What follows belongs to an exercise in optimizing a design on an open flow for small area; a production flow would make more cautious choices.
Function was checked by simulation only, so behaviour that the tests miss may differ from the original.
Some runs may be left out. An edit can pass the tests and still lose a function that they never use.
Power is estimated from default activity; no workload was simulated.

[design/flow/design.v]
module segments_lut(input [4:0] score, output [13:0] segments);
    reg[13:0] seg;
    assign segments = seg;
    always @(score) begin
        case(score)
            5'd0  : seg = 14'b00000000111111;
            5'd1  : seg = 14'b00000000000011;
            5'd2  : seg = 14'b00000001101101;
            5'd3  : seg = 14'b00000001100111;
            5'd4  : seg = 14'b00000001010011;
            5'd5  : seg = 14'b00000001110110;
            5'd6  : seg = 14'b00000001111110;
            5'd7  : seg = 14'b00000000100011;
            5'd8  : seg = 14'b00000001111111;
            5'd9  : seg = 14'b00000001110111;
            5'd10 : seg = 14'b00000110111111;
            5'd11 : seg = 14'b00000110000011;
            5'd12 : seg = 14'b00000111101101;
            5'd13 : seg = 14'b00000111100111;
            5'd14 : seg = 14'b00000111010011;
            5'd15 : seg = 14'b00000111110110;
            5'd16 : seg = 14'b00000111111110;
            5'd17 : seg = 14'b00000110100011;
            5'd18 : seg = 14'b00000111111111;
            5'd19 : seg = 14'b00000111110111;
            5'd20 : seg = 14'b11011010111111;
            5'd21 : seg = 14'b11011010000011;
            5'd22 : seg = 14'b11011011101101;
            5'd23 : seg = 14'b11011011100111;
            5'd24 : seg = 14'b11011011010011;
            5'd25 : seg = 14'b11011011110110;
            5'd26 : seg = 14'b11011011111110;
            5'd27 : seg = 14'b11011010100011;
            5'd28 : seg = 14'b11011011111111;
            5'd29 : seg = 14'b11011011110111;
            5'd30 : seg = 14'b11001110111111;
            default : seg = 14'b11001110000011;
        endcase
    end
endmodule
module video_encoder(input clk, rst, bat_size, p1_win, p2_win, turn, start_state,
                     input [1:0] mode, input [4:0] p1_score, p2_score,
                     input [9:0] p1_y, p2_y, ball_x, ball_y, x, y,
                     output px_data);
    reg [1:0] md_ff;        
    reg px_data_ff;
    assign px_data = px_data_ff;
    function [5:0] wcol;
        input [7:0] a;
        case(a)
            8'd0: wcol = 6'd0;
            8'd1: wcol = 6'd0;
            8'd2: wcol = 6'd0;
            8'd3: wcol = 6'd0;
            8'd4: wcol = 6'd0;
            8'd5: wcol = 6'd0;
            8'd6: wcol = 6'd1;
            8'd7: wcol = 6'd1;
            8'd8: wcol = 6'd1;
            8'd9: wcol = 6'd1;
            8'd10: wcol = 6'd1;
            8'd11: wcol = 6'd1;
            8'd12: wcol = 6'd2;
            8'd13: wcol = 6'd2;
            8'd14: wcol = 6'd2;
            8'd15: wcol = 6'd2;
            8'd16: wcol = 6'd2;
            8'd17: wcol = 6'd2;
            8'd18: wcol = 6'd3;
            8'd19: wcol = 6'd3;
            8'd20: wcol = 6'd3;
            8'd21: wcol = 6'd3;
            8'd22: wcol = 6'd3;
            8'd23: wcol = 6'd3;
            8'd24: wcol = 6'd4;
            8'd25: wcol = 6'd4;
            8'd26: wcol = 6'd4;
            8'd27: wcol = 6'd4;
            8'd28: wcol = 6'd4;
            8'd29: wcol = 6'd4;
            8'd30: wcol = 6'd5;
            8'd31: wcol = 6'd5;
            8'd32: wcol = 6'd5;
            8'd33: wcol = 6'd5;
            8'd34: wcol = 6'd5;
            8'd35: wcol = 6'd5;
            8'd36: wcol = 6'd5;
            8'd37: wcol = 6'd5;
            8'd38: wcol = 6'd5;
            8'd39: wcol = 6'd5;
            8'd40: wcol = 6'd8;
            8'd41: wcol = 6'd8;
            8'd42: wcol = 6'd8;
            8'd43: wcol = 6'd8;
            8'd44: wcol = 6'd8;
            8'd45: wcol = 6'd8;
            8'd46: wcol = 6'd9;
            8'd47: wcol = 6'd9;
            8'd48: wcol = 6'd9;
            8'd49: wcol = 6'd9;
            8'd50: wcol = 6'd9;
            8'd51: wcol = 6'd9;
            8'd52: wcol = 6'd10;
            8'd53: wcol = 6'd10;
            8'd54: wcol = 6'd10;
            8'd55: wcol = 6'd10;
            8'd56: wcol = 6'd10;
            8'd57: wcol = 6'd10;
            8'd58: wcol = 6'd11;
            8'd59: wcol = 6'd11;
            8'd60: wcol = 6'd11;
            8'd61: wcol = 6'd11;
            8'd62: wcol = 6'd11;
            8'd63: wcol = 6'd11;
            8'd64: wcol = 6'd12;
            8'd65: wcol = 6'd12;
            8'd66: wcol = 6'd12;
            8'd67: wcol = 6'd12;
            8'd68: wcol = 6'd12;
            8'd69: wcol = 6'd12;
            8'd70: wcol = 6'd13;
            8'd71: wcol = 6'd13;
            8'd72: wcol = 6'd13;
            8'd73: wcol = 6'd13;
            8'd74: wcol = 6'd13;
            8'd75: wcol = 6'd13;
            8'd76: wcol = 6'd13;
            8'd77: wcol = 6'd13;
            8'd78: wcol = 6'd13;
            8'd79: wcol = 6'd13;
            8'd80: wcol = 6'd16;
            8'd81: wcol = 6'd16;
            8'd82: wcol = 6'd16;
            8'd83: wcol = 6'd16;
            8'd84: wcol = 6'd16;
            8'd85: wcol = 6'd16;
            8'd86: wcol = 6'd17;
            8'd87: wcol = 6'd17;
            8'd88: wcol = 6'd17;
            8'd89: wcol = 6'd17;
            8'd90: wcol = 6'd17;
            8'd91: wcol = 6'd17;
            8'd92: wcol = 6'd18;
            8'd93: wcol = 6'd18;
            8'd94: wcol = 6'd18;
            8'd95: wcol = 6'd18;
            8'd96: wcol = 6'd18;
            8'd97: wcol = 6'd18;
            8'd98: wcol = 6'd19;
            8'd99: wcol = 6'd19;
            8'd100: wcol = 6'd19;
            8'd101: wcol = 6'd19;
            8'd102: wcol = 6'd19;
            8'd103: wcol = 6'd19;
            8'd104: wcol = 6'd20;
            8'd105: wcol = 6'd20;
            8'd106: wcol = 6'd20;
            8'd107: wcol = 6'd20;
            8'd108: wcol = 6'd20;
            8'd109: wcol = 6'd20;
            8'd110: wcol = 6'd21;
            8'd111: wcol = 6'd21;
            8'd112: wcol = 6'd21;
            8'd113: wcol = 6'd21;
            8'd114: wcol = 6'd21;
            8'd115: wcol = 6'd21;
            8'd116: wcol = 6'd21;
            8'd117: wcol = 6'd21;
            8'd118: wcol = 6'd21;
            8'd119: wcol = 6'd21;
            8'd120: wcol = 6'd24;
            8'd121: wcol = 6'd24;
            8'd122: wcol = 6'd24;
            8'd123: wcol = 6'd24;
            8'd124: wcol = 6'd24;
            8'd125: wcol = 6'd24;
            8'd126: wcol = 6'd25;
            8'd127: wcol = 6'd25;
            8'd128: wcol = 6'd25;
            8'd129: wcol = 6'd25;
            8'd130: wcol = 6'd25;
            8'd131: wcol = 6'd25;
            8'd132: wcol = 6'd26;
            8'd133: wcol = 6'd26;
            8'd134: wcol = 6'd26;
            8'd135: wcol = 6'd26;
            8'd136: wcol = 6'd26;
            8'd137: wcol = 6'd26;
            8'd138: wcol = 6'd27;
            8'd139: wcol = 6'd27;
            8'd140: wcol = 6'd27;
            8'd141: wcol = 6'd27;
            8'd142: wcol = 6'd27;
            8'd143: wcol = 6'd27;
            8'd144: wcol = 6'd28;
            8'd145: wcol = 6'd28;
            8'd146: wcol = 6'd28;
            8'd147: wcol = 6'd28;
            8'd148: wcol = 6'd28;
            8'd149: wcol = 6'd28;
            8'd150: wcol = 6'd29;
            8'd151: wcol = 6'd29;
            8'd152: wcol = 6'd29;
            8'd153: wcol = 6'd29;
            8'd154: wcol = 6'd29;
            8'd155: wcol = 6'd29;
            8'd156: wcol = 6'd29;
            8'd157: wcol = 6'd29;
            8'd158: wcol = 6'd29;
            8'd159: wcol = 6'd29;
            8'd160: wcol = 6'd32;
            8'd161: wcol = 6'd32;
            8'd162: wcol = 6'd32;
            8'd163: wcol = 6'd32;
            8'd164: wcol = 6'd32;
            8'd165: wcol = 6'd32;
            8'd166: wcol = 6'd33;
            8'd167: wcol = 6'd33;
            8'd168: wcol = 6'd33;
            8'd169: wcol = 6'd33;
            8'd170: wcol = 6'd33;
            8'd171: wcol = 6'd33;
            8'd172: wcol = 6'd34;
            8'd173: wcol = 6'd34;
            8'd174: wcol = 6'd34;
            8'd175: wcol = 6'd34;
            8'd176: wcol = 6'd34;
            8'd177: wcol = 6'd34;
            8'd178: wcol = 6'd35;
            8'd179: wcol = 6'd35;
            8'd180: wcol = 6'd35;
            8'd181: wcol = 6'd35;
            8'd182: wcol = 6'd35;
            8'd183: wcol = 6'd35;
            8'd184: wcol = 6'd36;
            8'd185: wcol = 6'd36;
            8'd186: wcol = 6'd36;
            8'd187: wcol = 6'd36;
            8'd188: wcol = 6'd36;
            8'd189: wcol = 6'd36;
            8'd190: wcol = 6'd37;
            8'd191: wcol = 6'd37;
            8'd192: wcol = 6'd37;
            8'd193: wcol = 6'd37;
            8'd194: wcol = 6'd37;
            8'd195: wcol = 6'd37;
            8'd196: wcol = 6'd37;
            8'd197: wcol = 6'd37;
            8'd198: wcol = 6'd37;
            8'd199: wcol = 6'd37;
            default: wcol = 6'bxxxxxx;
        endcase
    endfunction
    function [2:0] wrow;
        input [5:0] a;
        case(a)
            6'd0: wrow = 3'd0;
            6'd1: wrow = 3'd0;
            6'd2: wrow = 3'd0;
            6'd3: wrow = 3'd0;
            6'd4: wrow = 3'd0;
            6'd5: wrow = 3'd0;
            6'd6: wrow = 3'd1;
            6'd7: wrow = 3'd1;
            6'd8: wrow = 3'd1;
            6'd9: wrow = 3'd1;
            6'd10: wrow = 3'd1;
            6'd11: wrow = 3'd1;
            6'd12: wrow = 3'd2;
            6'd13: wrow = 3'd2;
            6'd14: wrow = 3'd2;
            6'd15: wrow = 3'd2;
            6'd16: wrow = 3'd2;
            6'd17: wrow = 3'd2;
            6'd18: wrow = 3'd3;
            6'd19: wrow = 3'd3;
            6'd20: wrow = 3'd3;
            6'd21: wrow = 3'd3;
            6'd22: wrow = 3'd3;
            6'd23: wrow = 3'd3;
            6'd24: wrow = 3'd4;
            6'd25: wrow = 3'd4;
            6'd26: wrow = 3'd4;
            6'd27: wrow = 3'd4;
            6'd28: wrow = 3'd4;
            6'd29: wrow = 3'd4;
            6'd30: wrow = 3'd5;
            6'd31: wrow = 3'd5;
            6'd32: wrow = 3'd5;
            6'd33: wrow = 3'd5;
            6'd34: wrow = 3'd5;
            6'd35: wrow = 3'd5;
            6'd36: wrow = 3'd6;
            6'd37: wrow = 3'd6;
            6'd38: wrow = 3'd6;
            6'd39: wrow = 3'd6;
            6'd40: wrow = 3'd6;
            6'd41: wrow = 3'd6;
            6'd42: wrow = 3'd6;
            6'd43: wrow = 3'd6;
            6'd44: wrow = 3'd6;
            6'd45: wrow = 3'd6;
            6'd46: wrow = 3'd6;
            6'd47: wrow = 3'd6;
            6'd48: wrow = 3'd6;
            6'd49: wrow = 3'd6;
            default: wrow = 3'bxxx;
        endcase
    endfunction
    function [2:0] srow;
        input [4:0] a;
        case(a)
            5'd0: srow = 3'd0;
            5'd1: srow = 3'd0;
            5'd2: srow = 3'd1;
            5'd3: srow = 3'd1;
            5'd4: srow = 3'd2;
            5'd5: srow = 3'd2;
            5'd6: srow = 3'd3;
            5'd7: srow = 3'd3;
            5'd8: srow = 3'd4;
            5'd9: srow = 3'd4;
            5'd10: srow = 3'd5;
            5'd11: srow = 3'd5;
            5'd12: srow = 3'd6;
            5'd13: srow = 3'd6;
            5'd14: srow = 3'd6;
            5'd15: srow = 3'd6;
            5'd16: srow = 3'd6;
            5'd17: srow = 3'd6;
            5'd18: srow = 3'd6;
            5'd19: srow = 3'd6;
            default: srow = 3'bxxx;
        endcase
    endfunction
    function [5:0] qcol;
        input [5:0] a;
        case(a)
            6'd0: qcol = 6'd0;
            6'd1: qcol = 6'd0;
            6'd2: qcol = 6'd0;
            6'd3: qcol = 6'd1;
            6'd4: qcol = 6'd1;
            6'd5: qcol = 6'd1;
            6'd6: qcol = 6'd2;
            6'd7: qcol = 6'd2;
            6'd8: qcol = 6'd2;
            6'd9: qcol = 6'd3;
            6'd10: qcol = 6'd3;
            6'd11: qcol = 6'd3;
            6'd12: qcol = 6'd4;
            6'd13: qcol = 6'd4;
            6'd14: qcol = 6'd4;
            6'd15: qcol = 6'd5;
            6'd16: qcol = 6'd5;
            6'd17: qcol = 6'd5;
            6'd18: qcol = 6'd5;
            6'd19: qcol = 6'd5;
            6'd20: qcol = 6'd8;
            6'd21: qcol = 6'd8;
            6'd22: qcol = 6'd8;
            6'd23: qcol = 6'd9;
            6'd24: qcol = 6'd9;
            6'd25: qcol = 6'd9;
            6'd26: qcol = 6'd10;
            6'd27: qcol = 6'd10;
            6'd28: qcol = 6'd10;
            6'd29: qcol = 6'd11;
            6'd30: qcol = 6'd11;
            6'd31: qcol = 6'd11;
            6'd32: qcol = 6'd12;
            6'd33: qcol = 6'd12;
            6'd34: qcol = 6'd12;
            6'd35: qcol = 6'd13;
            6'd36: qcol = 6'd13;
            6'd37: qcol = 6'd13;
            6'd38: qcol = 6'd13;
            6'd39: qcol = 6'd13;
            default: qcol = 6'bxxxxxx;
        endcase
    endfunction
    function [2:0] qrow;
        input [4:0] a;
        case(a)
            5'd0: qrow = 3'd0;
            5'd1: qrow = 3'd0;
            5'd2: qrow = 3'd0;
            5'd3: qrow = 3'd1;
            5'd4: qrow = 3'd1;
            5'd5: qrow = 3'd1;
            5'd6: qrow = 3'd2;
            5'd7: qrow = 3'd2;
            5'd8: qrow = 3'd2;
            5'd9: qrow = 3'd3;
            5'd10: qrow = 3'd3;
            5'd11: qrow = 3'd3;
            5'd12: qrow = 3'd4;
            5'd13: qrow = 3'd4;
            5'd14: qrow = 3'd4;
            5'd15: qrow = 3'd5;
            5'd16: qrow = 3'd5;
            5'd17: qrow = 3'd5;
            5'd18: qrow = 3'd6;
            5'd19: qrow = 3'd6;
            default: qrow = 3'bxxx;
        endcase
    endfunction
    function wglyph; input [10:0] a;
        case(a)
            11'd0: wglyph = 1'b1;
            11'd4: wglyph = 1'b1;
            11'd9: wglyph = 1'b1;
            11'd11: wglyph = 1'b1;
            11'd18: wglyph = 1'b1;
            11'd26: wglyph = 1'b1;
            11'd34: wglyph = 1'b1;
            11'd42: wglyph = 1'b1;
            11'd65: wglyph = 1'b1;
            11'd66: wglyph = 1'b1;
            11'd67: wglyph = 1'b1;
            11'd72: wglyph = 1'b1;
            11'd76: wglyph = 1'b1;
            11'd80: wglyph = 1'b1;
            11'd84: wglyph = 1'b1;
            11'd88: wglyph = 1'b1;
            11'd92: wglyph = 1'b1;
            11'd96: wglyph = 1'b1;
            11'd100: wglyph = 1'b1;
            11'd105: wglyph = 1'b1;
            11'd106: wglyph = 1'b1;
            11'd107: wglyph = 1'b1;
            11'd128: wglyph = 1'b1;
            11'd132: wglyph = 1'b1;
            11'd136: wglyph = 1'b1;
            11'd140: wglyph = 1'b1;
            11'd144: wglyph = 1'b1;
            11'd148: wglyph = 1'b1;
            11'd152: wglyph = 1'b1;
            11'd156: wglyph = 1'b1;
            11'd160: wglyph = 1'b1;
            11'd164: wglyph = 1'b1;
            11'd169: wglyph = 1'b1;
            11'd170: wglyph = 1'b1;
            11'd171: wglyph = 1'b1;
            11'd512: wglyph = 1'b1;
            11'd516: wglyph = 1'b1;
            11'd520: wglyph = 1'b1;
            11'd524: wglyph = 1'b1;
            11'd528: wglyph = 1'b1;
            11'd532: wglyph = 1'b1;
            11'd536: wglyph = 1'b1;
            11'd538: wglyph = 1'b1;
            11'd540: wglyph = 1'b1;
            11'd544: wglyph = 1'b1;
            11'd546: wglyph = 1'b1;
            11'd548: wglyph = 1'b1;
            11'd553: wglyph = 1'b1;
            11'd555: wglyph = 1'b1;
            11'd577: wglyph = 1'b1;
            11'd578: wglyph = 1'b1;
            11'd579: wglyph = 1'b1;
            11'd586: wglyph = 1'b1;
            11'd594: wglyph = 1'b1;
            11'd602: wglyph = 1'b1;
            11'd610: wglyph = 1'b1;
            11'd617: wglyph = 1'b1;
            11'd618: wglyph = 1'b1;
            11'd619: wglyph = 1'b1;
            11'd640: wglyph = 1'b1;
            11'd644: wglyph = 1'b1;
            11'd648: wglyph = 1'b1;
            11'd649: wglyph = 1'b1;
            11'd652: wglyph = 1'b1;
            11'd656: wglyph = 1'b1;
            11'd658: wglyph = 1'b1;
            11'd660: wglyph = 1'b1;
            11'd664: wglyph = 1'b1;
            11'd667: wglyph = 1'b1;
            11'd668: wglyph = 1'b1;
            11'd672: wglyph = 1'b1;
            11'd676: wglyph = 1'b1;
            11'd680: wglyph = 1'b1;
            11'd684: wglyph = 1'b1;
            11'd704: wglyph = 1'b1;
            11'd712: wglyph = 1'b1;
            11'd720: wglyph = 1'b1;
            11'd728: wglyph = 1'b1;
            11'd744: wglyph = 1'b1;
            11'd1024: wglyph = 1'b1;
            11'd1032: wglyph = 1'b1;
            11'd1040: wglyph = 1'b1;
            11'd1048: wglyph = 1'b1;
            11'd1056: wglyph = 1'b1;
            11'd1064: wglyph = 1'b1;
            11'd1065: wglyph = 1'b1;
            11'd1066: wglyph = 1'b1;
            11'd1067: wglyph = 1'b1;
            11'd1068: wglyph = 1'b1;
            11'd1089: wglyph = 1'b1;
            11'd1090: wglyph = 1'b1;
            11'd1091: wglyph = 1'b1;
            11'd1096: wglyph = 1'b1;
            11'd1100: wglyph = 1'b1;
            11'd1104: wglyph = 1'b1;
            11'd1108: wglyph = 1'b1;
            11'd1112: wglyph = 1'b1;
            11'd1116: wglyph = 1'b1;
            11'd1120: wglyph = 1'b1;
            11'd1124: wglyph = 1'b1;
            11'd1129: wglyph = 1'b1;
            11'd1130: wglyph = 1'b1;
            11'd1131: wglyph = 1'b1;
            11'd1153: wglyph = 1'b1;
            11'd1154: wglyph = 1'b1;
            11'd1155: wglyph = 1'b1;
            11'd1156: wglyph = 1'b1;
            11'd1160: wglyph = 1'b1;
            11'd1169: wglyph = 1'b1;
            11'd1170: wglyph = 1'b1;
            11'd1171: wglyph = 1'b1;
            11'd1180: wglyph = 1'b1;
            11'd1188: wglyph = 1'b1;
            11'd1192: wglyph = 1'b1;
            11'd1193: wglyph = 1'b1;
            11'd1194: wglyph = 1'b1;
            11'd1195: wglyph = 1'b1;
            11'd1216: wglyph = 1'b1;
            11'd1217: wglyph = 1'b1;
            11'd1218: wglyph = 1'b1;
            11'd1219: wglyph = 1'b1;
            11'd1220: wglyph = 1'b1;
            11'd1224: wglyph = 1'b1;
            11'd1232: wglyph = 1'b1;
            11'd1233: wglyph = 1'b1;
            11'd1234: wglyph = 1'b1;
            11'd1240: wglyph = 1'b1;
            11'd1248: wglyph = 1'b1;
            11'd1256: wglyph = 1'b1;
            11'd1257: wglyph = 1'b1;
            11'd1258: wglyph = 1'b1;
            11'd1259: wglyph = 1'b1;
            11'd1260: wglyph = 1'b1;
            11'd1280: wglyph = 1'b1;
            11'd1288: wglyph = 1'b1;
            11'd1296: wglyph = 1'b1;
            11'd1304: wglyph = 1'b1;
            11'd1320: wglyph = 1'b1;
            default: wglyph = 1'b0;
        endcase
    endfunction
    function [4:0] srom; input [5:0] a;
        case(a)
            6'd0: srom = 5'b11110;
            6'd1: srom = 5'b10001;
            6'd2: srom = 5'b11110;
            6'd3: srom = 5'b10000;
            6'd4: srom = 5'b10000;
            6'd5: srom = 5'b10000;
            6'd8: srom = 5'b11110;
            6'd9: srom = 5'b10001;
            6'd10: srom = 5'b11110;
            6'd11: srom = 5'b10100;
            6'd12: srom = 5'b10010;
            6'd13: srom = 5'b10001;
            6'd16: srom = 5'b11111;
            6'd17: srom = 5'b10000;
            6'd18: srom = 5'b11100;
            6'd19: srom = 5'b10000;
            6'd20: srom = 5'b10000;
            6'd21: srom = 5'b11111;
            6'd24: srom = 5'b01111;
            6'd25: srom = 5'b10000;
            6'd26: srom = 5'b01110;
            6'd27: srom = 5'b00001;
            6'd28: srom = 5'b00001;
            6'd29: srom = 5'b11110;
            6'd32: srom = 5'b11111;
            6'd33: srom = 5'b00100;
            6'd34: srom = 5'b00100;
            6'd35: srom = 5'b00100;
            6'd36: srom = 5'b00100;
            6'd37: srom = 5'b00100;
            6'd40: srom = 5'b01110;
            6'd41: srom = 5'b10001;
            6'd42: srom = 5'b11111;
            6'd43: srom = 5'b10001;
            6'd44: srom = 5'b10001;
            6'd45: srom = 5'b10001;
            default: srom = 5'b00000;
        endcase
    endfunction
    function qglyph; input [7:0] a;
        case(a)
            8'd0: qglyph = 1'b1;
            8'd1: qglyph = 1'b1;
            8'd2: qglyph = 1'b1;
            8'd3: qglyph = 1'b1;
            8'd8: qglyph = 1'b1;
            8'd12: qglyph = 1'b1;
            8'd16: qglyph = 1'b1;
            8'd17: qglyph = 1'b1;
            8'd18: qglyph = 1'b1;
            8'd19: qglyph = 1'b1;
            8'd24: qglyph = 1'b1;
            8'd32: qglyph = 1'b1;
            8'd40: qglyph = 1'b1;
            8'd66: qglyph = 1'b1;
            8'd73: qglyph = 1'b1;
            8'd74: qglyph = 1'b1;
            8'd80: qglyph = 1'b1;
            8'd82: qglyph = 1'b1;
            8'd90: qglyph = 1'b1;
            8'd98: qglyph = 1'b1;
            8'd106: qglyph = 1'b1;
            8'd128: qglyph = 1'b1;
            8'd129: qglyph = 1'b1;
            8'd130: qglyph = 1'b1;
            8'd131: qglyph = 1'b1;
            8'd136: qglyph = 1'b1;
            8'd140: qglyph = 1'b1;
            8'd144: qglyph = 1'b1;
            8'd145: qglyph = 1'b1;
            8'd146: qglyph = 1'b1;
            8'd147: qglyph = 1'b1;
            8'd152: qglyph = 1'b1;
            8'd160: qglyph = 1'b1;
            8'd168: qglyph = 1'b1;
            8'd193: qglyph = 1'b1;
            8'd194: qglyph = 1'b1;
            8'd195: qglyph = 1'b1;
            8'd200: qglyph = 1'b1;
            8'd204: qglyph = 1'b1;
            8'd211: qglyph = 1'b1;
            8'd218: qglyph = 1'b1;
            8'd225: qglyph = 1'b1;
            8'd232: qglyph = 1'b1;
            8'd233: qglyph = 1'b1;
            8'd234: qglyph = 1'b1;
            8'd235: qglyph = 1'b1;
            8'd236: qglyph = 1'b1;
            default: qglyph = 1'b0;
        endcase
    endfunction
    wire ML  = !md_ff[1];         
    wire FBL = md_ff != 2'b00;    
    wire FBR = md_ff == 2'b01;    
    wire SQ  = md_ff[1];          
    wire P2S = md_ff == 2'b10;    
    wire psel1 = (x < 10'd100) || (x >= 10'd300 && x < 10'd495);
    wire [8:0] pp = psel1 ? p1_y[8:0] : p2_y[8:0];
    wire [9:0] pd = {1'b0, y[8:0]} - {1'b0, pp};    
    wire prow = (pp >= (bat_size ? 9'd15 : 9'd25)) &&
                (pd[9] ? (pd[8:0] >= (bat_size ? 9'd497 : 9'd487)) : (pd[8:0] < (bat_size ? 9'd15 : 9'd25)));
    wire [10:0] bdx = {1'b0, x} + 11'd4 - {1'b0, ball_x};
    wire [10:0] bdy = {1'b0, y} + 11'd4 - {1'b0, ball_y};
    wire ball = (bdx[10:3] == 8'd0) && (bdy[10:3] == 8'd0);
    wire [4:0] ysum = {2'b00, y[8:6]} + {1'b0, y[5:2]};
    reg [2:0] ym5;
    always @* begin
        case(ysum)
            5'd0, 5'd5, 5'd10, 5'd15, 5'd20: ym5 = 3'd0;
            5'd1, 5'd6, 5'd11, 5'd16, 5'd21: ym5 = 3'd1;
            5'd2, 5'd7, 5'd12, 5'd17, 5'd22: ym5 = 3'd2;
            5'd3, 5'd8, 5'd13, 5'd18:        ym5 = 3'd3;
            default:                         ym5 = 3'd4;
        endcase
    end
    wire [4:0] ym20 = {ym5, y[1:0]};
    wire dash = (y >= 36 && y < 226 && (ym20 >= 5'd16 || ym20 < 5'd6)) ||
                (y >= 235 && y < 245) ||
                (y >= 254 && y < 444 && (ym20 >= 5'd14 || ym20 < 5'd4));
    wire ywall = (y >= 20 && y < 130) || (y >= 350 && y < 460);
    wire [13:0] sg;
    segments_lut seg(x < 10'd320 ? p1_score : p2_score, sg);
    wire yA = y >= 50 && y <= 56;
    wire yG = y >= 62 && y <= 68;
    wire yD = y >= 74 && y <= 80;
    wire yU = y >= 50 && y < 68;
    wire yL = y >= 62 && y < 80;
    wire xT  = (x >= 258 && x < 276) || (x >= 340 && x < 358);
    wire xTL = (x >= 258 && x < 264) || (x >= 340 && x < 346);
    wire xTR = (x >= 270 && x < 276) || (x >= 352 && x < 358);
    wire xO  = (x >= 282 && x < 300) || (x >= 364 && x < 382);
    wire xOL = (x >= 282 && x < 288) || (x >= 364 && x < 370);
    wire xOR = (x >= 294 && x < 300) || (x >= 376 && x < 382);
    wire score = (xT  & (yA & sg[12] | yG & sg[13] | yD & sg[9])) |
                 (xTL & (yU & sg[11] | yL & sg[10])) |
                 (xTR & (yU & sg[7]  | yL & sg[8])) |
                 (xO  & (yA & sg[5]  | yG & sg[6]  | yD & sg[2])) |
                 (xOL & (yU & sg[4]  | yL & sg[3])) |
                 (xOR & (yU & sg[0]  | yL & sg[1]));
    wire gfx = ((x >= 20 && x < 620) && ((y >= 20 && y < 26) || (y < 460 && y >= 454))) ||
               (ML && x >= 317 && x <= 323 && dash) ||
               (x >= 20 && x < 26 && (FBL && ywall || SQ && y >= 130 && y < 350)) ||
               (FBR && x >= 614 && x < 620 && ywall) ||
               (prow && (ML && x >= 40 && x < 46 || FBL && x >= 484 && x < 490 ||
                         ML && x >= 594 && x < 600 || FBR && x >= 150 && x < 156 ||
                         P2S && (x == 500 || x == 501 || x == 504 || x == 505))) ||
               ball || score;
    wire band_q = y >= 50 && y < 70;
    wire band_s = y >= 380 && y < 400;
    wire side = x >= 10'd337;
    wire wres = y >= 10'd240;
    wire wwin = side ? p2_win : p1_win;
    wire [1:0] word = !wres ? 2'd0 : wwin ? 2'd1 : 2'd2;    
    reg [9:0] tk, ty;
    always @* begin
        if(band_q) begin
            tk = 10'd550;
            ty = 10'd50;
        end else if(band_s) begin
            tk = 10'd70;
            ty = 10'd380;
        end else begin
            case(word)
                2'd0: tk = side ? 10'd410 : 10'd120;
                2'd1: tk = side ? 10'd404 : 10'd114;
                default: tk = side ? 10'd382 : 10'd92;
            endcase
            ty = wres ? 10'd240 : 10'd190;
        end
    end
    wire [9:0] tdx = x - tk;
    wire [9:0] tdy = y - ty;
    wire qreg = mode == 2'b10 && band_q && tdx < 10'd40;
    wire [5:0] qc = qcol(tdx[5:0]);
    wire [2:0] qr = qrow(tdy[4:0]);
    wire qpx = qglyph({turn, qc[3], qr, qc[2:0]});
    wire wreg = (p1_win || p2_win) && (!side || mode != 2'b11) && y >= 190 && y < 290 &&
                (tdx < (word == 2'd0 ? 10'd120 : word == 2'd1 ? 10'd160 : 10'd200));
    wire [5:0] wc = wcol(tdx[7:0]);
    wire [2:0] wr = wrow(tdy[5:0]);
    wire wpx = wglyph({word, wc[5:3], wr, wc[2:0]});
    wire sreg = start_state && band_s && tdx < 10'd165 && !(tdx >= 10'd75 && tdx < 10'd90);
    wire [4:0] ssum = {1'b0, tdx[7:4]} + {1'b0, tdx[3:0]};
    wire sov = ssum >= 5'd15;
    wire [3:0] si = tdx[7:4] + {3'b0, sov};
    wire [3:0] slx = sov ? ssum[3:0] - 4'd15 : ssum[3:0];
    wire [2:0] sc = slx >= 4'd10 ? 3'd5 : slx[3:1];
    wire [2:0] sr = srow(tdy[4:0]);
    reg [2:0] slid;
    always @* begin
        case(si)
            4'd0: slid = 3'd0;   
            4'd1: slid = 3'd1;   
            4'd2: slid = 3'd2;   
            4'd3: slid = 3'd3;   
            4'd4: slid = 3'd3;   
            4'd6: slid = 3'd3;   
            4'd7: slid = 3'd4;   
            4'd8: slid = 3'd5;   
            4'd9: slid = 3'd1;   
            4'd10: slid = 3'd4;  
            default: slid = 3'bxxx;
        endcase
    end
    wire [4:0] srowbits = srom({slid, sr});
    reg spx;
    always @* begin
        case(sc)
            3'd0: spx = srowbits[4];
            3'd1: spx = srowbits[3];
            3'd2: spx = srowbits[2];
            3'd3: spx = srowbits[1];
            3'd4: spx = srowbits[0];
            default: spx = 1'b0;
        endcase
    end
    wire px_data_nxt = sreg ? spx : wreg ? wpx : qreg ? qpx : gfx;
    always @(posedge clk) begin
        md_ff      <= mode;
        px_data_ff <= px_data_nxt;
    end
endmodule
module color_module(
    input         clk, rst,
                  px_data,
                  enable,
    input   [1:0] mode,
    input  [9:0] x, y,
    output [2:0] color);
    reg [2:0] c_ff, c_nxt;
    assign color = c_ff;
    wire stripe = (x > 0   && x <  80 || x > 160 && x < 240 || x > 320 && x < 400 || x > 480 && x < 560);
    wire [4:0] m20 = x % 20;
    wire vline = (m20 == 5'd0) || (m20 == 5'd10);
    wire odd = m20 >= 5'd10;
    wire hline = odd ? (y == 120 || y == 240 || y == 360) : (y == 60 || y == 180 || y == 300 || y == 420);
    always @* begin
        if(px_data) c_nxt = 3'd1;
        else if(!enable) c_nxt = 3'd0;
        else if(mode == 2'b00) c_nxt = 3'd2;
        else if(mode == 2'b01) c_nxt = stripe ? 3'd3 : 3'd4;
        else c_nxt = (vline || hline) ? 3'd5 : 3'd6;
    end
    always @(posedge clk or posedge rst) begin
        if(rst) c_ff <= 3'd0;
        else c_ff <= c_nxt;
    end
endmodule
module color_out(input [2:0] c, input vis, output reg [9:0] RED, GRN, BLU);
    always @* begin
        case(c)
            3'd1: {RED, GRN, BLU} = 30'b1111111111_1111111111_1111111111;
            3'd2: {RED, GRN, BLU} = 30'b1101000000_0101000000_0011000000;
            3'd3: {RED, GRN, BLU} = 30'b0010000000_1000000000_0010000000;
            3'd4: {RED, GRN, BLU} = 30'b0000000000_0110000000_0000000000;
            3'd5: {RED, GRN, BLU} = 30'b1010000000_0110000000_0010000000;
            3'd6: {RED, GRN, BLU} = 30'b1100000000_1000000000_0100000000;
            default: {RED, GRN, BLU} = 30'd0;
        endcase
        if(!vis) {RED, GRN, BLU} = 30'd0;
    end
endmodule
module vga_controller(input clk, rst, output [10:0] tb, output [9:0] px_h, px_v, output vis, HSYNC, VSYNC, px_clk);
    reg [10:0] t_ff;
    reg [9:0] vcount_ff;
    reg vs_ff;
    wire [9:0] hcount = t_ff[10:1];
    wire hwrap = (t_ff == 11'd1599);
    assign tb = t_ff;
    assign px_clk = ~t_ff[0];
    wire hv = hcount < 10'd640;
    wire vv = vcount_ff < 10'd480;
    assign vis = hv & vv;
    assign px_h = hv ? hcount : 10'd0;
    assign px_v = vv ? vcount_ff : 10'd0;
    assign HSYNC = !(hcount >= 10'd656 && hcount < 10'd752);
    assign VSYNC = vs_ff;
    always @(posedge clk or posedge rst) begin
        if(rst) begin
            t_ff <= 11'd1;
            vcount_ff <= 10'd0;
            vs_ff <= 1'b1;
        end else begin
            t_ff <= hwrap ? 11'd0 : t_ff + 11'd1;
            if(t_ff[0]) begin
                if(vcount_ff == 10'd524) vcount_ff <= 10'd0;
                else if(hwrap) vcount_ff <= vcount_ff + 10'd1;
                if(vcount_ff == 10'd489) vs_ff <= 1'b0;
                if(vcount_ff == 10'd491) vs_ff <= 1'b1;
            end
        end
    end
endmodule
module adc_reader(input clk, rst, input[8:0] adc, input [5:0] tb, output sel, output[9:0] p1_y, p2_y);
    reg [8:0] p1_ff, p2_ff;
    wire z = (tb[4:0] == 5'd0);
    assign sel = tb[5] ^ z;
    assign p1_y = {1'b0, p1_ff};
    assign p2_y = {1'b0, p2_ff};
    always @(posedge clk or posedge rst) begin
        if(rst) begin
            p1_ff <= 9'd240;
            p2_ff <= 9'd240;
        end else if(z) begin
            if(tb[5]) p1_ff <= adc;
            else p2_ff <= adc;
        end
    end
endmodule
module paddle_controller(input clk, rst, p, m, bat_size, input [3:0] tb, output[8:0] p2_y);    
    reg [8:0] p2_ff, p2_nxt;
    assign p2_y = p2_ff;
    always @* begin
        p2_nxt = p2_ff;
        if(tb == 4'd0) begin
            if(!p) p2_nxt = p2_ff + 9'd1;
            if(!m) p2_nxt = p2_ff - 9'd1;
        end
        if(bat_size) begin
            if(p2_ff < 9'd40)  p2_nxt = 9'd40;
            if(p2_ff > 9'd440) p2_nxt = 9'd440;
        end else begin
            if(p2_ff < 9'd50)  p2_nxt = 9'd50;
            if(p2_ff > 9'd430) p2_nxt = 9'd430;
        end
    end
    always @(posedge clk or posedge rst) begin
        if(rst) p2_ff <= 9'd240;
        else p2_ff <= p2_nxt;
    end
endmodule
module auto_player(
    input clk, rst, en,
          turn, hit, wall,
          start_state,
          hard_mode,
          xh,
    input [1:0] mode,
    input [8:0] by, py,
    output p, m
);
reg p_ff, p_nxt, m_ff, m_nxt;
reg [4:0] err_count_ff, err_count_nxt;
reg [4:0] err_idx_ff;    
reg [5:0] error;
reg wall_ff, wall_nxt;
assign p = p_ff;
assign m = m_ff;
always @* begin
    case(err_idx_ff)
        5'd0  : error = 6'd0;
        5'd1  : error = 6'd5;
        5'd2  : error = 6'd26;
        5'd3  : error = 6'd29;
        5'd4  : error = 6'd0;
        5'd5  : error = 6'd30;
        5'd6  : error = 6'd26;
        5'd7  : error = 6'd28;
        5'd8  : error = 6'd5;
        5'd9  : error = 6'd7;
        5'd10 : error = 6'd40;
        5'd11 : error = 6'd26;
        5'd12 : error = 6'd24;
        5'd13 : error = 6'd19;
        5'd14 : error = 6'd29;
        5'd15 : error = 6'd26;
        5'd16 : error = 6'd31;
        5'd17 : error = 6'd5;
        5'd18 : error = 6'd28;
        5'd19 : error = 6'd31;
        5'd20 : error = 6'd27;
        5'd21 : error = 6'd0;
        5'd22 : error = 6'd17;
        5'd23 : error = 6'd31;
        5'd24 : error = 6'd26;
        5'd25 : error = 6'd27;
        5'd26 : error = 6'd26;
        5'd27 : error = 6'd28;
        5'd28 : error = 6'd31;
        5'd29 : error = 6'd34;
        5'd30 : error = 6'd8;
        default: error = 6'd26;
    endcase
end
wire [9:0] d = {1'b0, by} - {1'b0, py};    
always @* begin
    err_count_nxt = err_count_ff;
    wall_nxt = wall_ff;
    if(!hard_mode) begin
        if(hit || (mode == 2'b10 && wall)) err_count_nxt = err_count_ff + 5'd1;
    end else err_count_nxt = 5'd0;
    if(start_state) wall_nxt = 1'b0;
    if(wall) wall_nxt = 1'b1;
    if((mode == 2'b00 && xh) || (mode == 2'b01 && wall_ff) || (mode == 2'b10 && turn)) begin
        if(by < {3'b0, error} || (!d[9] && d[8:0] > {3'b0, error})) begin
            p_nxt = 1'b0;
            m_nxt = 1'b1;
        end else if(d[9] && ~d[8:0] >= {3'b0, error}) begin
            p_nxt = 1'b1;
            m_nxt = 1'b0;
        end else begin
            p_nxt = 1'b1;
            m_nxt = 1'b1;
        end
    end else begin
        p_nxt = 1'b1;
        m_nxt = 1'b1;
    end
end
always @(posedge clk or posedge rst) begin
    if(rst) begin
        err_count_ff <= 5'd0;
        err_idx_ff <= 5'd0;
        wall_ff <= 1'b0;
    end else if(en) begin
        err_count_ff <= err_count_nxt;
        err_idx_ff <= err_count_ff;
        wall_ff <= wall_nxt;
    end
end
always @(posedge clk) begin
    if(en) begin
        p_ff <= p_nxt;
        m_ff <= m_nxt;
    end else begin
        p_ff <= 1'b1;
        m_ff <= 1'b1;
    end
end
endmodule
module sound_output(input clk, rst, hit, wall, goal, output sound);
    reg hit_ff , wall_ff , goal_ff,
        hit_nxt, wall_nxt, goal_nxt,
        sound_ff, sound_nxt;
    reg [12:0] counter_ff, counter_nxt;  
    reg [5:0] pulse_ff, pulse_nxt;  
    assign sound = sound_ff;
    always @* begin
        counter_nxt = counter_ff + 13'd1;
        hit_nxt = hit_ff;
        wall_nxt = wall_ff;
        goal_nxt = goal_ff;
        sound_nxt = sound_ff;
        pulse_nxt = 6'd1;
        if(hit) hit_nxt = 1'b1;
        if(wall) wall_nxt = 1'b1;
        if(goal) goal_nxt = 1'b1;
        if(hit || wall || goal) counter_nxt = 13'b1;
        if(!counter_ff) begin
            hit_nxt = 1'b0;
            wall_nxt = 1'b0;
            goal_nxt = 1'b0;
        end
        if(hit_ff || wall_ff || goal_ff) begin
            pulse_nxt = pulse_ff + 6'd1;
            if(hit_ff) begin
                if(pulse_ff == 6'd25)
                    pulse_nxt = 6'd0;
            end
            if(wall_ff) begin
                if(pulse_ff == 6'd50)
                    pulse_nxt = 6'd0;
            end
            if(goal_ff) begin
                if(pulse_ff == 6'd13)
                    pulse_nxt = 6'd0;
            end
            if(!pulse_ff) begin
                sound_nxt = ~sound_ff;
            end
        end else sound_nxt = 1'b0;
    end
    always @(posedge clk) pulse_ff <= pulse_nxt;
    always @(posedge clk or posedge rst) begin
        if(rst) begin
            counter_ff <= 13'd0;
            hit_ff <= 1'b0;
            wall_ff <= 1'b0;
            goal_ff <= 1'b0;
            sound_ff <= 1'b0;
        end else begin
            counter_ff <= counter_nxt;
            hit_ff <= hit_nxt;
            wall_ff <= wall_nxt;
            goal_ff <= goal_nxt;
            sound_ff <= sound_nxt;
        end
    end
endmodule
module game_controller( input clk, rst,
                        input  [9:0] p1_in,        
                                      p2_in,       
                        input  [1:0]  mode,        
                                      max_score,   
                        input         ball_speed,  
                                      serve_type,  
                                      angle,       
                                      bat_size,    
                                      restart,     
                                      start,       
                        input  [4:0]  tb,          
                        output        p1_win,      
                                      p2_win,      
                                      turn,        
                                      start_state, 
                                      hit,         
                                      wall,        
                                      goal,        
                                      bs,          
                                      xh,          
                        output [1:0]  mode_out,    
                        output [4:0]  p1_score,    
                                      p2_score,    
                        output [9:0]  ball_x,      
                                      ball_y);     
    localparam[1:0] START = 2'b00,
                    GAME  = 2'b01,
                    SERVE = 2'b10,
                    ENDG  = 2'b11;
    localparam[1:0] SAME = 2'd0, INC = 2'd1, DEC = 2'd2;
    reg [1:0] state_ff, state_nxt;
    reg [1:0] mode_ff, mode_nxt;
    reg start_state_ff;
    reg hit_ff, hit_nxt, wall_ff, wall_nxt, goal_ff, goal_nxt;
    reg [9:0] x_ff, x_nxt;
    reg [8:0] y_ff, y_nxt;    
    reg xh_ff, xh_nxt, yh_ff, yh_nxt;
    reg ball_en_ff;
    reg [4:0] rand_pos_ff, rand_pos_nxt;
    reg [1:0] move_counter_ff, move_counter_nxt;
    reg [1:0] dir_nxt;
    reg hd2_ff, hd_ff;    
    reg [4:0] p1_score_ff, p1_score_nxt, p2_score_ff, p2_score_nxt;
    reg turn_ff, turn_nxt;
    reg [1:0] ws_ff;
    reg win1_ff, win1_nxt, win2_ff, win2_nxt;
    reg bs_ff;
    assign mode_out = mode_ff;
    assign start_state = start_state_ff;
    assign hit = hit_ff;
    assign wall = wall_ff;
    assign goal = goal_ff;
    assign p1_win = win1_ff;
    assign p2_win = win2_ff;
    assign turn = turn_ff;
    assign p1_score = p1_score_ff;
    assign p2_score = p2_score_ff;
    assign ball_x = x_ff;
    assign ball_y = {1'b0, y_ff};
    assign bs = bs_ff;
    assign xh = hd_ff;
    function [1:0] angles;
        input [4:0] pos;
        case(pos)
            5'd0  : angles = 2'd0;
            5'd1  : angles = 2'd1;
            5'd2  : angles = 2'd2;
            5'd3  : angles = 2'd1;
            5'd4  : angles = 2'd2;
            5'd5  : angles = 2'd0;
            5'd6  : angles = 2'd0;
            5'd7  : angles = 2'd2;
            5'd8  : angles = 2'd1;
            5'd9  : angles = 2'd0;
            5'd10 : angles = 2'd1;
            5'd11 : angles = 2'd0;
            5'd12 : angles = 2'd1;
            5'd13 : angles = 2'd2;
            5'd14 : angles = 2'd2;
            5'd15 : angles = 2'd0;
            5'd16 : angles = 2'd2;
            5'd17 : angles = 2'd1;
            5'd18 : angles = 2'd2;
            5'd19 : angles = 2'd0;
            5'd20 : angles = 2'd0;
            5'd21 : angles = 2'd2;
            5'd22 : angles = 2'd1;
            5'd23 : angles = 2'd0;
            5'd24 : angles = 2'd1;
            5'd25 : angles = 2'd0;
            5'd26 : angles = 2'd2;
            5'd27 : angles = 2'd1;
            5'd28 : angles = 2'd1;
            5'd29 : angles = 2'd0;
            5'd30 : angles = 2'd0;
            5'd31 : angles = 2'd2;
            default : angles = 2'd0;
        endcase
    endfunction
    function hit_y;
        input [8:0] yb, p;
        input sm;
        reg [9:0] d;    
        begin
            d = {1'b0, yb} - {1'b0, p};
            hit_y = (p >= (sm ? 9'd19 : 9'd29)) &&
                    (d[9] ? (d[8:0] >= (sm ? 9'd493 : 9'd483)) : (d[8:0] <= (sm ? 9'd19 : 9'd29)));
        end
    endfunction
    wire hy1 = hit_y(y_ff, p1_in[8:0], bs_ff);
    wire hy2 = hit_y(y_ff, p2_in[8:0], bs_ff);
    reg [4:0] win_score;
    always @* begin
        case(ws_ff)
            2'b00 : win_score = 5'd10;
            2'b01 : win_score = 5'd15;
            2'b10 : win_score = 5'd20;
            default : win_score = 5'd30;
        endcase
    end
    wire st_start = state_ff == START;
    wire st_game  = state_ff == GAME;
    wire st_serve = state_ff == SERVE;
    wire st_endg  = state_ff == ENDG;
    wire m0 = mode_ff == 2'b00, m1 = mode_ff == 2'b01, m2 = mode_ff == 2'b10, m3 = mode_ff == 2'b11;
    wire xle15 = x_ff <= 10'd15, xle30 = x_ff <= 10'd30, xge610 = x_ff >= 10'd610, xge625 = x_ff >= 10'd625;
    wire ygoal = y_ff >= 9'd134 && y_ff <= 9'd344;
    wire t_l  = m0 & xle15;                  
    wire t_r  = m0 & xge625;                 
    wire f_lw = m1 & xle30 & !ygoal;         
    wire f_lg = m1 & xle15 & ygoal;          
    wire f_rw = m1 & xge610 & !ygoal;        
    wire f_rg = m1 & xge625 & ygoal;         
    wire s_l  = mode_ff[1] & xle30;                 
    wire s_r  = mode_ff[1] & xge625;         
    wire h_p1 = !mode_ff[1] & x_ff >= 10'd40 & x_ff < 10'd49 & hy1;       
    wire h_p2 = !mode_ff[1] & x_ff >= 10'd591 & x_ff < 10'd600 & hy2;     
    wire h_f1 = m1 & x_ff >= 10'd484 & x_ff < 10'd494 & hy1;              
    wire h_f2 = m1 & x_ff >= 10'd146 & x_ff < 10'd156 & hy2;              
    wire h_s2 = m2 & x_ff >= 10'd496 & x_ff < 10'd506 & hy2 & turn_ff;    
    wire h_s1 = mode_ff[1] & x_ff >= 10'd480 & x_ff < 10'd490 & hy1 & !turn_ff;  
    wire y_lo = y_ff <= 9'd30;               
    wire y_hi = y_ff >= 9'd450;              
    wire goalc = t_l | t_r | f_lg | f_rg | s_r;
    wire hitc  = h_p1 | h_p2 | h_f1 | h_f2 | h_s2 | h_s1;
    wire xinc  = t_l | f_lw | f_lg | s_l | h_p1 | h_f1;            
    wire xdec  = t_r | f_rw | f_rg | h_p2 | h_f2 | h_s2 | h_s1;    
    wire xcoll = xinc | xdec | s_r;
    wire p1_inc = t_r | f_rg | (s_r & m2 & turn_ff) | (h_s1 & m3);
    wire p2_inc = t_l | f_lg | (s_r & (m3 | (m2 & !turn_ff)));
    wire [9:0] xc = ({10{t_l | f_lg}} & 10'd160) | ({10{t_r | f_rg}} & 10'd480) |
                    ({10{f_lw | s_l}} & 10'd31) | ({10{f_rw}} & 10'd609) | ({10{s_r}} & 10'd100) |
                    ({10{h_p1}} & 10'd50) | ({10{h_p2}} & 10'd590) | ({10{h_f1}} & 10'd495) |
                    ({10{h_f2}} & 10'd145) | ({10{h_s2 | h_s1}} & 10'd479);
    wire move = (!tb[4] || ball_speed) && tb[3:0] == 4'd0 && ball_en_ff;
    wire move_y = move && (!angle || move_counter_ff == angles(rand_pos_ff));
    function [9:0] step10;
        input [9:0] v;
        input up;
        reg c;
        integer k;
        begin
            c = 1'b1;
            for(k = 0; k < 10; k = k + 1) begin
                step10[k] = v[k] ^ c;
                c = c & (v[k] ~^ up);
            end
        end
    endfunction
    function [8:0] step9;
        input [8:0] v;
        input up;
        reg c;
        integer k;
        begin
            c = 1'b1;
            for(k = 0; k < 9; k = k + 1) begin
                step9[k] = v[k] ^ c;
                c = c & (v[k] ~^ up);
            end
        end
    endfunction
    always @* begin
        state_nxt = state_ff;
        win1_nxt = win1_ff;
        win2_nxt = win2_ff;
        case(state_ff)
            START : begin
                win1_nxt = 1'b0;
                win2_nxt = 1'b0;
                if(start) state_nxt = GAME;
            end
            SERVE : begin
                if(p1_score_ff >= win_score || p2_score_ff >= win_score) begin
                    state_nxt = ENDG;
                    if(p1_score_ff > p2_score_ff) win1_nxt = 1'b1;
                    else win2_nxt = 1'b1;
                end else if(serve_type) state_nxt = GAME;
            end
            ENDG : begin
                if(restart) state_nxt = START;
            end
            default: ;
        endcase
        if(goalc && st_game) state_nxt = SERVE;
        if(h_s1 && m3 && p1_score_ff >= max_score) state_nxt = SERVE;
        mode_nxt = st_start ? mode : mode_ff;
        p1_score_nxt = p1_inc ? p1_score_ff + 5'd1 : st_start ? 5'd0 : p1_score_ff;
        p2_score_nxt = p2_inc ? p2_score_ff + 5'd1 : st_start ? 5'd0 : p2_score_ff;
        turn_nxt = h_s2 ? 1'b0 : (h_s1 && mode == 2'b10) ? 1'b1 : st_start ? 1'b0 : turn_ff;
        hit_nxt = hitc;
        wall_nxt = f_lw | f_rw | s_l | y_lo | y_hi;
        goal_nxt = goalc;
        rand_pos_nxt = (s_l | hitc) ? rand_pos_ff + 5'd1 : rand_pos_ff;
        move_counter_nxt = move ? (move_y ? 2'b00 : move_counter_ff + 2'd1) : move_counter_ff;
        xh_nxt = xinc ? 1'b1 : xdec ? 1'b0 : st_start ? 1'b1 : xh_ff;
        yh_nxt = y_lo ? 1'b1 : y_hi ? 1'b0 : (h_f1 | h_f2) ? (y_ff < 9'd240) : st_start ? 1'b1 : yh_ff;
        if(xcoll) begin
            x_nxt = xc;
            dir_nxt = xinc ? INC : DEC;
        end else if(move) begin
            x_nxt = step10(x_ff, xh_ff);
            dir_nxt = xh_ff ? INC : DEC;
        end else if(st_start) begin
            x_nxt = 10'd60;
            dir_nxt = (x_ff < 10'd60) ? INC : (x_ff > 10'd60) ? DEC : SAME;
        end else begin
            x_nxt = x_ff;
            dir_nxt = SAME;
        end
        y_nxt = y_lo ? 9'd31 : y_hi ? 9'd445 : move_y ? step9(y_ff, yh_ff) : st_start ? 9'd60 : y_ff;
    end
    always @(posedge clk or posedge rst) begin
        if(rst) begin
            state_ff <= START;
            start_state_ff <= 1'b0;
            move_counter_ff <= 2'd1;
            rand_pos_ff <= 5'd0;
            x_ff <= 10'd60;
            y_ff <= 9'd60;
            hd2_ff <= 1'b1;
        end else begin
            state_ff <= state_nxt;
            start_state_ff <= (state_ff == START);
            move_counter_ff <= move_counter_nxt;
            rand_pos_ff <= rand_pos_nxt;
            x_ff <= x_nxt;
            y_ff <= y_nxt;
            if(dir_nxt == INC) hd2_ff <= 1'b1;
            else if(dir_nxt == DEC) hd2_ff <= 1'b0;
        end
    end
    always @(posedge clk) begin
        mode_ff <= mode_nxt;
        if(state_ff != ENDG) begin
            p1_score_ff <= p1_score_nxt;
            p2_score_ff <= p2_score_nxt;
            hit_ff <= hit_nxt;
            wall_ff <= wall_nxt;
            goal_ff <= goal_nxt;
        end else begin
            hit_ff <= 1'b0;
            wall_ff <= 1'b0;
            goal_ff <= 1'b0;
        end
        win1_ff <= win1_nxt;
        win2_ff <= win2_nxt;
        turn_ff <= turn_nxt;
        xh_ff <= xh_nxt;
        yh_ff <= yh_nxt;
        ball_en_ff <= state_ff[0];    
        bs_ff <= bat_size;      
        ws_ff <= max_score;
        hd_ff <= hd2_ff;
    end
endmodule
module top(input clk, rst, ball_speed, serve_type, angle, bat_size, restart, start, en_color, auto, hard_mode, input[3:0] mode, max_score, input[8:0] adc, output sel, size, output sound, output [9:0] RED, GRN, BLU, output HSYNC, VSYNC, px_clk, blank);
    wire [9:0] x, y, p1_y, bx, by, pp2_y;
    wire [8:0] ap2_y;
    reg [8:0] p2_y_ff;    
    wire [10:0] tb;
    wire px_data_out, vis;
    wire [2:0] color;
    wire [4:0] score1, score2;
    wire p1_win, p2_win, turn, start_state, hit, wall, goal, bs;
    wire p2p, p2m, xh;
    wire [1:0] game_mode;
    reg [1:0] mode_in, score_in;
    assign blank = 1'b1;
    assign size = bat_size;
    always @(posedge clk) begin
        if(auto) p2_y_ff <= ap2_y;
        else p2_y_ff <= pp2_y[8:0];
    end
    always @(posedge clk or posedge rst) begin
        if(rst) begin
            mode_in <= 2'b00;
            score_in <= 2'b00;
        end else begin
            if(mode[3]) mode_in <= 2'b11;
            else if(mode[2]) mode_in <= 2'b10;
            else if(mode[1]) mode_in <= 2'b01;
            else if(mode[0]) mode_in <= 2'b00;
            if(max_score[3]) score_in <= 2'b11;
            else if(max_score[2]) score_in <= 2'b10;
            else if(max_score[1]) score_in <= 2'b01;
            else if(max_score[0]) score_in <= 2'b00;
        end
    end
    vga_controller vga_controller(clk, rst, tb, x, y, vis, HSYNC, VSYNC, px_clk);
    paddle_controller pctrl(clk, rst, p2p, p2m, bat_size, tb[3:0], ap2_y);
    auto_player auto_player(clk, rst, auto, turn, hit, wall, start_state, hard_mode, xh, game_mode, by[8:0], ap2_y, p2p, p2m);
    adc_reader adc_reader(clk, rst, adc, tb[5:0], sel, p1_y, pp2_y);
    sound_output sound_output(clk, rst, hit, wall, goal, sound);
    game_controller game_controller(clk, rst, p1_y, {1'b0, p2_y_ff}, mode_in, score_in, ball_speed, serve_type, angle, bat_size, restart, start, tb[4:0],
        p1_win, p2_win, turn, start_state, hit, wall, goal, bs, xh, game_mode, score1, score2, bx, by);
    video_encoder video_encoder(clk, rst, bs, p1_win, p2_win, turn, start_state, game_mode, score1, score2, p1_y, {1'b0, p2_y_ff}, bx, by, x, y, px_data_out);
    color_module color_module(clk, rst, px_data_out, en_color, game_mode, x, y, color);
    color_out color_out(color, vis, RED, GRN, BLU);
endmodule
[design/flow/flow/run.sh]
#!/bin/bash
# Layout flow: the standard flow, except that synthesis skips the adder extraction
# (ADDER_MAP_FILE empty) and maps the logic with a stronger ABC script (abc_area.script here).
set -euo pipefail
W=$PWD
rm -rf "$W/scripts_mine"
cp -r "$FLOW_HOME/scripts" "$W/scripts_mine"
cp "$W/flow/abc_area.script" "$W/scripts_mine/abc_area.script"
make -C "$FLOW_HOME" DESIGN_CONFIG="$W/config.mk" WORK_HOME="$W/orfs" CLKGATE_MAP_FILE= \
  SYNTH_SCRIPT="$W/synth_recipe.tcl" SCRIPTS_DIR="$W/scripts_mine" ADDER_MAP_FILE= synth > "$W/synth.log" 2>&1
bash "$W/standard.sh" > "$W/layout.log" 2>&1
[design/flow/flow/abc_area.script]
strash
&get -n
&fraig -x
&put
scorr
dc2
strash
&get -n
&deepsyn -T 180
&put
strash
&get -n
&dch -f
&nf
&put
[design/flow/standard.sh]
#!/bin/bash
# synth_recipe.tcl (not shown) runs the flow's synth.tcl, then flattens the netlist and writes it again
# the make line also repeats each setting of config.mk as NAME=value (left out here)
make -C /OpenROAD-flow-scripts/flow DESIGN_CONFIG=/design/flow/config.mk WORK_HOME=/design/flow/orfs CLKGATE_MAP_FILE= SYNTH_SCRIPT=/design/flow/synth_recipe.tcl "${@:-finish}"
[design/flow/config.mk]
export PLATFORM = sky130hd
export DESIGN_NAME = top
export DESIGN_NICKNAME = top
export VERILOG_FILES = /design/flow/design.v
export SDC_FILE = /design/flow/constraint.sdc
export NUM_CORES = 4
export LEC_CHECK = 0
export ABC_AREA = 1
export CAP_MARGIN = 20
export CORE_MARGIN = 2
export CORE_UTILIZATION = 40
export PLACE_DENSITY = 0.6
export SLEW_MARGIN = 20
[design/flow/constraint.sdc]
create_clock -name core_clock -period 10.0 [get_ports {clk}]
set_input_delay 2.0000 -clock core_clock [delete_from_list [all_inputs] [get_ports {clk}]]
set_output_delay 2.0000 -clock core_clock [all_outputs]
set_load 0.01 [all_outputs]
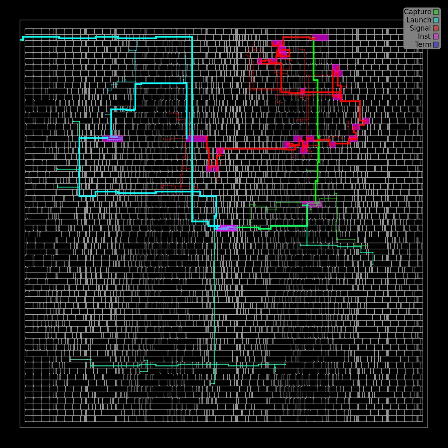
Fig. 1. Path with the least slack (run 1).
fin crit period: 7970 ps
final core utilization: 0.460
final worst-path setup slack: 2030 ps
post-route setup TNS: 0 ps
filler-free cell count of the finished design: 2275

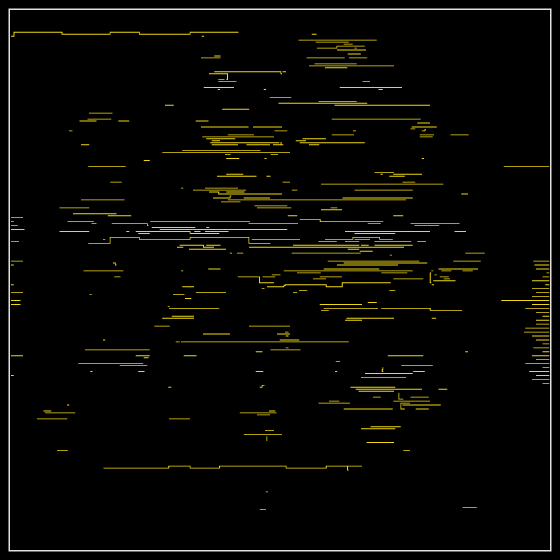
Fig. 2. Met3 routing (run 1).
longest straight run: 61.2 µm
wire length on this layer: 2960 µm
main direction: horizontal
share of all routed wire: 6.7%
nets with wire on the layer: 244
via count of the routed design: 13.7k
routed wire length: 44500 µm
GR Layer Usage met3: 0.0415

==> summary.md, run 1 <==
The longest clock path from root to sink contains 2 buffers. The count of buffers added on input and output ports is 63. The peak ir drop on the vdd network is 128 µV. The leakage power summed over all cells is 0.00575 µW, and the overall die area is 34700 µm². The count of buffer and inverter cells on the critical path is 1. The largest single stage delay on the critical path is 800 ps. Among all cell types in the netlist, the one instantiated most often is nor2_1.

The run gives 4 as the level count of the clock H-tree. The overall track demand over capacity in global routing came out at 0.262. The path with the worst hold slack has its endpoint at game_controller.hd_ff.

The core region is 32600 µm². Setup repair after global routing left no endpoint under its margin. Global routing finished with a remaining overflow of 0. The logs give 12.6k for the via count of the first global-routing pass and 0.407 for the starting density of the core.

The final routed wire length divided by cell count came out at 19.6 µm. The logs give 0 for the number of antenna violations at the first check in global routing and 66 for the largest net degree at the start of global routing. After legalization and detailed placement, the total HPWL measured 33400 µm.

The signal on the critical path passes through or3_1 -> or3_1 -> o221ai_1 -> o21bai_1 -> maj3_1 -> xnor2_1 -> a21o_1 -> maj3_1 -> a31oi_1 -> mux2i_1 -> xnor2_1 -> buf_4 -> o211a_1 -> a211o_1 -> o221a_1 -> nor3_1 -> nor3_1 -> a221o_1 -> a2111oi_0 -> a221oi_1 -> o311ai_0 -> nand2_1. The flop and latch count out of synthesis works out to 159. In this run the count of I/O pins placed on the die edge is 65. The layout has 3300 filler cells. The main flop type after synthesis was dfrtp_1. The run finished with no timing, DRC or antenna violations.

The area fraction of the dominant cell type after synthesis was 0.170; the wire length on met1 was 19900 µm. Summing every instance area after synthesis gives 13300 µm². The tools report the share of synthesized area occupied by flip-flops and latches as 0.296. Power spread over the standard cell area amounts to 225 nW/µm². Depth of the worst register-to-register path: 22.

The routed via count divided by cell count is 6.03.
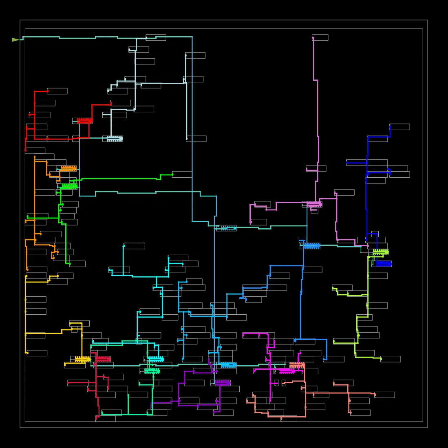
Fig. 3. The clock tree on the layout (run 1).
number of buffers created by CTS: 17
Root Driver: clkbuf_16
number of clock sinks: 159

## run 1: power by group
part	total (µW)	internal (µW)	switching, µW
combinational	1660	662	1000
clock	675	370	305
sequential	1040	800	242
## run 1: cells by family after synthesis
kind of cell | count (synthesis) | share of synthesized area
AOI/OAI and AO/OA | 510 | 0.241
buffers and inverters | 87 | 0.0308
adders and majority gates | 23 | 0.0173
xor gates and xnor gates | 134 | 0.0894
muxes | 51 | 0.0417
DFF | 159 | 0.296
and+or+nand+nor | 778 | 0.284
other | 1 | 0.000282
## run 1: per-layer routing
metal  vias to the layer above  track usage
li1                       6563            -
met1                      6532        0.356
met2                       553        0.430
met3                        71       0.0415
met4                         0       0.0778
met5                         -            0
## run 1: through the flow
| step | util | instances | power (µW) | hold slack (ps) | worst slack, ps |
|---|---|---|---|---|---|
| after floorplan | - | 1743 | 2210 | 360 | 2980 |
| final | 0.460 | 2275 | 3380 | 444 | 2030 |
| after global routing | 0.460 | 2275 | 3620 | 458 | 1470 |
| after detailed placement | 0.442 | 2243 | 2680 | 430 | 2250 |
| after CTS | 0.460 | 2275 | 3360 | 445 | 2230 |
| after global placement | 0.442 | 2243 | 2680 | 436 | 2350 |
## run 1: final cells by class
cell class              count  area, µm²  area share
clock buffers              17        425      0.0283
clock inverters            15        158      0.0105
inverters                  65        246      0.0164
multi-input cells        1497       8950       0.596
flip-flops and latches    159       3920       0.261
well taps                 442        553      0.0368
repair buffers             80        758      0.0505
## run 1: placed cells by master, fill, tap and decap left out, drive strengths merged, types with 9 or more instances in the layout
cell type,instances
nand4,20
or3,14
nand3,47
mux2,34
nor2,222
o22ai,16
o21a,13
nor4,17
maj3,23
a211oi,17
clkinv,68
and2,27
nor3,66
dfxtp,31
a21oi,154
nor2b,39
clkbuf,17
o211ai,15
nand2b,40
a21boi,10
nor3b,9
or2,19
nand3b,10
mux2i,17
a21o,14
a31oi,31
and3,38
o21ai,132
clkdlybuf4s50,63
edfxtp,14
dfstp,24
nand2,189
xnor2,83
xor2,50
buf,17
dfrtp,90
## run 1: registers in the layout, summed over array words and instances (netlist names), 3 cells and up
signal	flops
sound_output.pulse_ff	6
color_module.c_ff	3
game_controller.y_ff	9
game_controller.x_ff	10
p2_y_ff	9
vga_controller.vcount_ff	10
sound_output.counter_ff	13
game_controller.p2_score_ff	5
vga_controller.t_ff	11
game_controller.rand_pos_ff	5
auto_player.err_idx_ff	5
adc_reader.p1_ff	9
game_controller.p1_score_ff	5
pctrl.p2_ff	9
auto_player.err_count_ff	5
adc_reader.p2_ff	9
## run 1: how the worst max path moves through the flow
stage | to | slack [ps]
after detailed placement | video_encoder.px_data_ff | 2250
final | video_encoder.px_data_ff | 2030
after global placement | video_encoder.px_data_ff | 2350
after floorplan | video_encoder.px_data_ff | 2980
after CTS | video_encoder.px_data_ff | 2230
after global routing | video_encoder.px_data_ff | 1470
## Run 2: what changed since run 1
--- a/design/flow/design.v
+++ b/design/flow/design.v
@@ -782,7 +782,18 @@
     reg [2:0] c_ff, c_nxt;
     assign color = c_ff;
     wire stripe = (x > 0   && x <  80 || x > 160 && x < 240 || x > 320 && x < 400 || x > 480 && x < 560);
-    wire [4:0] m20 = x % 20;
+    wire [4:0] xsum = {1'b0, x[9:6]} + {1'b0, x[5:2]};
+    reg [2:0] xm5;
+    always @* begin
+        case(xsum)
+            5'd0, 5'd5, 5'd10, 5'd15, 5'd20, 5'd25, 5'd30: xm5 = 3'd0;
+            5'd1, 5'd6, 5'd11, 5'd16, 5'd21, 5'd26, 5'd31: xm5 = 3'd1;
+            5'd2, 5'd7, 5'd12, 5'd17, 5'd22, 5'd27: xm5 = 3'd2;
+            5'd3, 5'd8, 5'd13, 5'd18, 5'd23, 5'd28: xm5 = 3'd3;
+            default: xm5 = 3'd4;
+        endcase
+    end
+    wire [4:0] m20 = {xm5, x[1:0]};
     wire vline = (m20 == 5'd0) || (m20 == 5'd10);
     wire odd = m20 >= 5'd10;
     wire hline = odd ? (y == 120 || y == 240 || y == 360) : (y == 60 || y == 180 || y == 300 || y == 420);
@@ -815,9 +826,8 @@
 module vga_controller(input clk, rst, output [10:0] tb, output [9:0] px_h, px_v, output vis, HSYNC, VSYNC, px_clk);
     reg [10:0] t_ff;
     reg [9:0] vcount_ff;
-    reg vs_ff;
     wire [9:0] hcount = t_ff[10:1];
-    wire hwrap = (t_ff == 11'd1599);
+    wire hwrap = t_ff[10] & t_ff[9] & (&t_ff[5:0]);    
     assign tb = t_ff;
     assign px_clk = ~t_ff[0];
     wire hv = hcount < 10'd640;
@@ -826,19 +836,17 @@
     assign px_h = hv ? hcount : 10'd0;
     assign px_v = vv ? vcount_ff : 10'd0;
     assign HSYNC = !(hcount >= 10'd656 && hcount < 10'd752);
-    assign VSYNC = vs_ff;
+    wire h0 = t_ff[10:1] == 10'd0;
+    assign VSYNC = !((vcount_ff == 10'd490) || (vcount_ff == 10'd489 && !h0) || (vcount_ff == 10'd491 && h0));
     always @(posedge clk or posedge rst) begin
         if(rst) begin
             t_ff <= 11'd1;
             vcount_ff <= 10'd0;
-            vs_ff <= 1'b1;
         end else begin
             t_ff <= hwrap ? 11'd0 : t_ff + 11'd1;
             if(t_ff[0]) begin
-                if(vcount_ff == 10'd524) vcount_ff <= 10'd0;
+                if(vcount_ff[9] & vcount_ff[3] & vcount_ff[2]) vcount_ff <= 10'd0;    
                 else if(hwrap) vcount_ff <= vcount_ff + 10'd1;
-                if(vcount_ff == 10'd489) vs_ff <= 1'b0;
-                if(vcount_ff == 10'd491) vs_ff <= 1'b1;
             end
         end
     end
@@ -861,12 +869,17 @@
 endmodule
 module paddle_controller(input clk, rst, p, m, bat_size, input [3:0] tb, output[8:0] p2_y);    
     reg [8:0] p2_ff, p2_nxt;
+    reg c;
+    integer k;
     assign p2_y = p2_ff;
     always @* begin
         p2_nxt = p2_ff;
-        if(tb == 4'd0) begin
-            if(!p) p2_nxt = p2_ff + 9'd1;
-            if(!m) p2_nxt = p2_ff - 9'd1;
+        if(tb == 4'd0 && !(p && m)) begin
+            c = 1'b1;
+            for(k = 0; k < 9; k = k + 1) begin
+                p2_nxt[k] = p2_ff[k] ^ c;
+                c = c & (p2_ff[k] ~^ m);
+            end
         end
         if(bat_size) begin
             if(p2_ff < 9'd40)  p2_nxt = 9'd40;
@@ -1149,8 +1162,10 @@
                     (d[9] ? (d[8:0] >= (sm ? 9'd493 : 9'd483)) : (d[8:0] <= (sm ? 9'd19 : 9'd29)));
         end
     endfunction
-    wire hy1 = hit_y(y_ff, p1_in[8:0], bs_ff);
-    wire hy2 = hit_y(y_ff, p2_in[8:0], bs_ff);
+    wire psel1 = (x_ff < 10'd100) || (x_ff >= 10'd300 && x_ff < 10'd495);
+    wire hy = hit_y(y_ff, psel1 ? p1_in[8:0] : p2_in[8:0], bs_ff);
+    wire hy1 = hy;
+    wire hy2 = hy;
     reg [4:0] win_score;
     always @* begin
         case(ws_ff)
==> design/flow/flow/abc_area.script (replaced) <==
strash
&get -n
&fraig -x
&put
scorr
dc2
strash
&get -n
&deepsyn -T 300
&put
strash
&get -n
&dch -f
&nf -R 1000 -F 32 -A 32 -p
&put
--- a/design/flow/config.mk
+++ b/design/flow/config.mk
@@ -9,5 +9,6 @@
 export CAP_MARGIN = 20
 export CORE_MARGIN = 2
 export CORE_UTILIZATION = 40
+export CTS_BUF_LIST = sky130_fd_sc_hd__clkbuf_8
 export PLACE_DENSITY = 0.6
 export SLEW_MARGIN = 20
==> run 2 against run 1 <==
  * Core utilization is 0.82 points lower
  * Design area is 5.5% lower
  * Via count is 5.8% lower
  * Critical endpoint unchanged
  * Combinational power is 35% lower
  * Die area is 4.5% lower
  * Synthesized area is 4.6% lower
==> summary.md, run 2 <==
The flow ran to the end and the layout has no timing, DRC or antenna violations. The library cell used most frequently in the layout, excluding fill and tap cells, is nor2_1. The combinational family with the most area after synthesis was simple AND/OR/NAND/NOR gates. Clock tree synthesis inserted a total of 17 buffers. The detailed placement HPWL is 31100 µm.

The xor/xnor share of the synthesized area is 0.0913, and the number of antenna violations at the first check in global routing is 0. The worst hold path terminates at game_controller.hd_ff. For the cell area after synthesis, the log shows 12700 µm². Setup total negative slack on the finished layout was measured at 0 ps. Setup repair after global routing left no endpoint under its margin. The most used flip-flop cell after synthesis is dfrtp_1. The flip-flop count of the largest register after layout is 13, and the flop and latch count out of synthesis is 158. The share of synthesized area occupied by flip-flops and latches came out at 0.308. The detailed router placed 12.9k vias in this run. The area fraction of the dominant cell type after synthesis is 0.178.

The final routed wire length divided by cell count is 19.6 µm, and the residual overflow from global routing is 0. For the share of total power in sequential cells, the log shows 0.401. The largest registers in the layout are sound_output.counter_ff: 13 flops, vga_controller.t_ff: 11 flops.

At the placement stage, the worst setup path has a slack of 1130 ps. For the overall track demand over capacity in global routing, the log shows 0.250. The largest net degree at the start of global routing was 64.

Leakage power summed over all cells: 0.00538 µW.
## run 2: cell count changes after synthesis, moves of 8 or more
cell	change
clkinv_1	-9
a21oi_1	-10
nand2b_1	-8
nand3_1	-10
nor2_1	-32
xor2_1	-11
nand2_1	-20
mux2i_1	+15
and3_1	-8
xnor2_1	+10
## run 2: stage by stage
| stage | hold WS, ps | utilization | cell area (µm²) |
|---|---|---|---|
| 2_1_floorplan | 360 | - | 12700 |
| 3_3_place_gp | 414 | 0.441 | 13800 |
| 3_5_place_dp | 422 | 0.441 | 13800 |
| 4_1_cts | 432 | 0.452 | 14200 |
| 5_1_grt | 433 | 0.452 | 14200 |
| 6_report | 432 | 0.452 | 14200 |
## run 2: cells by family (layout without fill, tap and decap cells)
family          count (synthesis)  after routing
mux                            62             62
compound gates                497            497
other cells                     1              1
flops                         158            158
xor+xnor                      132            132
fa+ha+maj                      17             17
buf+inv                        78            176
simple gates                  685            685
## run 2: layout make-up
cell class / count / area, µm²
fill: 3192 / 17200
multi-input combinational: 1394 / 8410
sequential: 158 / 3900
timing repair buffer: 88 / 818
tap: 402 / 503
clock buffer: 19 / 262
inverter: 56 / 213
clock inverter: 13 / 90.1
## run 2: metal layers
layer,wire length (µm),up-vias,global-route usage
met5,0,-,0
met4,856,0,0.0752
met3,3150,58,0.0505
met2,18700,507,0.395
met1,19100,6191,0.345
li1,-,6173,-
## run 2: worst max path at each step
| stage | start | end | slack [ps] | cells after the start |
|---|---|---|---|---|
| final | vga_controller.vcount_ff[7] | video_encoder.px_data_ff | 910 | 31 |
| after floorplan | vga_controller.vcount_ff[8] | video_encoder.px_data_ff | 2480 | 32 |
| after global routing | vga_controller.vcount_ff[7] | video_encoder.px_data_ff | 90 | 31 |
| after CTS | vga_controller.vcount_ff[7] | video_encoder.px_data_ff | 1110 | 31 |
| after global placement | vga_controller.vcount_ff[7] | video_encoder.px_data_ff | 1500 | 31 |
| after detailed placement | vga_controller.vcount_ff[6] | video_encoder.px_data_ff | 1130 | 31 |
## run 2: power by group through the flow
stage          registers [µW]  clock network, µW  logic, µW
5_1_grt                  1060                491       1210
6_report                 1030                459       1080
3_3_place_gp             1040                  0       1060
3_5_place_dp             1040                  0       1070
4_1_cts                  1030                468       1080
2_1_floorplan             952                  0        823
## run 2: worst max-delay path: cells and delay by family (launching register included)
kind / cells / cell delay (ps)
xor gates and xnor gates: 4 / 1920
and+or+nand+nor: 9 / 1850
DFF: 1 / 670
adders and majority gates: 2 / 790
buffers and inverters: 2 / 190
muxes: 2 / 400
AOI/OAI and AO/OA: 12 / 3160
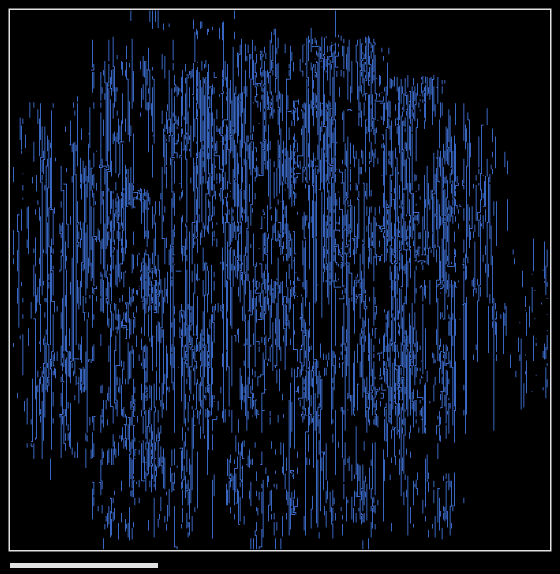
Fig. 4. Met2 routing (run 2).
The bar under the picture is 50 µm long.
longest straight run: 83.1 µm
main direction: vertical
global-route track usage on met2: 0.395
routed wire length: 41700 µm

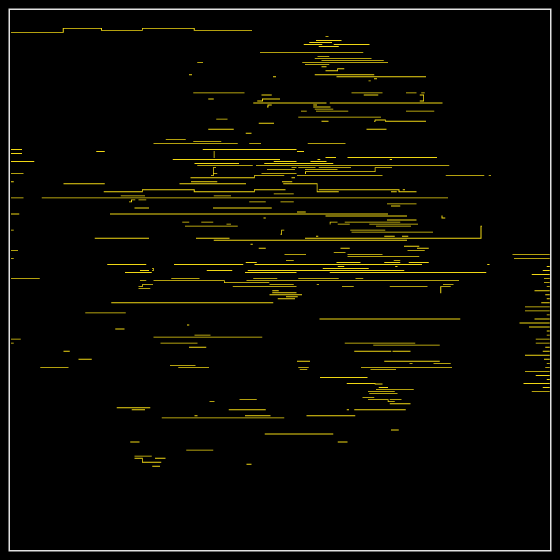
Fig. 5. Met3 routing (run 2).
longest straight run: 137 µm
nets with wire on the layer: 218
main direction: horizontal
share of all routed wire: 7.5%
wire length on this layer: 3150 µm

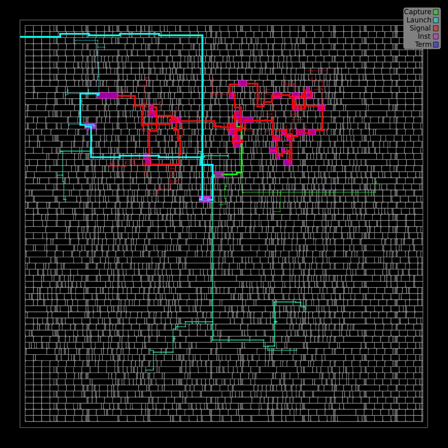
Fig. 6. Path with the least slack (run 2).
final worst-path setup slack: 914 ps
filler-free cell count of the finished design: 2130
fin crit period: 9090 ps
final core utilization: 0.452

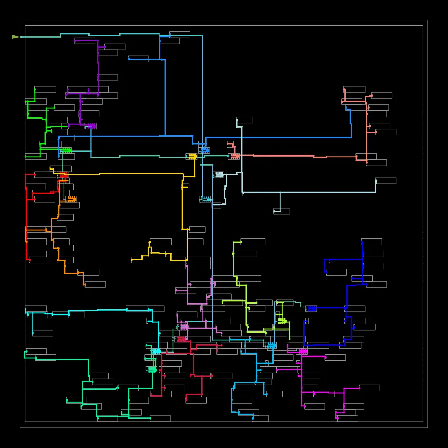
Fig. 7. The clock tree on the layout (run 2).
number of clock sinks: 158
number of sequential storage elements: 158
H-Tree Level Count: 4
Root Driver: clkbuf_8

## Run 3: what changed since run 2
==> design/flow/flow/run.sh (replaced) <==
#!/bin/bash
# Layout flow: the standard flow, except that
#  - synthesis skips the adder extraction (ADDER_MAP_FILE empty) and maps the logic with a
#    stronger ABC script (abc_area.script here);
#  - the port buffers are the smallest buffer (buf_1) instead of clkdlybuf4s50_1.
set -euo pipefail
W=$PWD
rm -rf "$W/scripts_mine"
cp -r "$FLOW_HOME/scripts" "$W/scripts_mine"
cp "$W/flow/abc_area.script" "$W/scripts_mine/abc_area.script"
make -C "$FLOW_HOME" DESIGN_CONFIG="$W/config.mk" WORK_HOME="$W/orfs" CLKGATE_MAP_FILE= \
  SYNTH_SCRIPT="$W/synth_recipe.tcl" SCRIPTS_DIR="$W/scripts_mine" ADDER_MAP_FILE= synth > "$W/synth.log" 2>&1
export BUFFER_PORTS_ARGS="-buffer_cell sky130_fd_sc_hd__buf_1"
bash "$W/standard.sh" > "$W/layout.log" 2>&1
==> run 3 against run 2 <==
  * Synthesized area did not move
  * Highest routed layer is now met5
  * Largest cell class unchanged
  * Sequential cell count stayed put
  * Hold slack gained 17 ps
  * Die area is the same
  * Largest power group unchanged
  * Still clean
  * Non-clock buffer count down 4
  * Sequential share of layout area grew 0.67 points
==> summary.md, run 3 <==
The library cells used most frequently in the layout, excluding fill and tap cells, are nor2_1 (190), nand2_1 (169), a21oi_1 (144), o21ai_0 (137), xnor2_1 (91). Entering global routing, the biggest net connects 66 pins. After legalization and detailed placement, the total HPWL measured 29900 µm. Setup total negative slack on the finished layout was measured at 0 ps.

The flow ran to the end and the layout has no timing, DRC or antenna violations. The tools report the share of synthesized area occupied by flip-flops and latches as 0.308. For this run, the number of standard cells in the final layout without fillers is 2126.

For this design the top-level I/O count stands at 65. Setup repair after global routing left no endpoint under its margin. nor2_1 is the most common cell in the netlist.

After routing the design area is 13900 µm². In this run the static leakage power is 0.00524 µW. The flop and latch count out of synthesis is 158. Buffers placed on the I/O ports in this run total 63. The area fraction of the dominant cell type after synthesis is 0.178.

Buffers inserted during clock tree synthesis total 17. Final critical path time including I/O delays and setup: 9180 ps. The wire length on met1 was 18200 µm; the flip-flop count of the largest register after layout was 13. The peak per-stage delay on the critical path was 710 ps. Register bank with the most flops: sound_output.counter_ff. Overall die area: 33100 µm². The level count of the clock H-tree is 4. Main flop type after synthesis: dfrtp_1. After detailed routing, the number of vias per cell comes to 6.08. The total overflow left after global routing is 0. The starting density of the core came out at 0.404.

Dividing total power by cell area gives a power density of 188 nW/µm². The uppermost layer routed was met5. The count of fill cells added during filler insertion is 3131. The buffer levels on the longest clock path was 2.
-- run 3: cell counts after synthesis --
Identical to the previous run, type by type.
-- run 3: layer usage --
| layer | global-route usage | up-vias |
|---|---|---|
| met2 | 0.377 | 558 |
| met1 | 0.337 | 6105 |
| li1 | - | 6179 |
| met5 | 0 | - |
| met4 | 0.0790 | 2 |
| met3 | 0.0515 | 75 |
-- run 3: cell type report --
type	count	area, µm²	area share
multi-input cells	1394	8420	0.608
clock buffers	17	234	0.0169
clock inverters	15	189	0.0136
flip-flops and latches	158	3900	0.281
repair buffers	84	394	0.0285
inverters	56	213	0.0154
well taps	402	503	0.0363
-- run 3: worst max path at each step --
stage                           startpoint                  endpoint  slack [ps]  cells after the start
2_1_floorplan  vga_controller.vcount_ff[8]  video_encoder.px_data_ff        2480                     32
3_3_place_gp   vga_controller.vcount_ff[8]  video_encoder.px_data_ff        1330                     33
6_report       vga_controller.vcount_ff[8]  video_encoder.px_data_ff         820                     33
3_5_place_dp   vga_controller.vcount_ff[8]  video_encoder.px_data_ff         910                     33
4_1_cts        vga_controller.vcount_ff[8]  video_encoder.px_data_ff         830                     33
5_1_grt        vga_controller.vcount_ff[8]  video_encoder.px_data_ff          40                     33
-- run 3: through the flow --
stage	util	worst slack, ps	hold slack [ps]
finish	0.441	816	449
global route	0.441	40.2	451
CTS	0.441	833	443
detailed placement	0.427	909	427
global placement	0.427	1330	430
floorplan	-	2480	360
-- run 3: power breakdown --
part,leakage (µW),internal (µW),switching [µW]
sequential,0.00180,789,245
clock,0.000216,251,281
combinational,0.00322,435,601
-- run 3: critical path, delay by kind of cell, from the launching register on --
kind,cells,cell delay (ps)
adder cells (fa/ha/maj),2,800
XOR/XNOR,4,1710
AO/OA/AOI/OAI,11,2630
AND/OR/NAND/NOR,11,2470
multiplexers,2,420
buffers and inverters,3,380
flip-flops,1,640
-- run 3: cells by family after synthesis --
group,share of synthesized area
xor+xnor,0.0913
buf+inv,0.0296
fa+ha+maj,0.0134
mux,0.0520
compound gates,0.243
flops,0.308
other cells,0.000296
simple gates,0.263
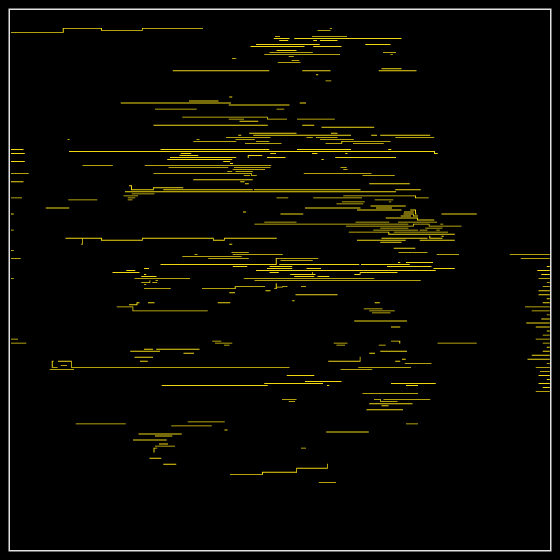
Fig. 8. Met3 routing (run 3).
longest straight run: 123 µm
nets with wire on the layer: 224
wire length on this layer: 3250 µm
share of all routed wire: 8.1%
main direction: horizontal
via count of the routed design: 12.9k
GR Layer Usage met3: 0.0515

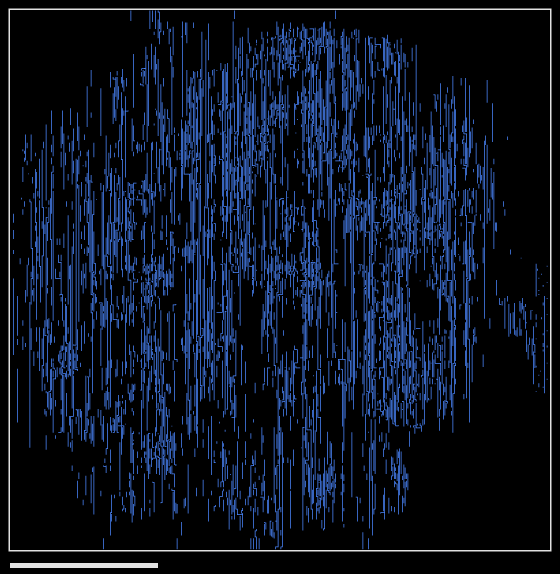
Fig. 9. Met2 routing (run 3).
The bar under the picture is 50 µm long.
longest straight run: 62.7 µm
wire length on this layer: 17500 µm
nets with wire on the layer: 1446
main direction: vertical
share of all routed wire: 44%

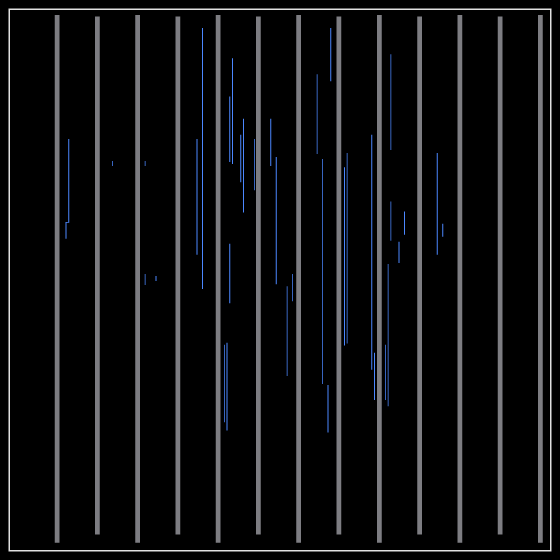
Fig. 10. M4 wires (run 3).
Supply wires on this layer in grey.
wire length on this layer: 978 µm
share of all routed wire: 2.5%
nets with wire on the layer: 30
longest straight run: 87.7 µm
main direction: vertical
routed wire length: 40000 µm

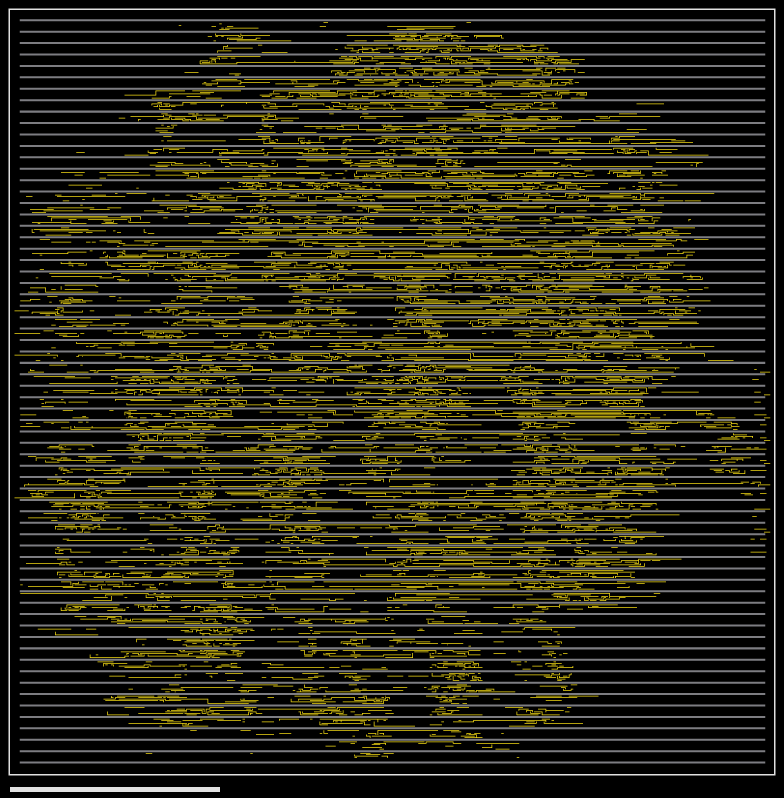
Fig. 11. Signal wires on met1 (run 3).
The bar under the picture is 50 µm long. Supply wires on this layer in grey.
share of all routed wire: 45%
main direction: horizontal

## Run 4: what changed since run 3
==> design/flow/flow/abc_area.script (replaced) <==
strash
&get -n
&fraig -x
&put
scorr
dc2
strash
&get -n
&deepsyn -T 600
&put
strash
&get -n
&dch -f
&nf -R 1000 -F 32 -A 32 -p
&put
==> run 4 against run 3 <==
  * Still clean on timing, DRC and antenna
  * Final cell count up 1.4%
  * Synthesized cell count increased by 1.5%
  * Hold slack got worse by 52 ps
  * Count of clock-buffer cells in the layout up 3
  * Sequential power is essentially flat
  * Clock skew decreased by 6.0 ps
  * Sequential cell count stayed put
  * Die area rose by 0.18%
  * Register-to-register slack improved by 30 ps
  * Largest power group is now sequential cells
==> summary.md, run 4 <==
The post-placement cell count came out at 2123. In the routed layout, each cell is associated on average with a via count of 6.13. The most common cell after layout, fill and taps aside was nor2_1. Data on the critical path arrives at its endpoint at 9590 ps. The run gives 0.00519 µW as the leakage power summed over all cells. Starting density of the core: 0.404.

Library cell with the highest instance count after synthesis: nor2_1. IR analysis of the VDD net gives a maximum drop of 137 µV. The filler cells instantiated in the layout total 3193.

Summed over all failing endpoints, the final setup total negative slack is 0 ps. The tools report the number of antenna violations at the first check in global routing as 0. For the via count of the first global-routing pass, the log shows 12.0k. Setup repair after global routing left no endpoint under its margin.

The clock tree synthesis step divided the H-tree into 4 levels. Measured in cells, the most critical reg-to-reg path has a length of 33. Entering global routing, the biggest net connects 71 pins.

Buffers inserted during clock tree synthesis total 17. The count of buffer and inverter cells on the critical path works out to 1. The capturing point of the worst reg2reg path is video_encoder.px_data_ff. The final core utilization came out at 0.441. Main flop type after synthesis: dfrtp_1. The overall track demand over capacity in global routing is 0.253.

Final routed wire length divided by cell count: 19.5 µm. At the worst endpoint, the required time is 10430 ps. In this run the cell area measured after placement is 13500 µm². sound_output.counter_ff holds more flip-flops than any other register.

Summed over all layers, the global routing overflow is 0. The endpoint of the worst hold-timing path is game_controller.ws_ff[1]. The die covers 33200 µm².

Count of placed standard cells in the final layout, fillers left out: 2155. The final critical path time including I/O delays and setup came out at 9160 ps. The run finished with no timing, DRC or antenna violations. Detailed placement finished with a half-perimeter wire length of 31000 µm. The area fraction of the dominant cell type after synthesis was 0.177; the number of primary I/O pins was 65.

The area of the multi-input gates is 8440 µm². In the layout the commonest cells are nor2_1 (180), nand2_1 (177), a21oi_1 (166), o21ai_0 (161), dfrtp_1 (90). The flop and latch count out of synthesis is 158. The register with the most flip-flops in the layout has 13 of them.

The number of input and output port buffers inserted is 63. Initial DRC count: 1600. After routing the design area is 13900 µm². For the total clock sinks, the log shows 158. The share of synthesized area occupied by flip-flops and latches came out at 0.307. The run gives 843 ps as the setup slack after layout. The share of synthesized flip-flops with an asynchronous set or reset was 0.715; the worst slack at placement was 808 ps. Summing all flip-flop and latch instances after layout gives 3900 µm².

No sink is reached through more buffers than the 2 on the longest clock path.
-- run 4: cell count changes after synthesis, sizes merged, moves of 6 or more --
cell    change
a21oi      +22
a221oi      -6
a22oi       -9
mux2i      -11
nand2       +8
nand3      +14
nand4b      +8
nor2       -10
nor3        -8
o21ai      +24
or3         +6
xnor2      -12
-- run 4: how the worst max path moves through the flow --
stage                                           start  slack (ps)                        to  depth (start not counted)
final                          vga_controller.t_ff[9]         840  video_encoder.px_data_ff                         33
after global routing           vga_controller.t_ff[9]         140  video_encoder.px_data_ff                         33
after CTS                      vga_controller.t_ff[9]         760  video_encoder.px_data_ff                         35
after detailed placement       vga_controller.t_ff[9]         810  video_encoder.px_data_ff                         35
after global placement         vga_controller.t_ff[9]        1110  video_encoder.px_data_ff                         35
after floorplan           vga_controller.vcount_ff[4]        2140  video_encoder.px_data_ff                         35
-- run 4: worst register-to-register path, delay by kind of cell, from the launching register on --
family | cells | cell delay [ps]
xor+xnor | 2 | 900
fa+ha+maj | 3 | 1210
buf+inv | 1 | 140
compound gates | 13 | 3040
simple gates | 13 | 2720
mux | 1 | 460
flops | 1 | 620
-- run 4: power by group --
part / internal, µW / switching, µW
Clock: 218 / 268
Combinational: 431 / 602
Sequential: 795 / 255
-- run 4: cell families after synthesis --
kind of cell,Yosys count,synth area share
and+or+nand+nor,704,0.272
xor gates and xnor gates,119,0.0821
muxes,52,0.0441
other,1,0.000295
DFF,158,0.307
buffers and inverters,77,0.0293
AOI/OAI and AO/OA,526,0.251
adders and majority gates,17,0.0134
-- run 4: area by class of cell --
type                       instances  area share
inverter                          55      0.0151
clock inverter                    12     0.00776
sequential                       158       0.281
clock buffer                      20      0.0199
tap                              402      0.0363
timing repair buffer              89      0.0311
multi-input combinational       1419       0.609
-- run 4: per-stage QoR --
stage                     hold slack (ps)  total power (µW)
after floorplan                       354              1780
after global placement                362              2060
after detailed placement              374              2070
after CTS                             396              2570
after global routing                  408              2760
final                                 396              2570
-- run 4: per-layer routing --
metal / global-route usage / up-vias / wire length [µm]
li1: - / 6270 / -
met1: 0.359 / 6315 / 19400
met2: 0.398 / 540 / 19000
met3: 0.0283 / 84 / 2410
met4: 0.0903 / 0 / 1200
met5: 0 / - / 0
-- run 4: repair_timing --
item                                    in CTS  in global routing
gates resized for setup                      0                  2
endpoints found under the setup margin       0                  1
hold buffers                                 0                  0
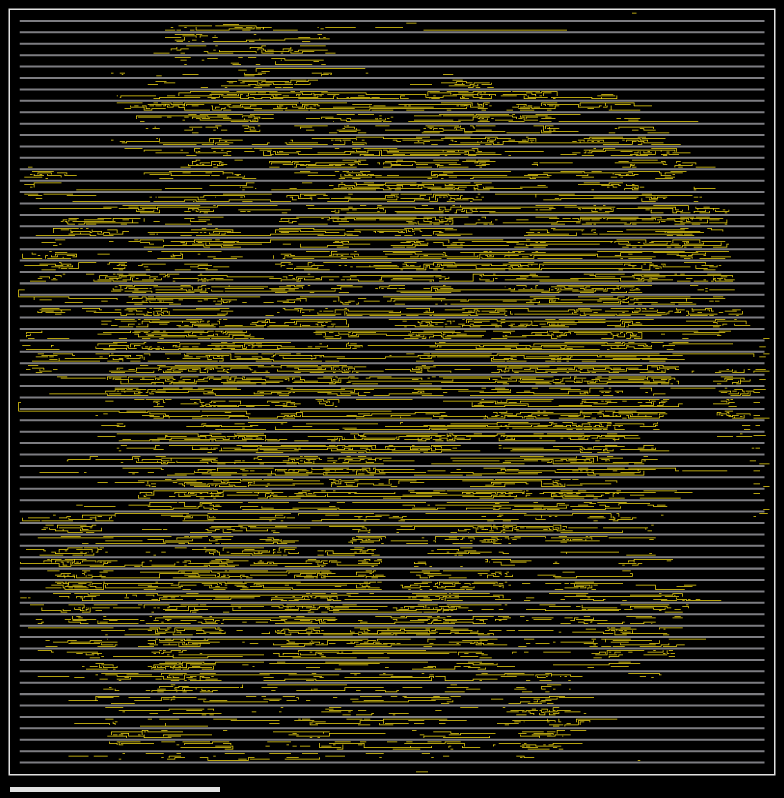
Fig. 12. Signal wires on met1 (run 4).
The bar under the picture is 50 µm long. Supply wires on this layer in grey.
longest straight run: 60.3 µm
nets with wire on the layer: 1653

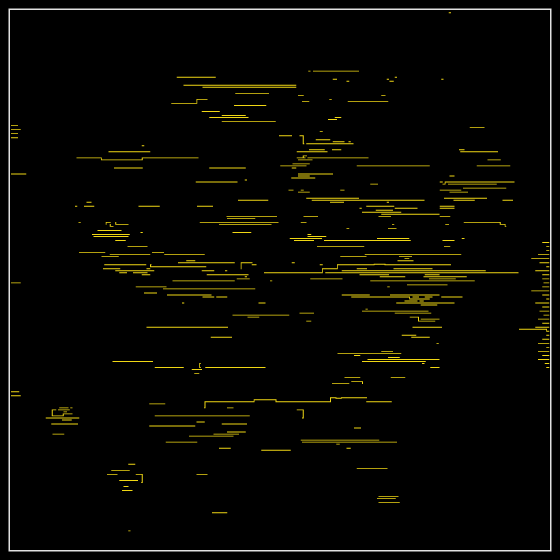
Fig. 13. Met3 routing (run 4).
nets with wire on the layer: 216
wire length on this layer: 2410 µm
share of all routed wire: 5.8%
longest straight run: 64.9 µm

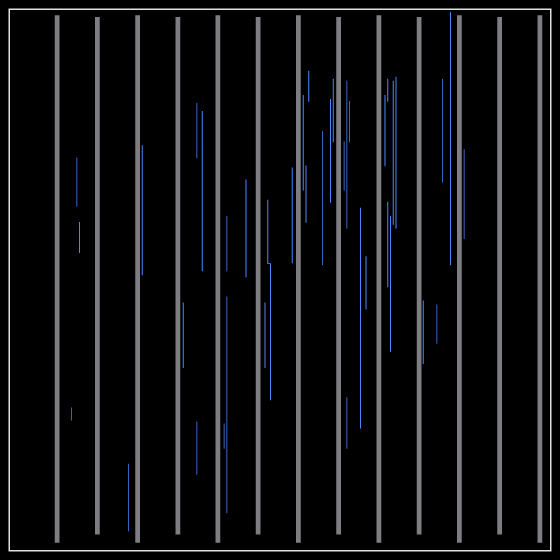
Fig. 14. M4 wires (run 4).
Supply wires on this layer in grey.
wire length on this layer: 1200 µm
nets with wire on the layer: 32
longest straight run: 85.0 µm
share of all routed wire: 2.9%
main direction: vertical
via count of the routed design: 13.2k
routed wire length: 41900 µm

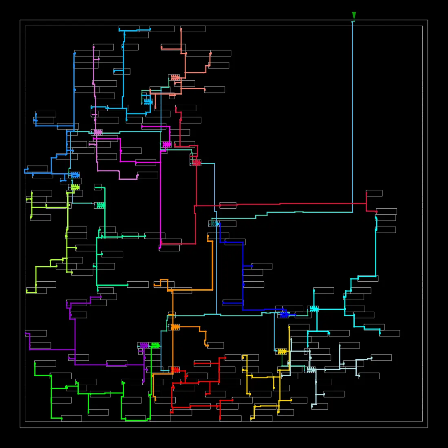
Fig. 15. The clock tree on the layout (run 4).

## Run 5: what changed since run 4
==> design/flow/flow/run.sh (replaced) <==
#!/bin/bash
# Layout flow: the standard flow, except that
#  - synthesis skips the adder extraction (ADDER_MAP_FILE empty) and maps the logic with a
#    stronger ABC script (abc_area.script here);
#  - the port buffers are the smallest buffer (buf_1) instead of clkdlybuf4s50_1;
#  - clock tree synthesis uses clkbuf_8 and inserts no dummy loads.
set -euo pipefail
W=$PWD
rm -rf "$W/scripts_mine"
cp -r "$FLOW_HOME/scripts" "$W/scripts_mine"
cp "$W/flow/abc_area.script" "$W/scripts_mine/abc_area.script"
make -C "$FLOW_HOME" DESIGN_CONFIG="$W/config.mk" WORK_HOME="$W/orfs" CLKGATE_MAP_FILE= \
  SYNTH_SCRIPT="$W/synth_recipe.tcl" SCRIPTS_DIR="$W/scripts_mine" ADDER_MAP_FILE= synth > "$W/synth.log" 2>&1
export BUFFER_PORTS_ARGS="-buffer_cell sky130_fd_sc_hd__buf_1"
export CTS_ARGS="-sink_clustering_enable -repair_clock_nets -buf_list sky130_fd_sc_hd__clkbuf_8 -dont_use_dummy_load"
bash "$W/standard.sh" > "$W/layout.log" 2>&1
==> design/flow/flow/abc_area.script (replaced) <==
strash
&get -n
&fraig -x
&put
scorr
dc2
strash
&get -n
&deepsyn -T 300
&put
strash
&get -n
&dch -f
&nf -R 1000 -F 32 -A 32 -p
&put
==> run 5 against run 4 <==
  * Still clean on timing, DRC and antenna
  * Core utilization decreased by 0.76 points
  * Sequential share of layout area increased by 0.57 points
  * Design area decreased by 2.0%
  * Synthesized area decreased by 0.54%
  * Largest power group unchanged
==> summary.md, run 5 <==
The share of synthesized flip-flops with an asynchronous set or reset was 0.715; the placed standard-cell area was 13400 µm². STA puts the critical path data arrival time at 9380 ps. The tools report the capturing point of the worst reg2reg path as video_encoder.px_data_ff. Yosys attributes the largest share of cell area to dfrtp_1 (18%), a21oi_1 (6.3%), xnor2_1 (5.8%).

Detailed placement finished with a half-perimeter wire length of 30200 µm. The region available for standard cell placement spans 31300 µm². The largest registers in the layout are sound_output.counter_ff: 13 flops, vga_controller.t_ff: 11 flops. Hold repair after CTS inserted 0 buffers. The number of cells on the worst reg-to-reg path is 31. The library cell with the highest instance count after synthesis was nand2_1. For this run the aggregate overflow at the end of global routing stands at 0.

65 I/O pins were placed. The register with the most flip-flops in the layout has 13 of them. VDD sags by at most 137 µV.

At the worst endpoint, the required time is 10350 ps. CTS placed an instance of clkbuf_8 at the clock tree root. Level count of the clock H-tree: 4. The top cell types in the final layout, fill and taps aside, are nand2_1 (190), nor2_1 (181), a21oi_1 (160), o21ai_0 (139), dfrtp_1 (90). Setup repair after global routing left no endpoint under its margin.

Buffers placed on the I/O ports in this run total 63. The largest total area in the synthesized netlist belongs to dfrtp_1. The tools report the number of buffers created by CTS as 17.

The area fraction of the dominant cell type after synthesis came out at 0.178. The tools report the share of synthesized area occupied by flip-flops and latches as 0.309. For this run, the slowest stage of the critical path takes 850 ps. Summing all non-filler instances in the final layout gives an area of 13600 µm². For the total clock sinks, the log shows 158.

The worst hold path terminates at game_controller.ws_ff[1]. The power per cell area came out at 178 nW/µm². The min-delay analysis places its worst path in the category flip-flop to flip-flop. Using the TritonRoute via totals, the vias-per-cell ratio works out to 6.08.

The flop and latch count out of synthesis was 158. The main flop type after synthesis was dfrtp_1. Entering global routing, the biggest net connects 72 pins.

The post-cts repair resize count came out at 0. Power comes to 2410 µW. The tools report the number of antenna violations at the first check in global routing as 1.

TritonCTS built the clock tree. Leaving out fill and tap cells, the most frequent cell in the layout is nand2_1. The routed design has 40600 µm of wire. The register bank with the most flops is sound_output.counter_ff. The final routed wire length divided by cell count is 19.1 µm, and the overall track demand over capacity in global routing is 0.246. The logs give 0.00511 µW for the leakage power summed over all cells and 0.403 for the starting density of the core. For the source-to-sink clock delay at the later pin of the worst-skew pair, the log shows 470 ps.

For the via count, the log shows 12.9k. The via count of the first global-routing pass is 12.0k. The run finished with no timing, DRC or antenna violations. The die covers 33000 µm². The fraction of layout cells with a size suffix above 1 is 0.0353, and the cell area after synthesis is 12600 µm². The longest clock path from root to sink contains 2 buffers. Hold timing on the final database bottoms out at a slack of 386 ps.
## run 5: cell types whose count changed after synthesis, moves of 8 or more
cell,delta
a31oi_1,+8
clkinv_1,+13
a21boi_0,+8
o21ai_0,-22
nand2_1,+13
## run 5: power by group
part / internal, µW / switching (µW)
clock network: 150 / 221
registers: 793 / 256
logic: 416 / 579
## run 5: per-stage QoR
step,setup slack [ps],std cells,util
5_1_grt,225,2131,0.434
2_1_floorplan,2180,1651,-
3_3_place_gp,1400,2114,0.426
6_report,971,2131,0.434
4_1_cts,1120,2131,0.434
3_5_place_dp,1140,2114,0.426
## run 5: layer usage
layer / vias up / global-route usage / part of all wire
li1: 6253 / - / -
met1: 6148 / 0.343 / 0.46
met2: 478 / 0.389 / 0.45
met3: 67 / 0.0357 / 0.062
met4: 2 / 0.0898 / 0.031
met5: - / 0 / 0.00032
## run 5: critical path, delay by kind of cell (launching register included)
kind | cells | cell delay, ps
AOI/OAI and AO/OA | 16 | 4030
xor gates and xnor gates | 2 | 850
adders and majority gates | 3 | 1200
buffers and inverters | 2 | 390
DFF | 1 | 850
and+or+nand+nor | 8 | 1600
## run 5: final cells by class
cell class              instances  area, µm²
clock buffers                  17        234
fillers                      3188      17700
inverters                      68        258
multi-input cells            1403       8310
flip-flops and latches        158       3900
well taps                     402        503
repair buffers                 83        387
## run 5: how the worst max path moves through the flow
stage | start | to | slack [ps] | cells after the start
2_1_floorplan | vga_controller.vcount_ff[6] | video_encoder.px_data_ff | 2180 | 31
3_3_place_gp | vga_controller.vcount_ff[7] | video_encoder.px_data_ff | 1400 | 31
3_5_place_dp | vga_controller.vcount_ff[7] | video_encoder.px_data_ff | 1140 | 31
4_1_cts | vga_controller.vcount_ff[7] | video_encoder.px_data_ff | 1120 | 31
5_1_grt | vga_controller.vcount_ff[7] | video_encoder.px_data_ff | 220 | 32
6_report | vga_controller.vcount_ff[7] | video_encoder.px_data_ff | 970 | 31
## run 5: cells by family after synthesis
group                    Yosys count  share of synthesized area
AO/OA/AOI/OAI                    530                      0.260
XOR/XNOR                         116                     0.0805
adder cells (fa/ha/maj)           14                     0.0111
buffers and inverters             90                     0.0333
flip-flops                       158                      0.309
multiplexers                      51                     0.0433
other                              1                   0.000297
AND/OR/NAND/NOR                  691                      0.263
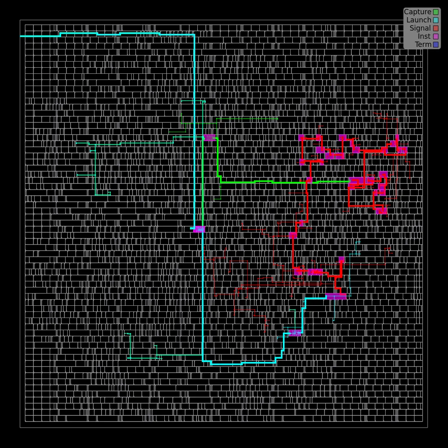
Fig. 16. Path with the least slack (run 5).
fin crit period: 9030 ps
final worst-path setup slack: 971 ps
filler-free cell count of the finished design: 2131
final core utilization: 0.434

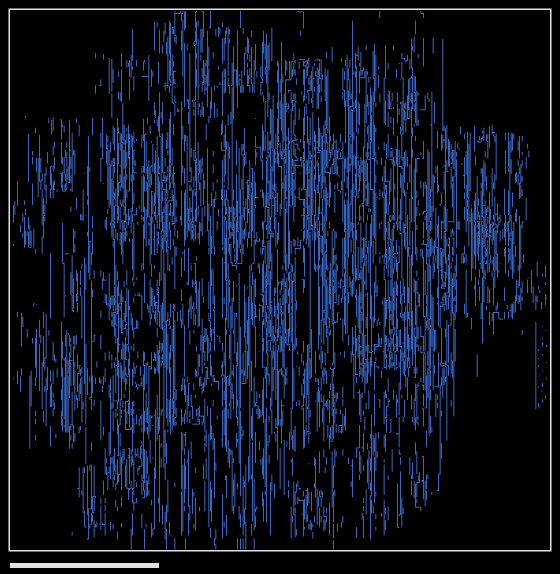
Fig. 17. Met2 routing (run 5).
The bar under the picture is 50 µm long.
main direction: vertical
longest straight run: 72.1 µm
share of all routed wire: 45%
wire length on this layer: 18200 µm

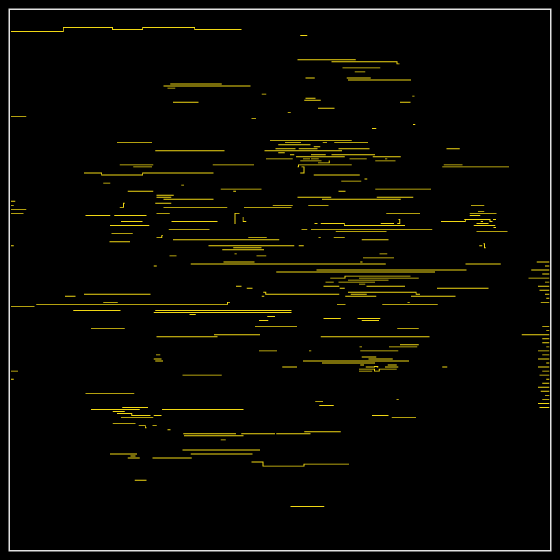
Fig. 18. Met3 routing (run 5).
share of all routed wire: 6.2%
main direction: horizontal

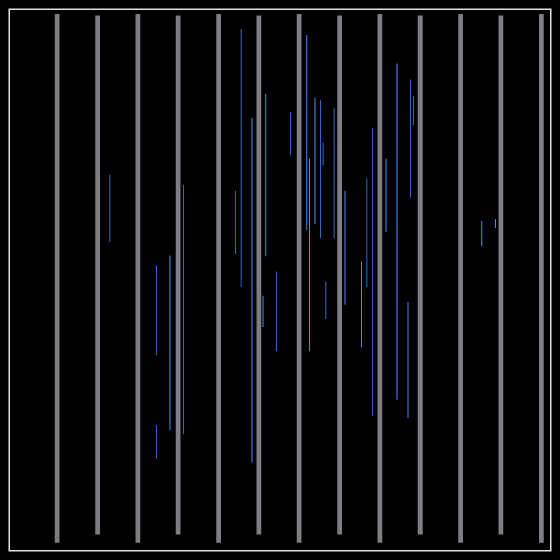
Fig. 19. M4 wires (run 5).
Supply wires on this layer in grey.
nets with wire on the layer: 27
main direction: vertical
longest straight run: 116 µm
share of all routed wire: 3.1%
wire length on this layer: 1250 µm

static timing again, ports no longer ideal:
The results above use ideal ports. As a check the final layouts listed here were re-extracted and re-timed, cells and wires unchanged.
Step 1 (the two cells are an assumption about what drives the block):
set clk [get_ports {clk}]
set_driving_cell -lib_cell sky130_fd_sc_hd__clkbuf_16 $clk
set_driving_cell -lib_cell sky130_fd_sc_hd__buf_2 [delete_from_list [all_inputs] $clk]
Step 2, shift: input delay + t, output delay - t, t = (earliest + latest rising clock arrival at the registers) / 2. This alone moves slack from input paths to output paths.
Slacks: ideal ports / drivers / drivers and shift; pairs: ideal ports / drivers.
| run | shift t [ns] | setup slack, ns | worst hold slack (ns) | worst data-port slew with drivers (ns) | cell pins on the clock port's net |
|---|---|---|---|---|---|
| run 1 | 0.502 | 2.026 / 2.026 / 2.026 | 0.444 / 0.444 / 0.444 | 0.05 | 1 |
| run 2 | 0.512 | 0.914 / 0.914 / 0.914 | 0.432 / 0.432 / 0.432 | 0.04 | 1 |
| run 3 | 0.524 | 0.816 / 0.816 / 0.816 | 0.449 / 0.449 / 0.449 | 0.05 | 1 |
| run 4 | 0.524 | 0.843 / 0.843 / 0.843 | 0.396 / 0.396 / 0.396 | 0.03 | 1 |
| run 5 | 0.499 | 0.971 / 0.971 / 0.971 | 0.386 / 0.386 / 0.386 | 0.03 | 1 |
After both steps every run listed still meets setup and hold.
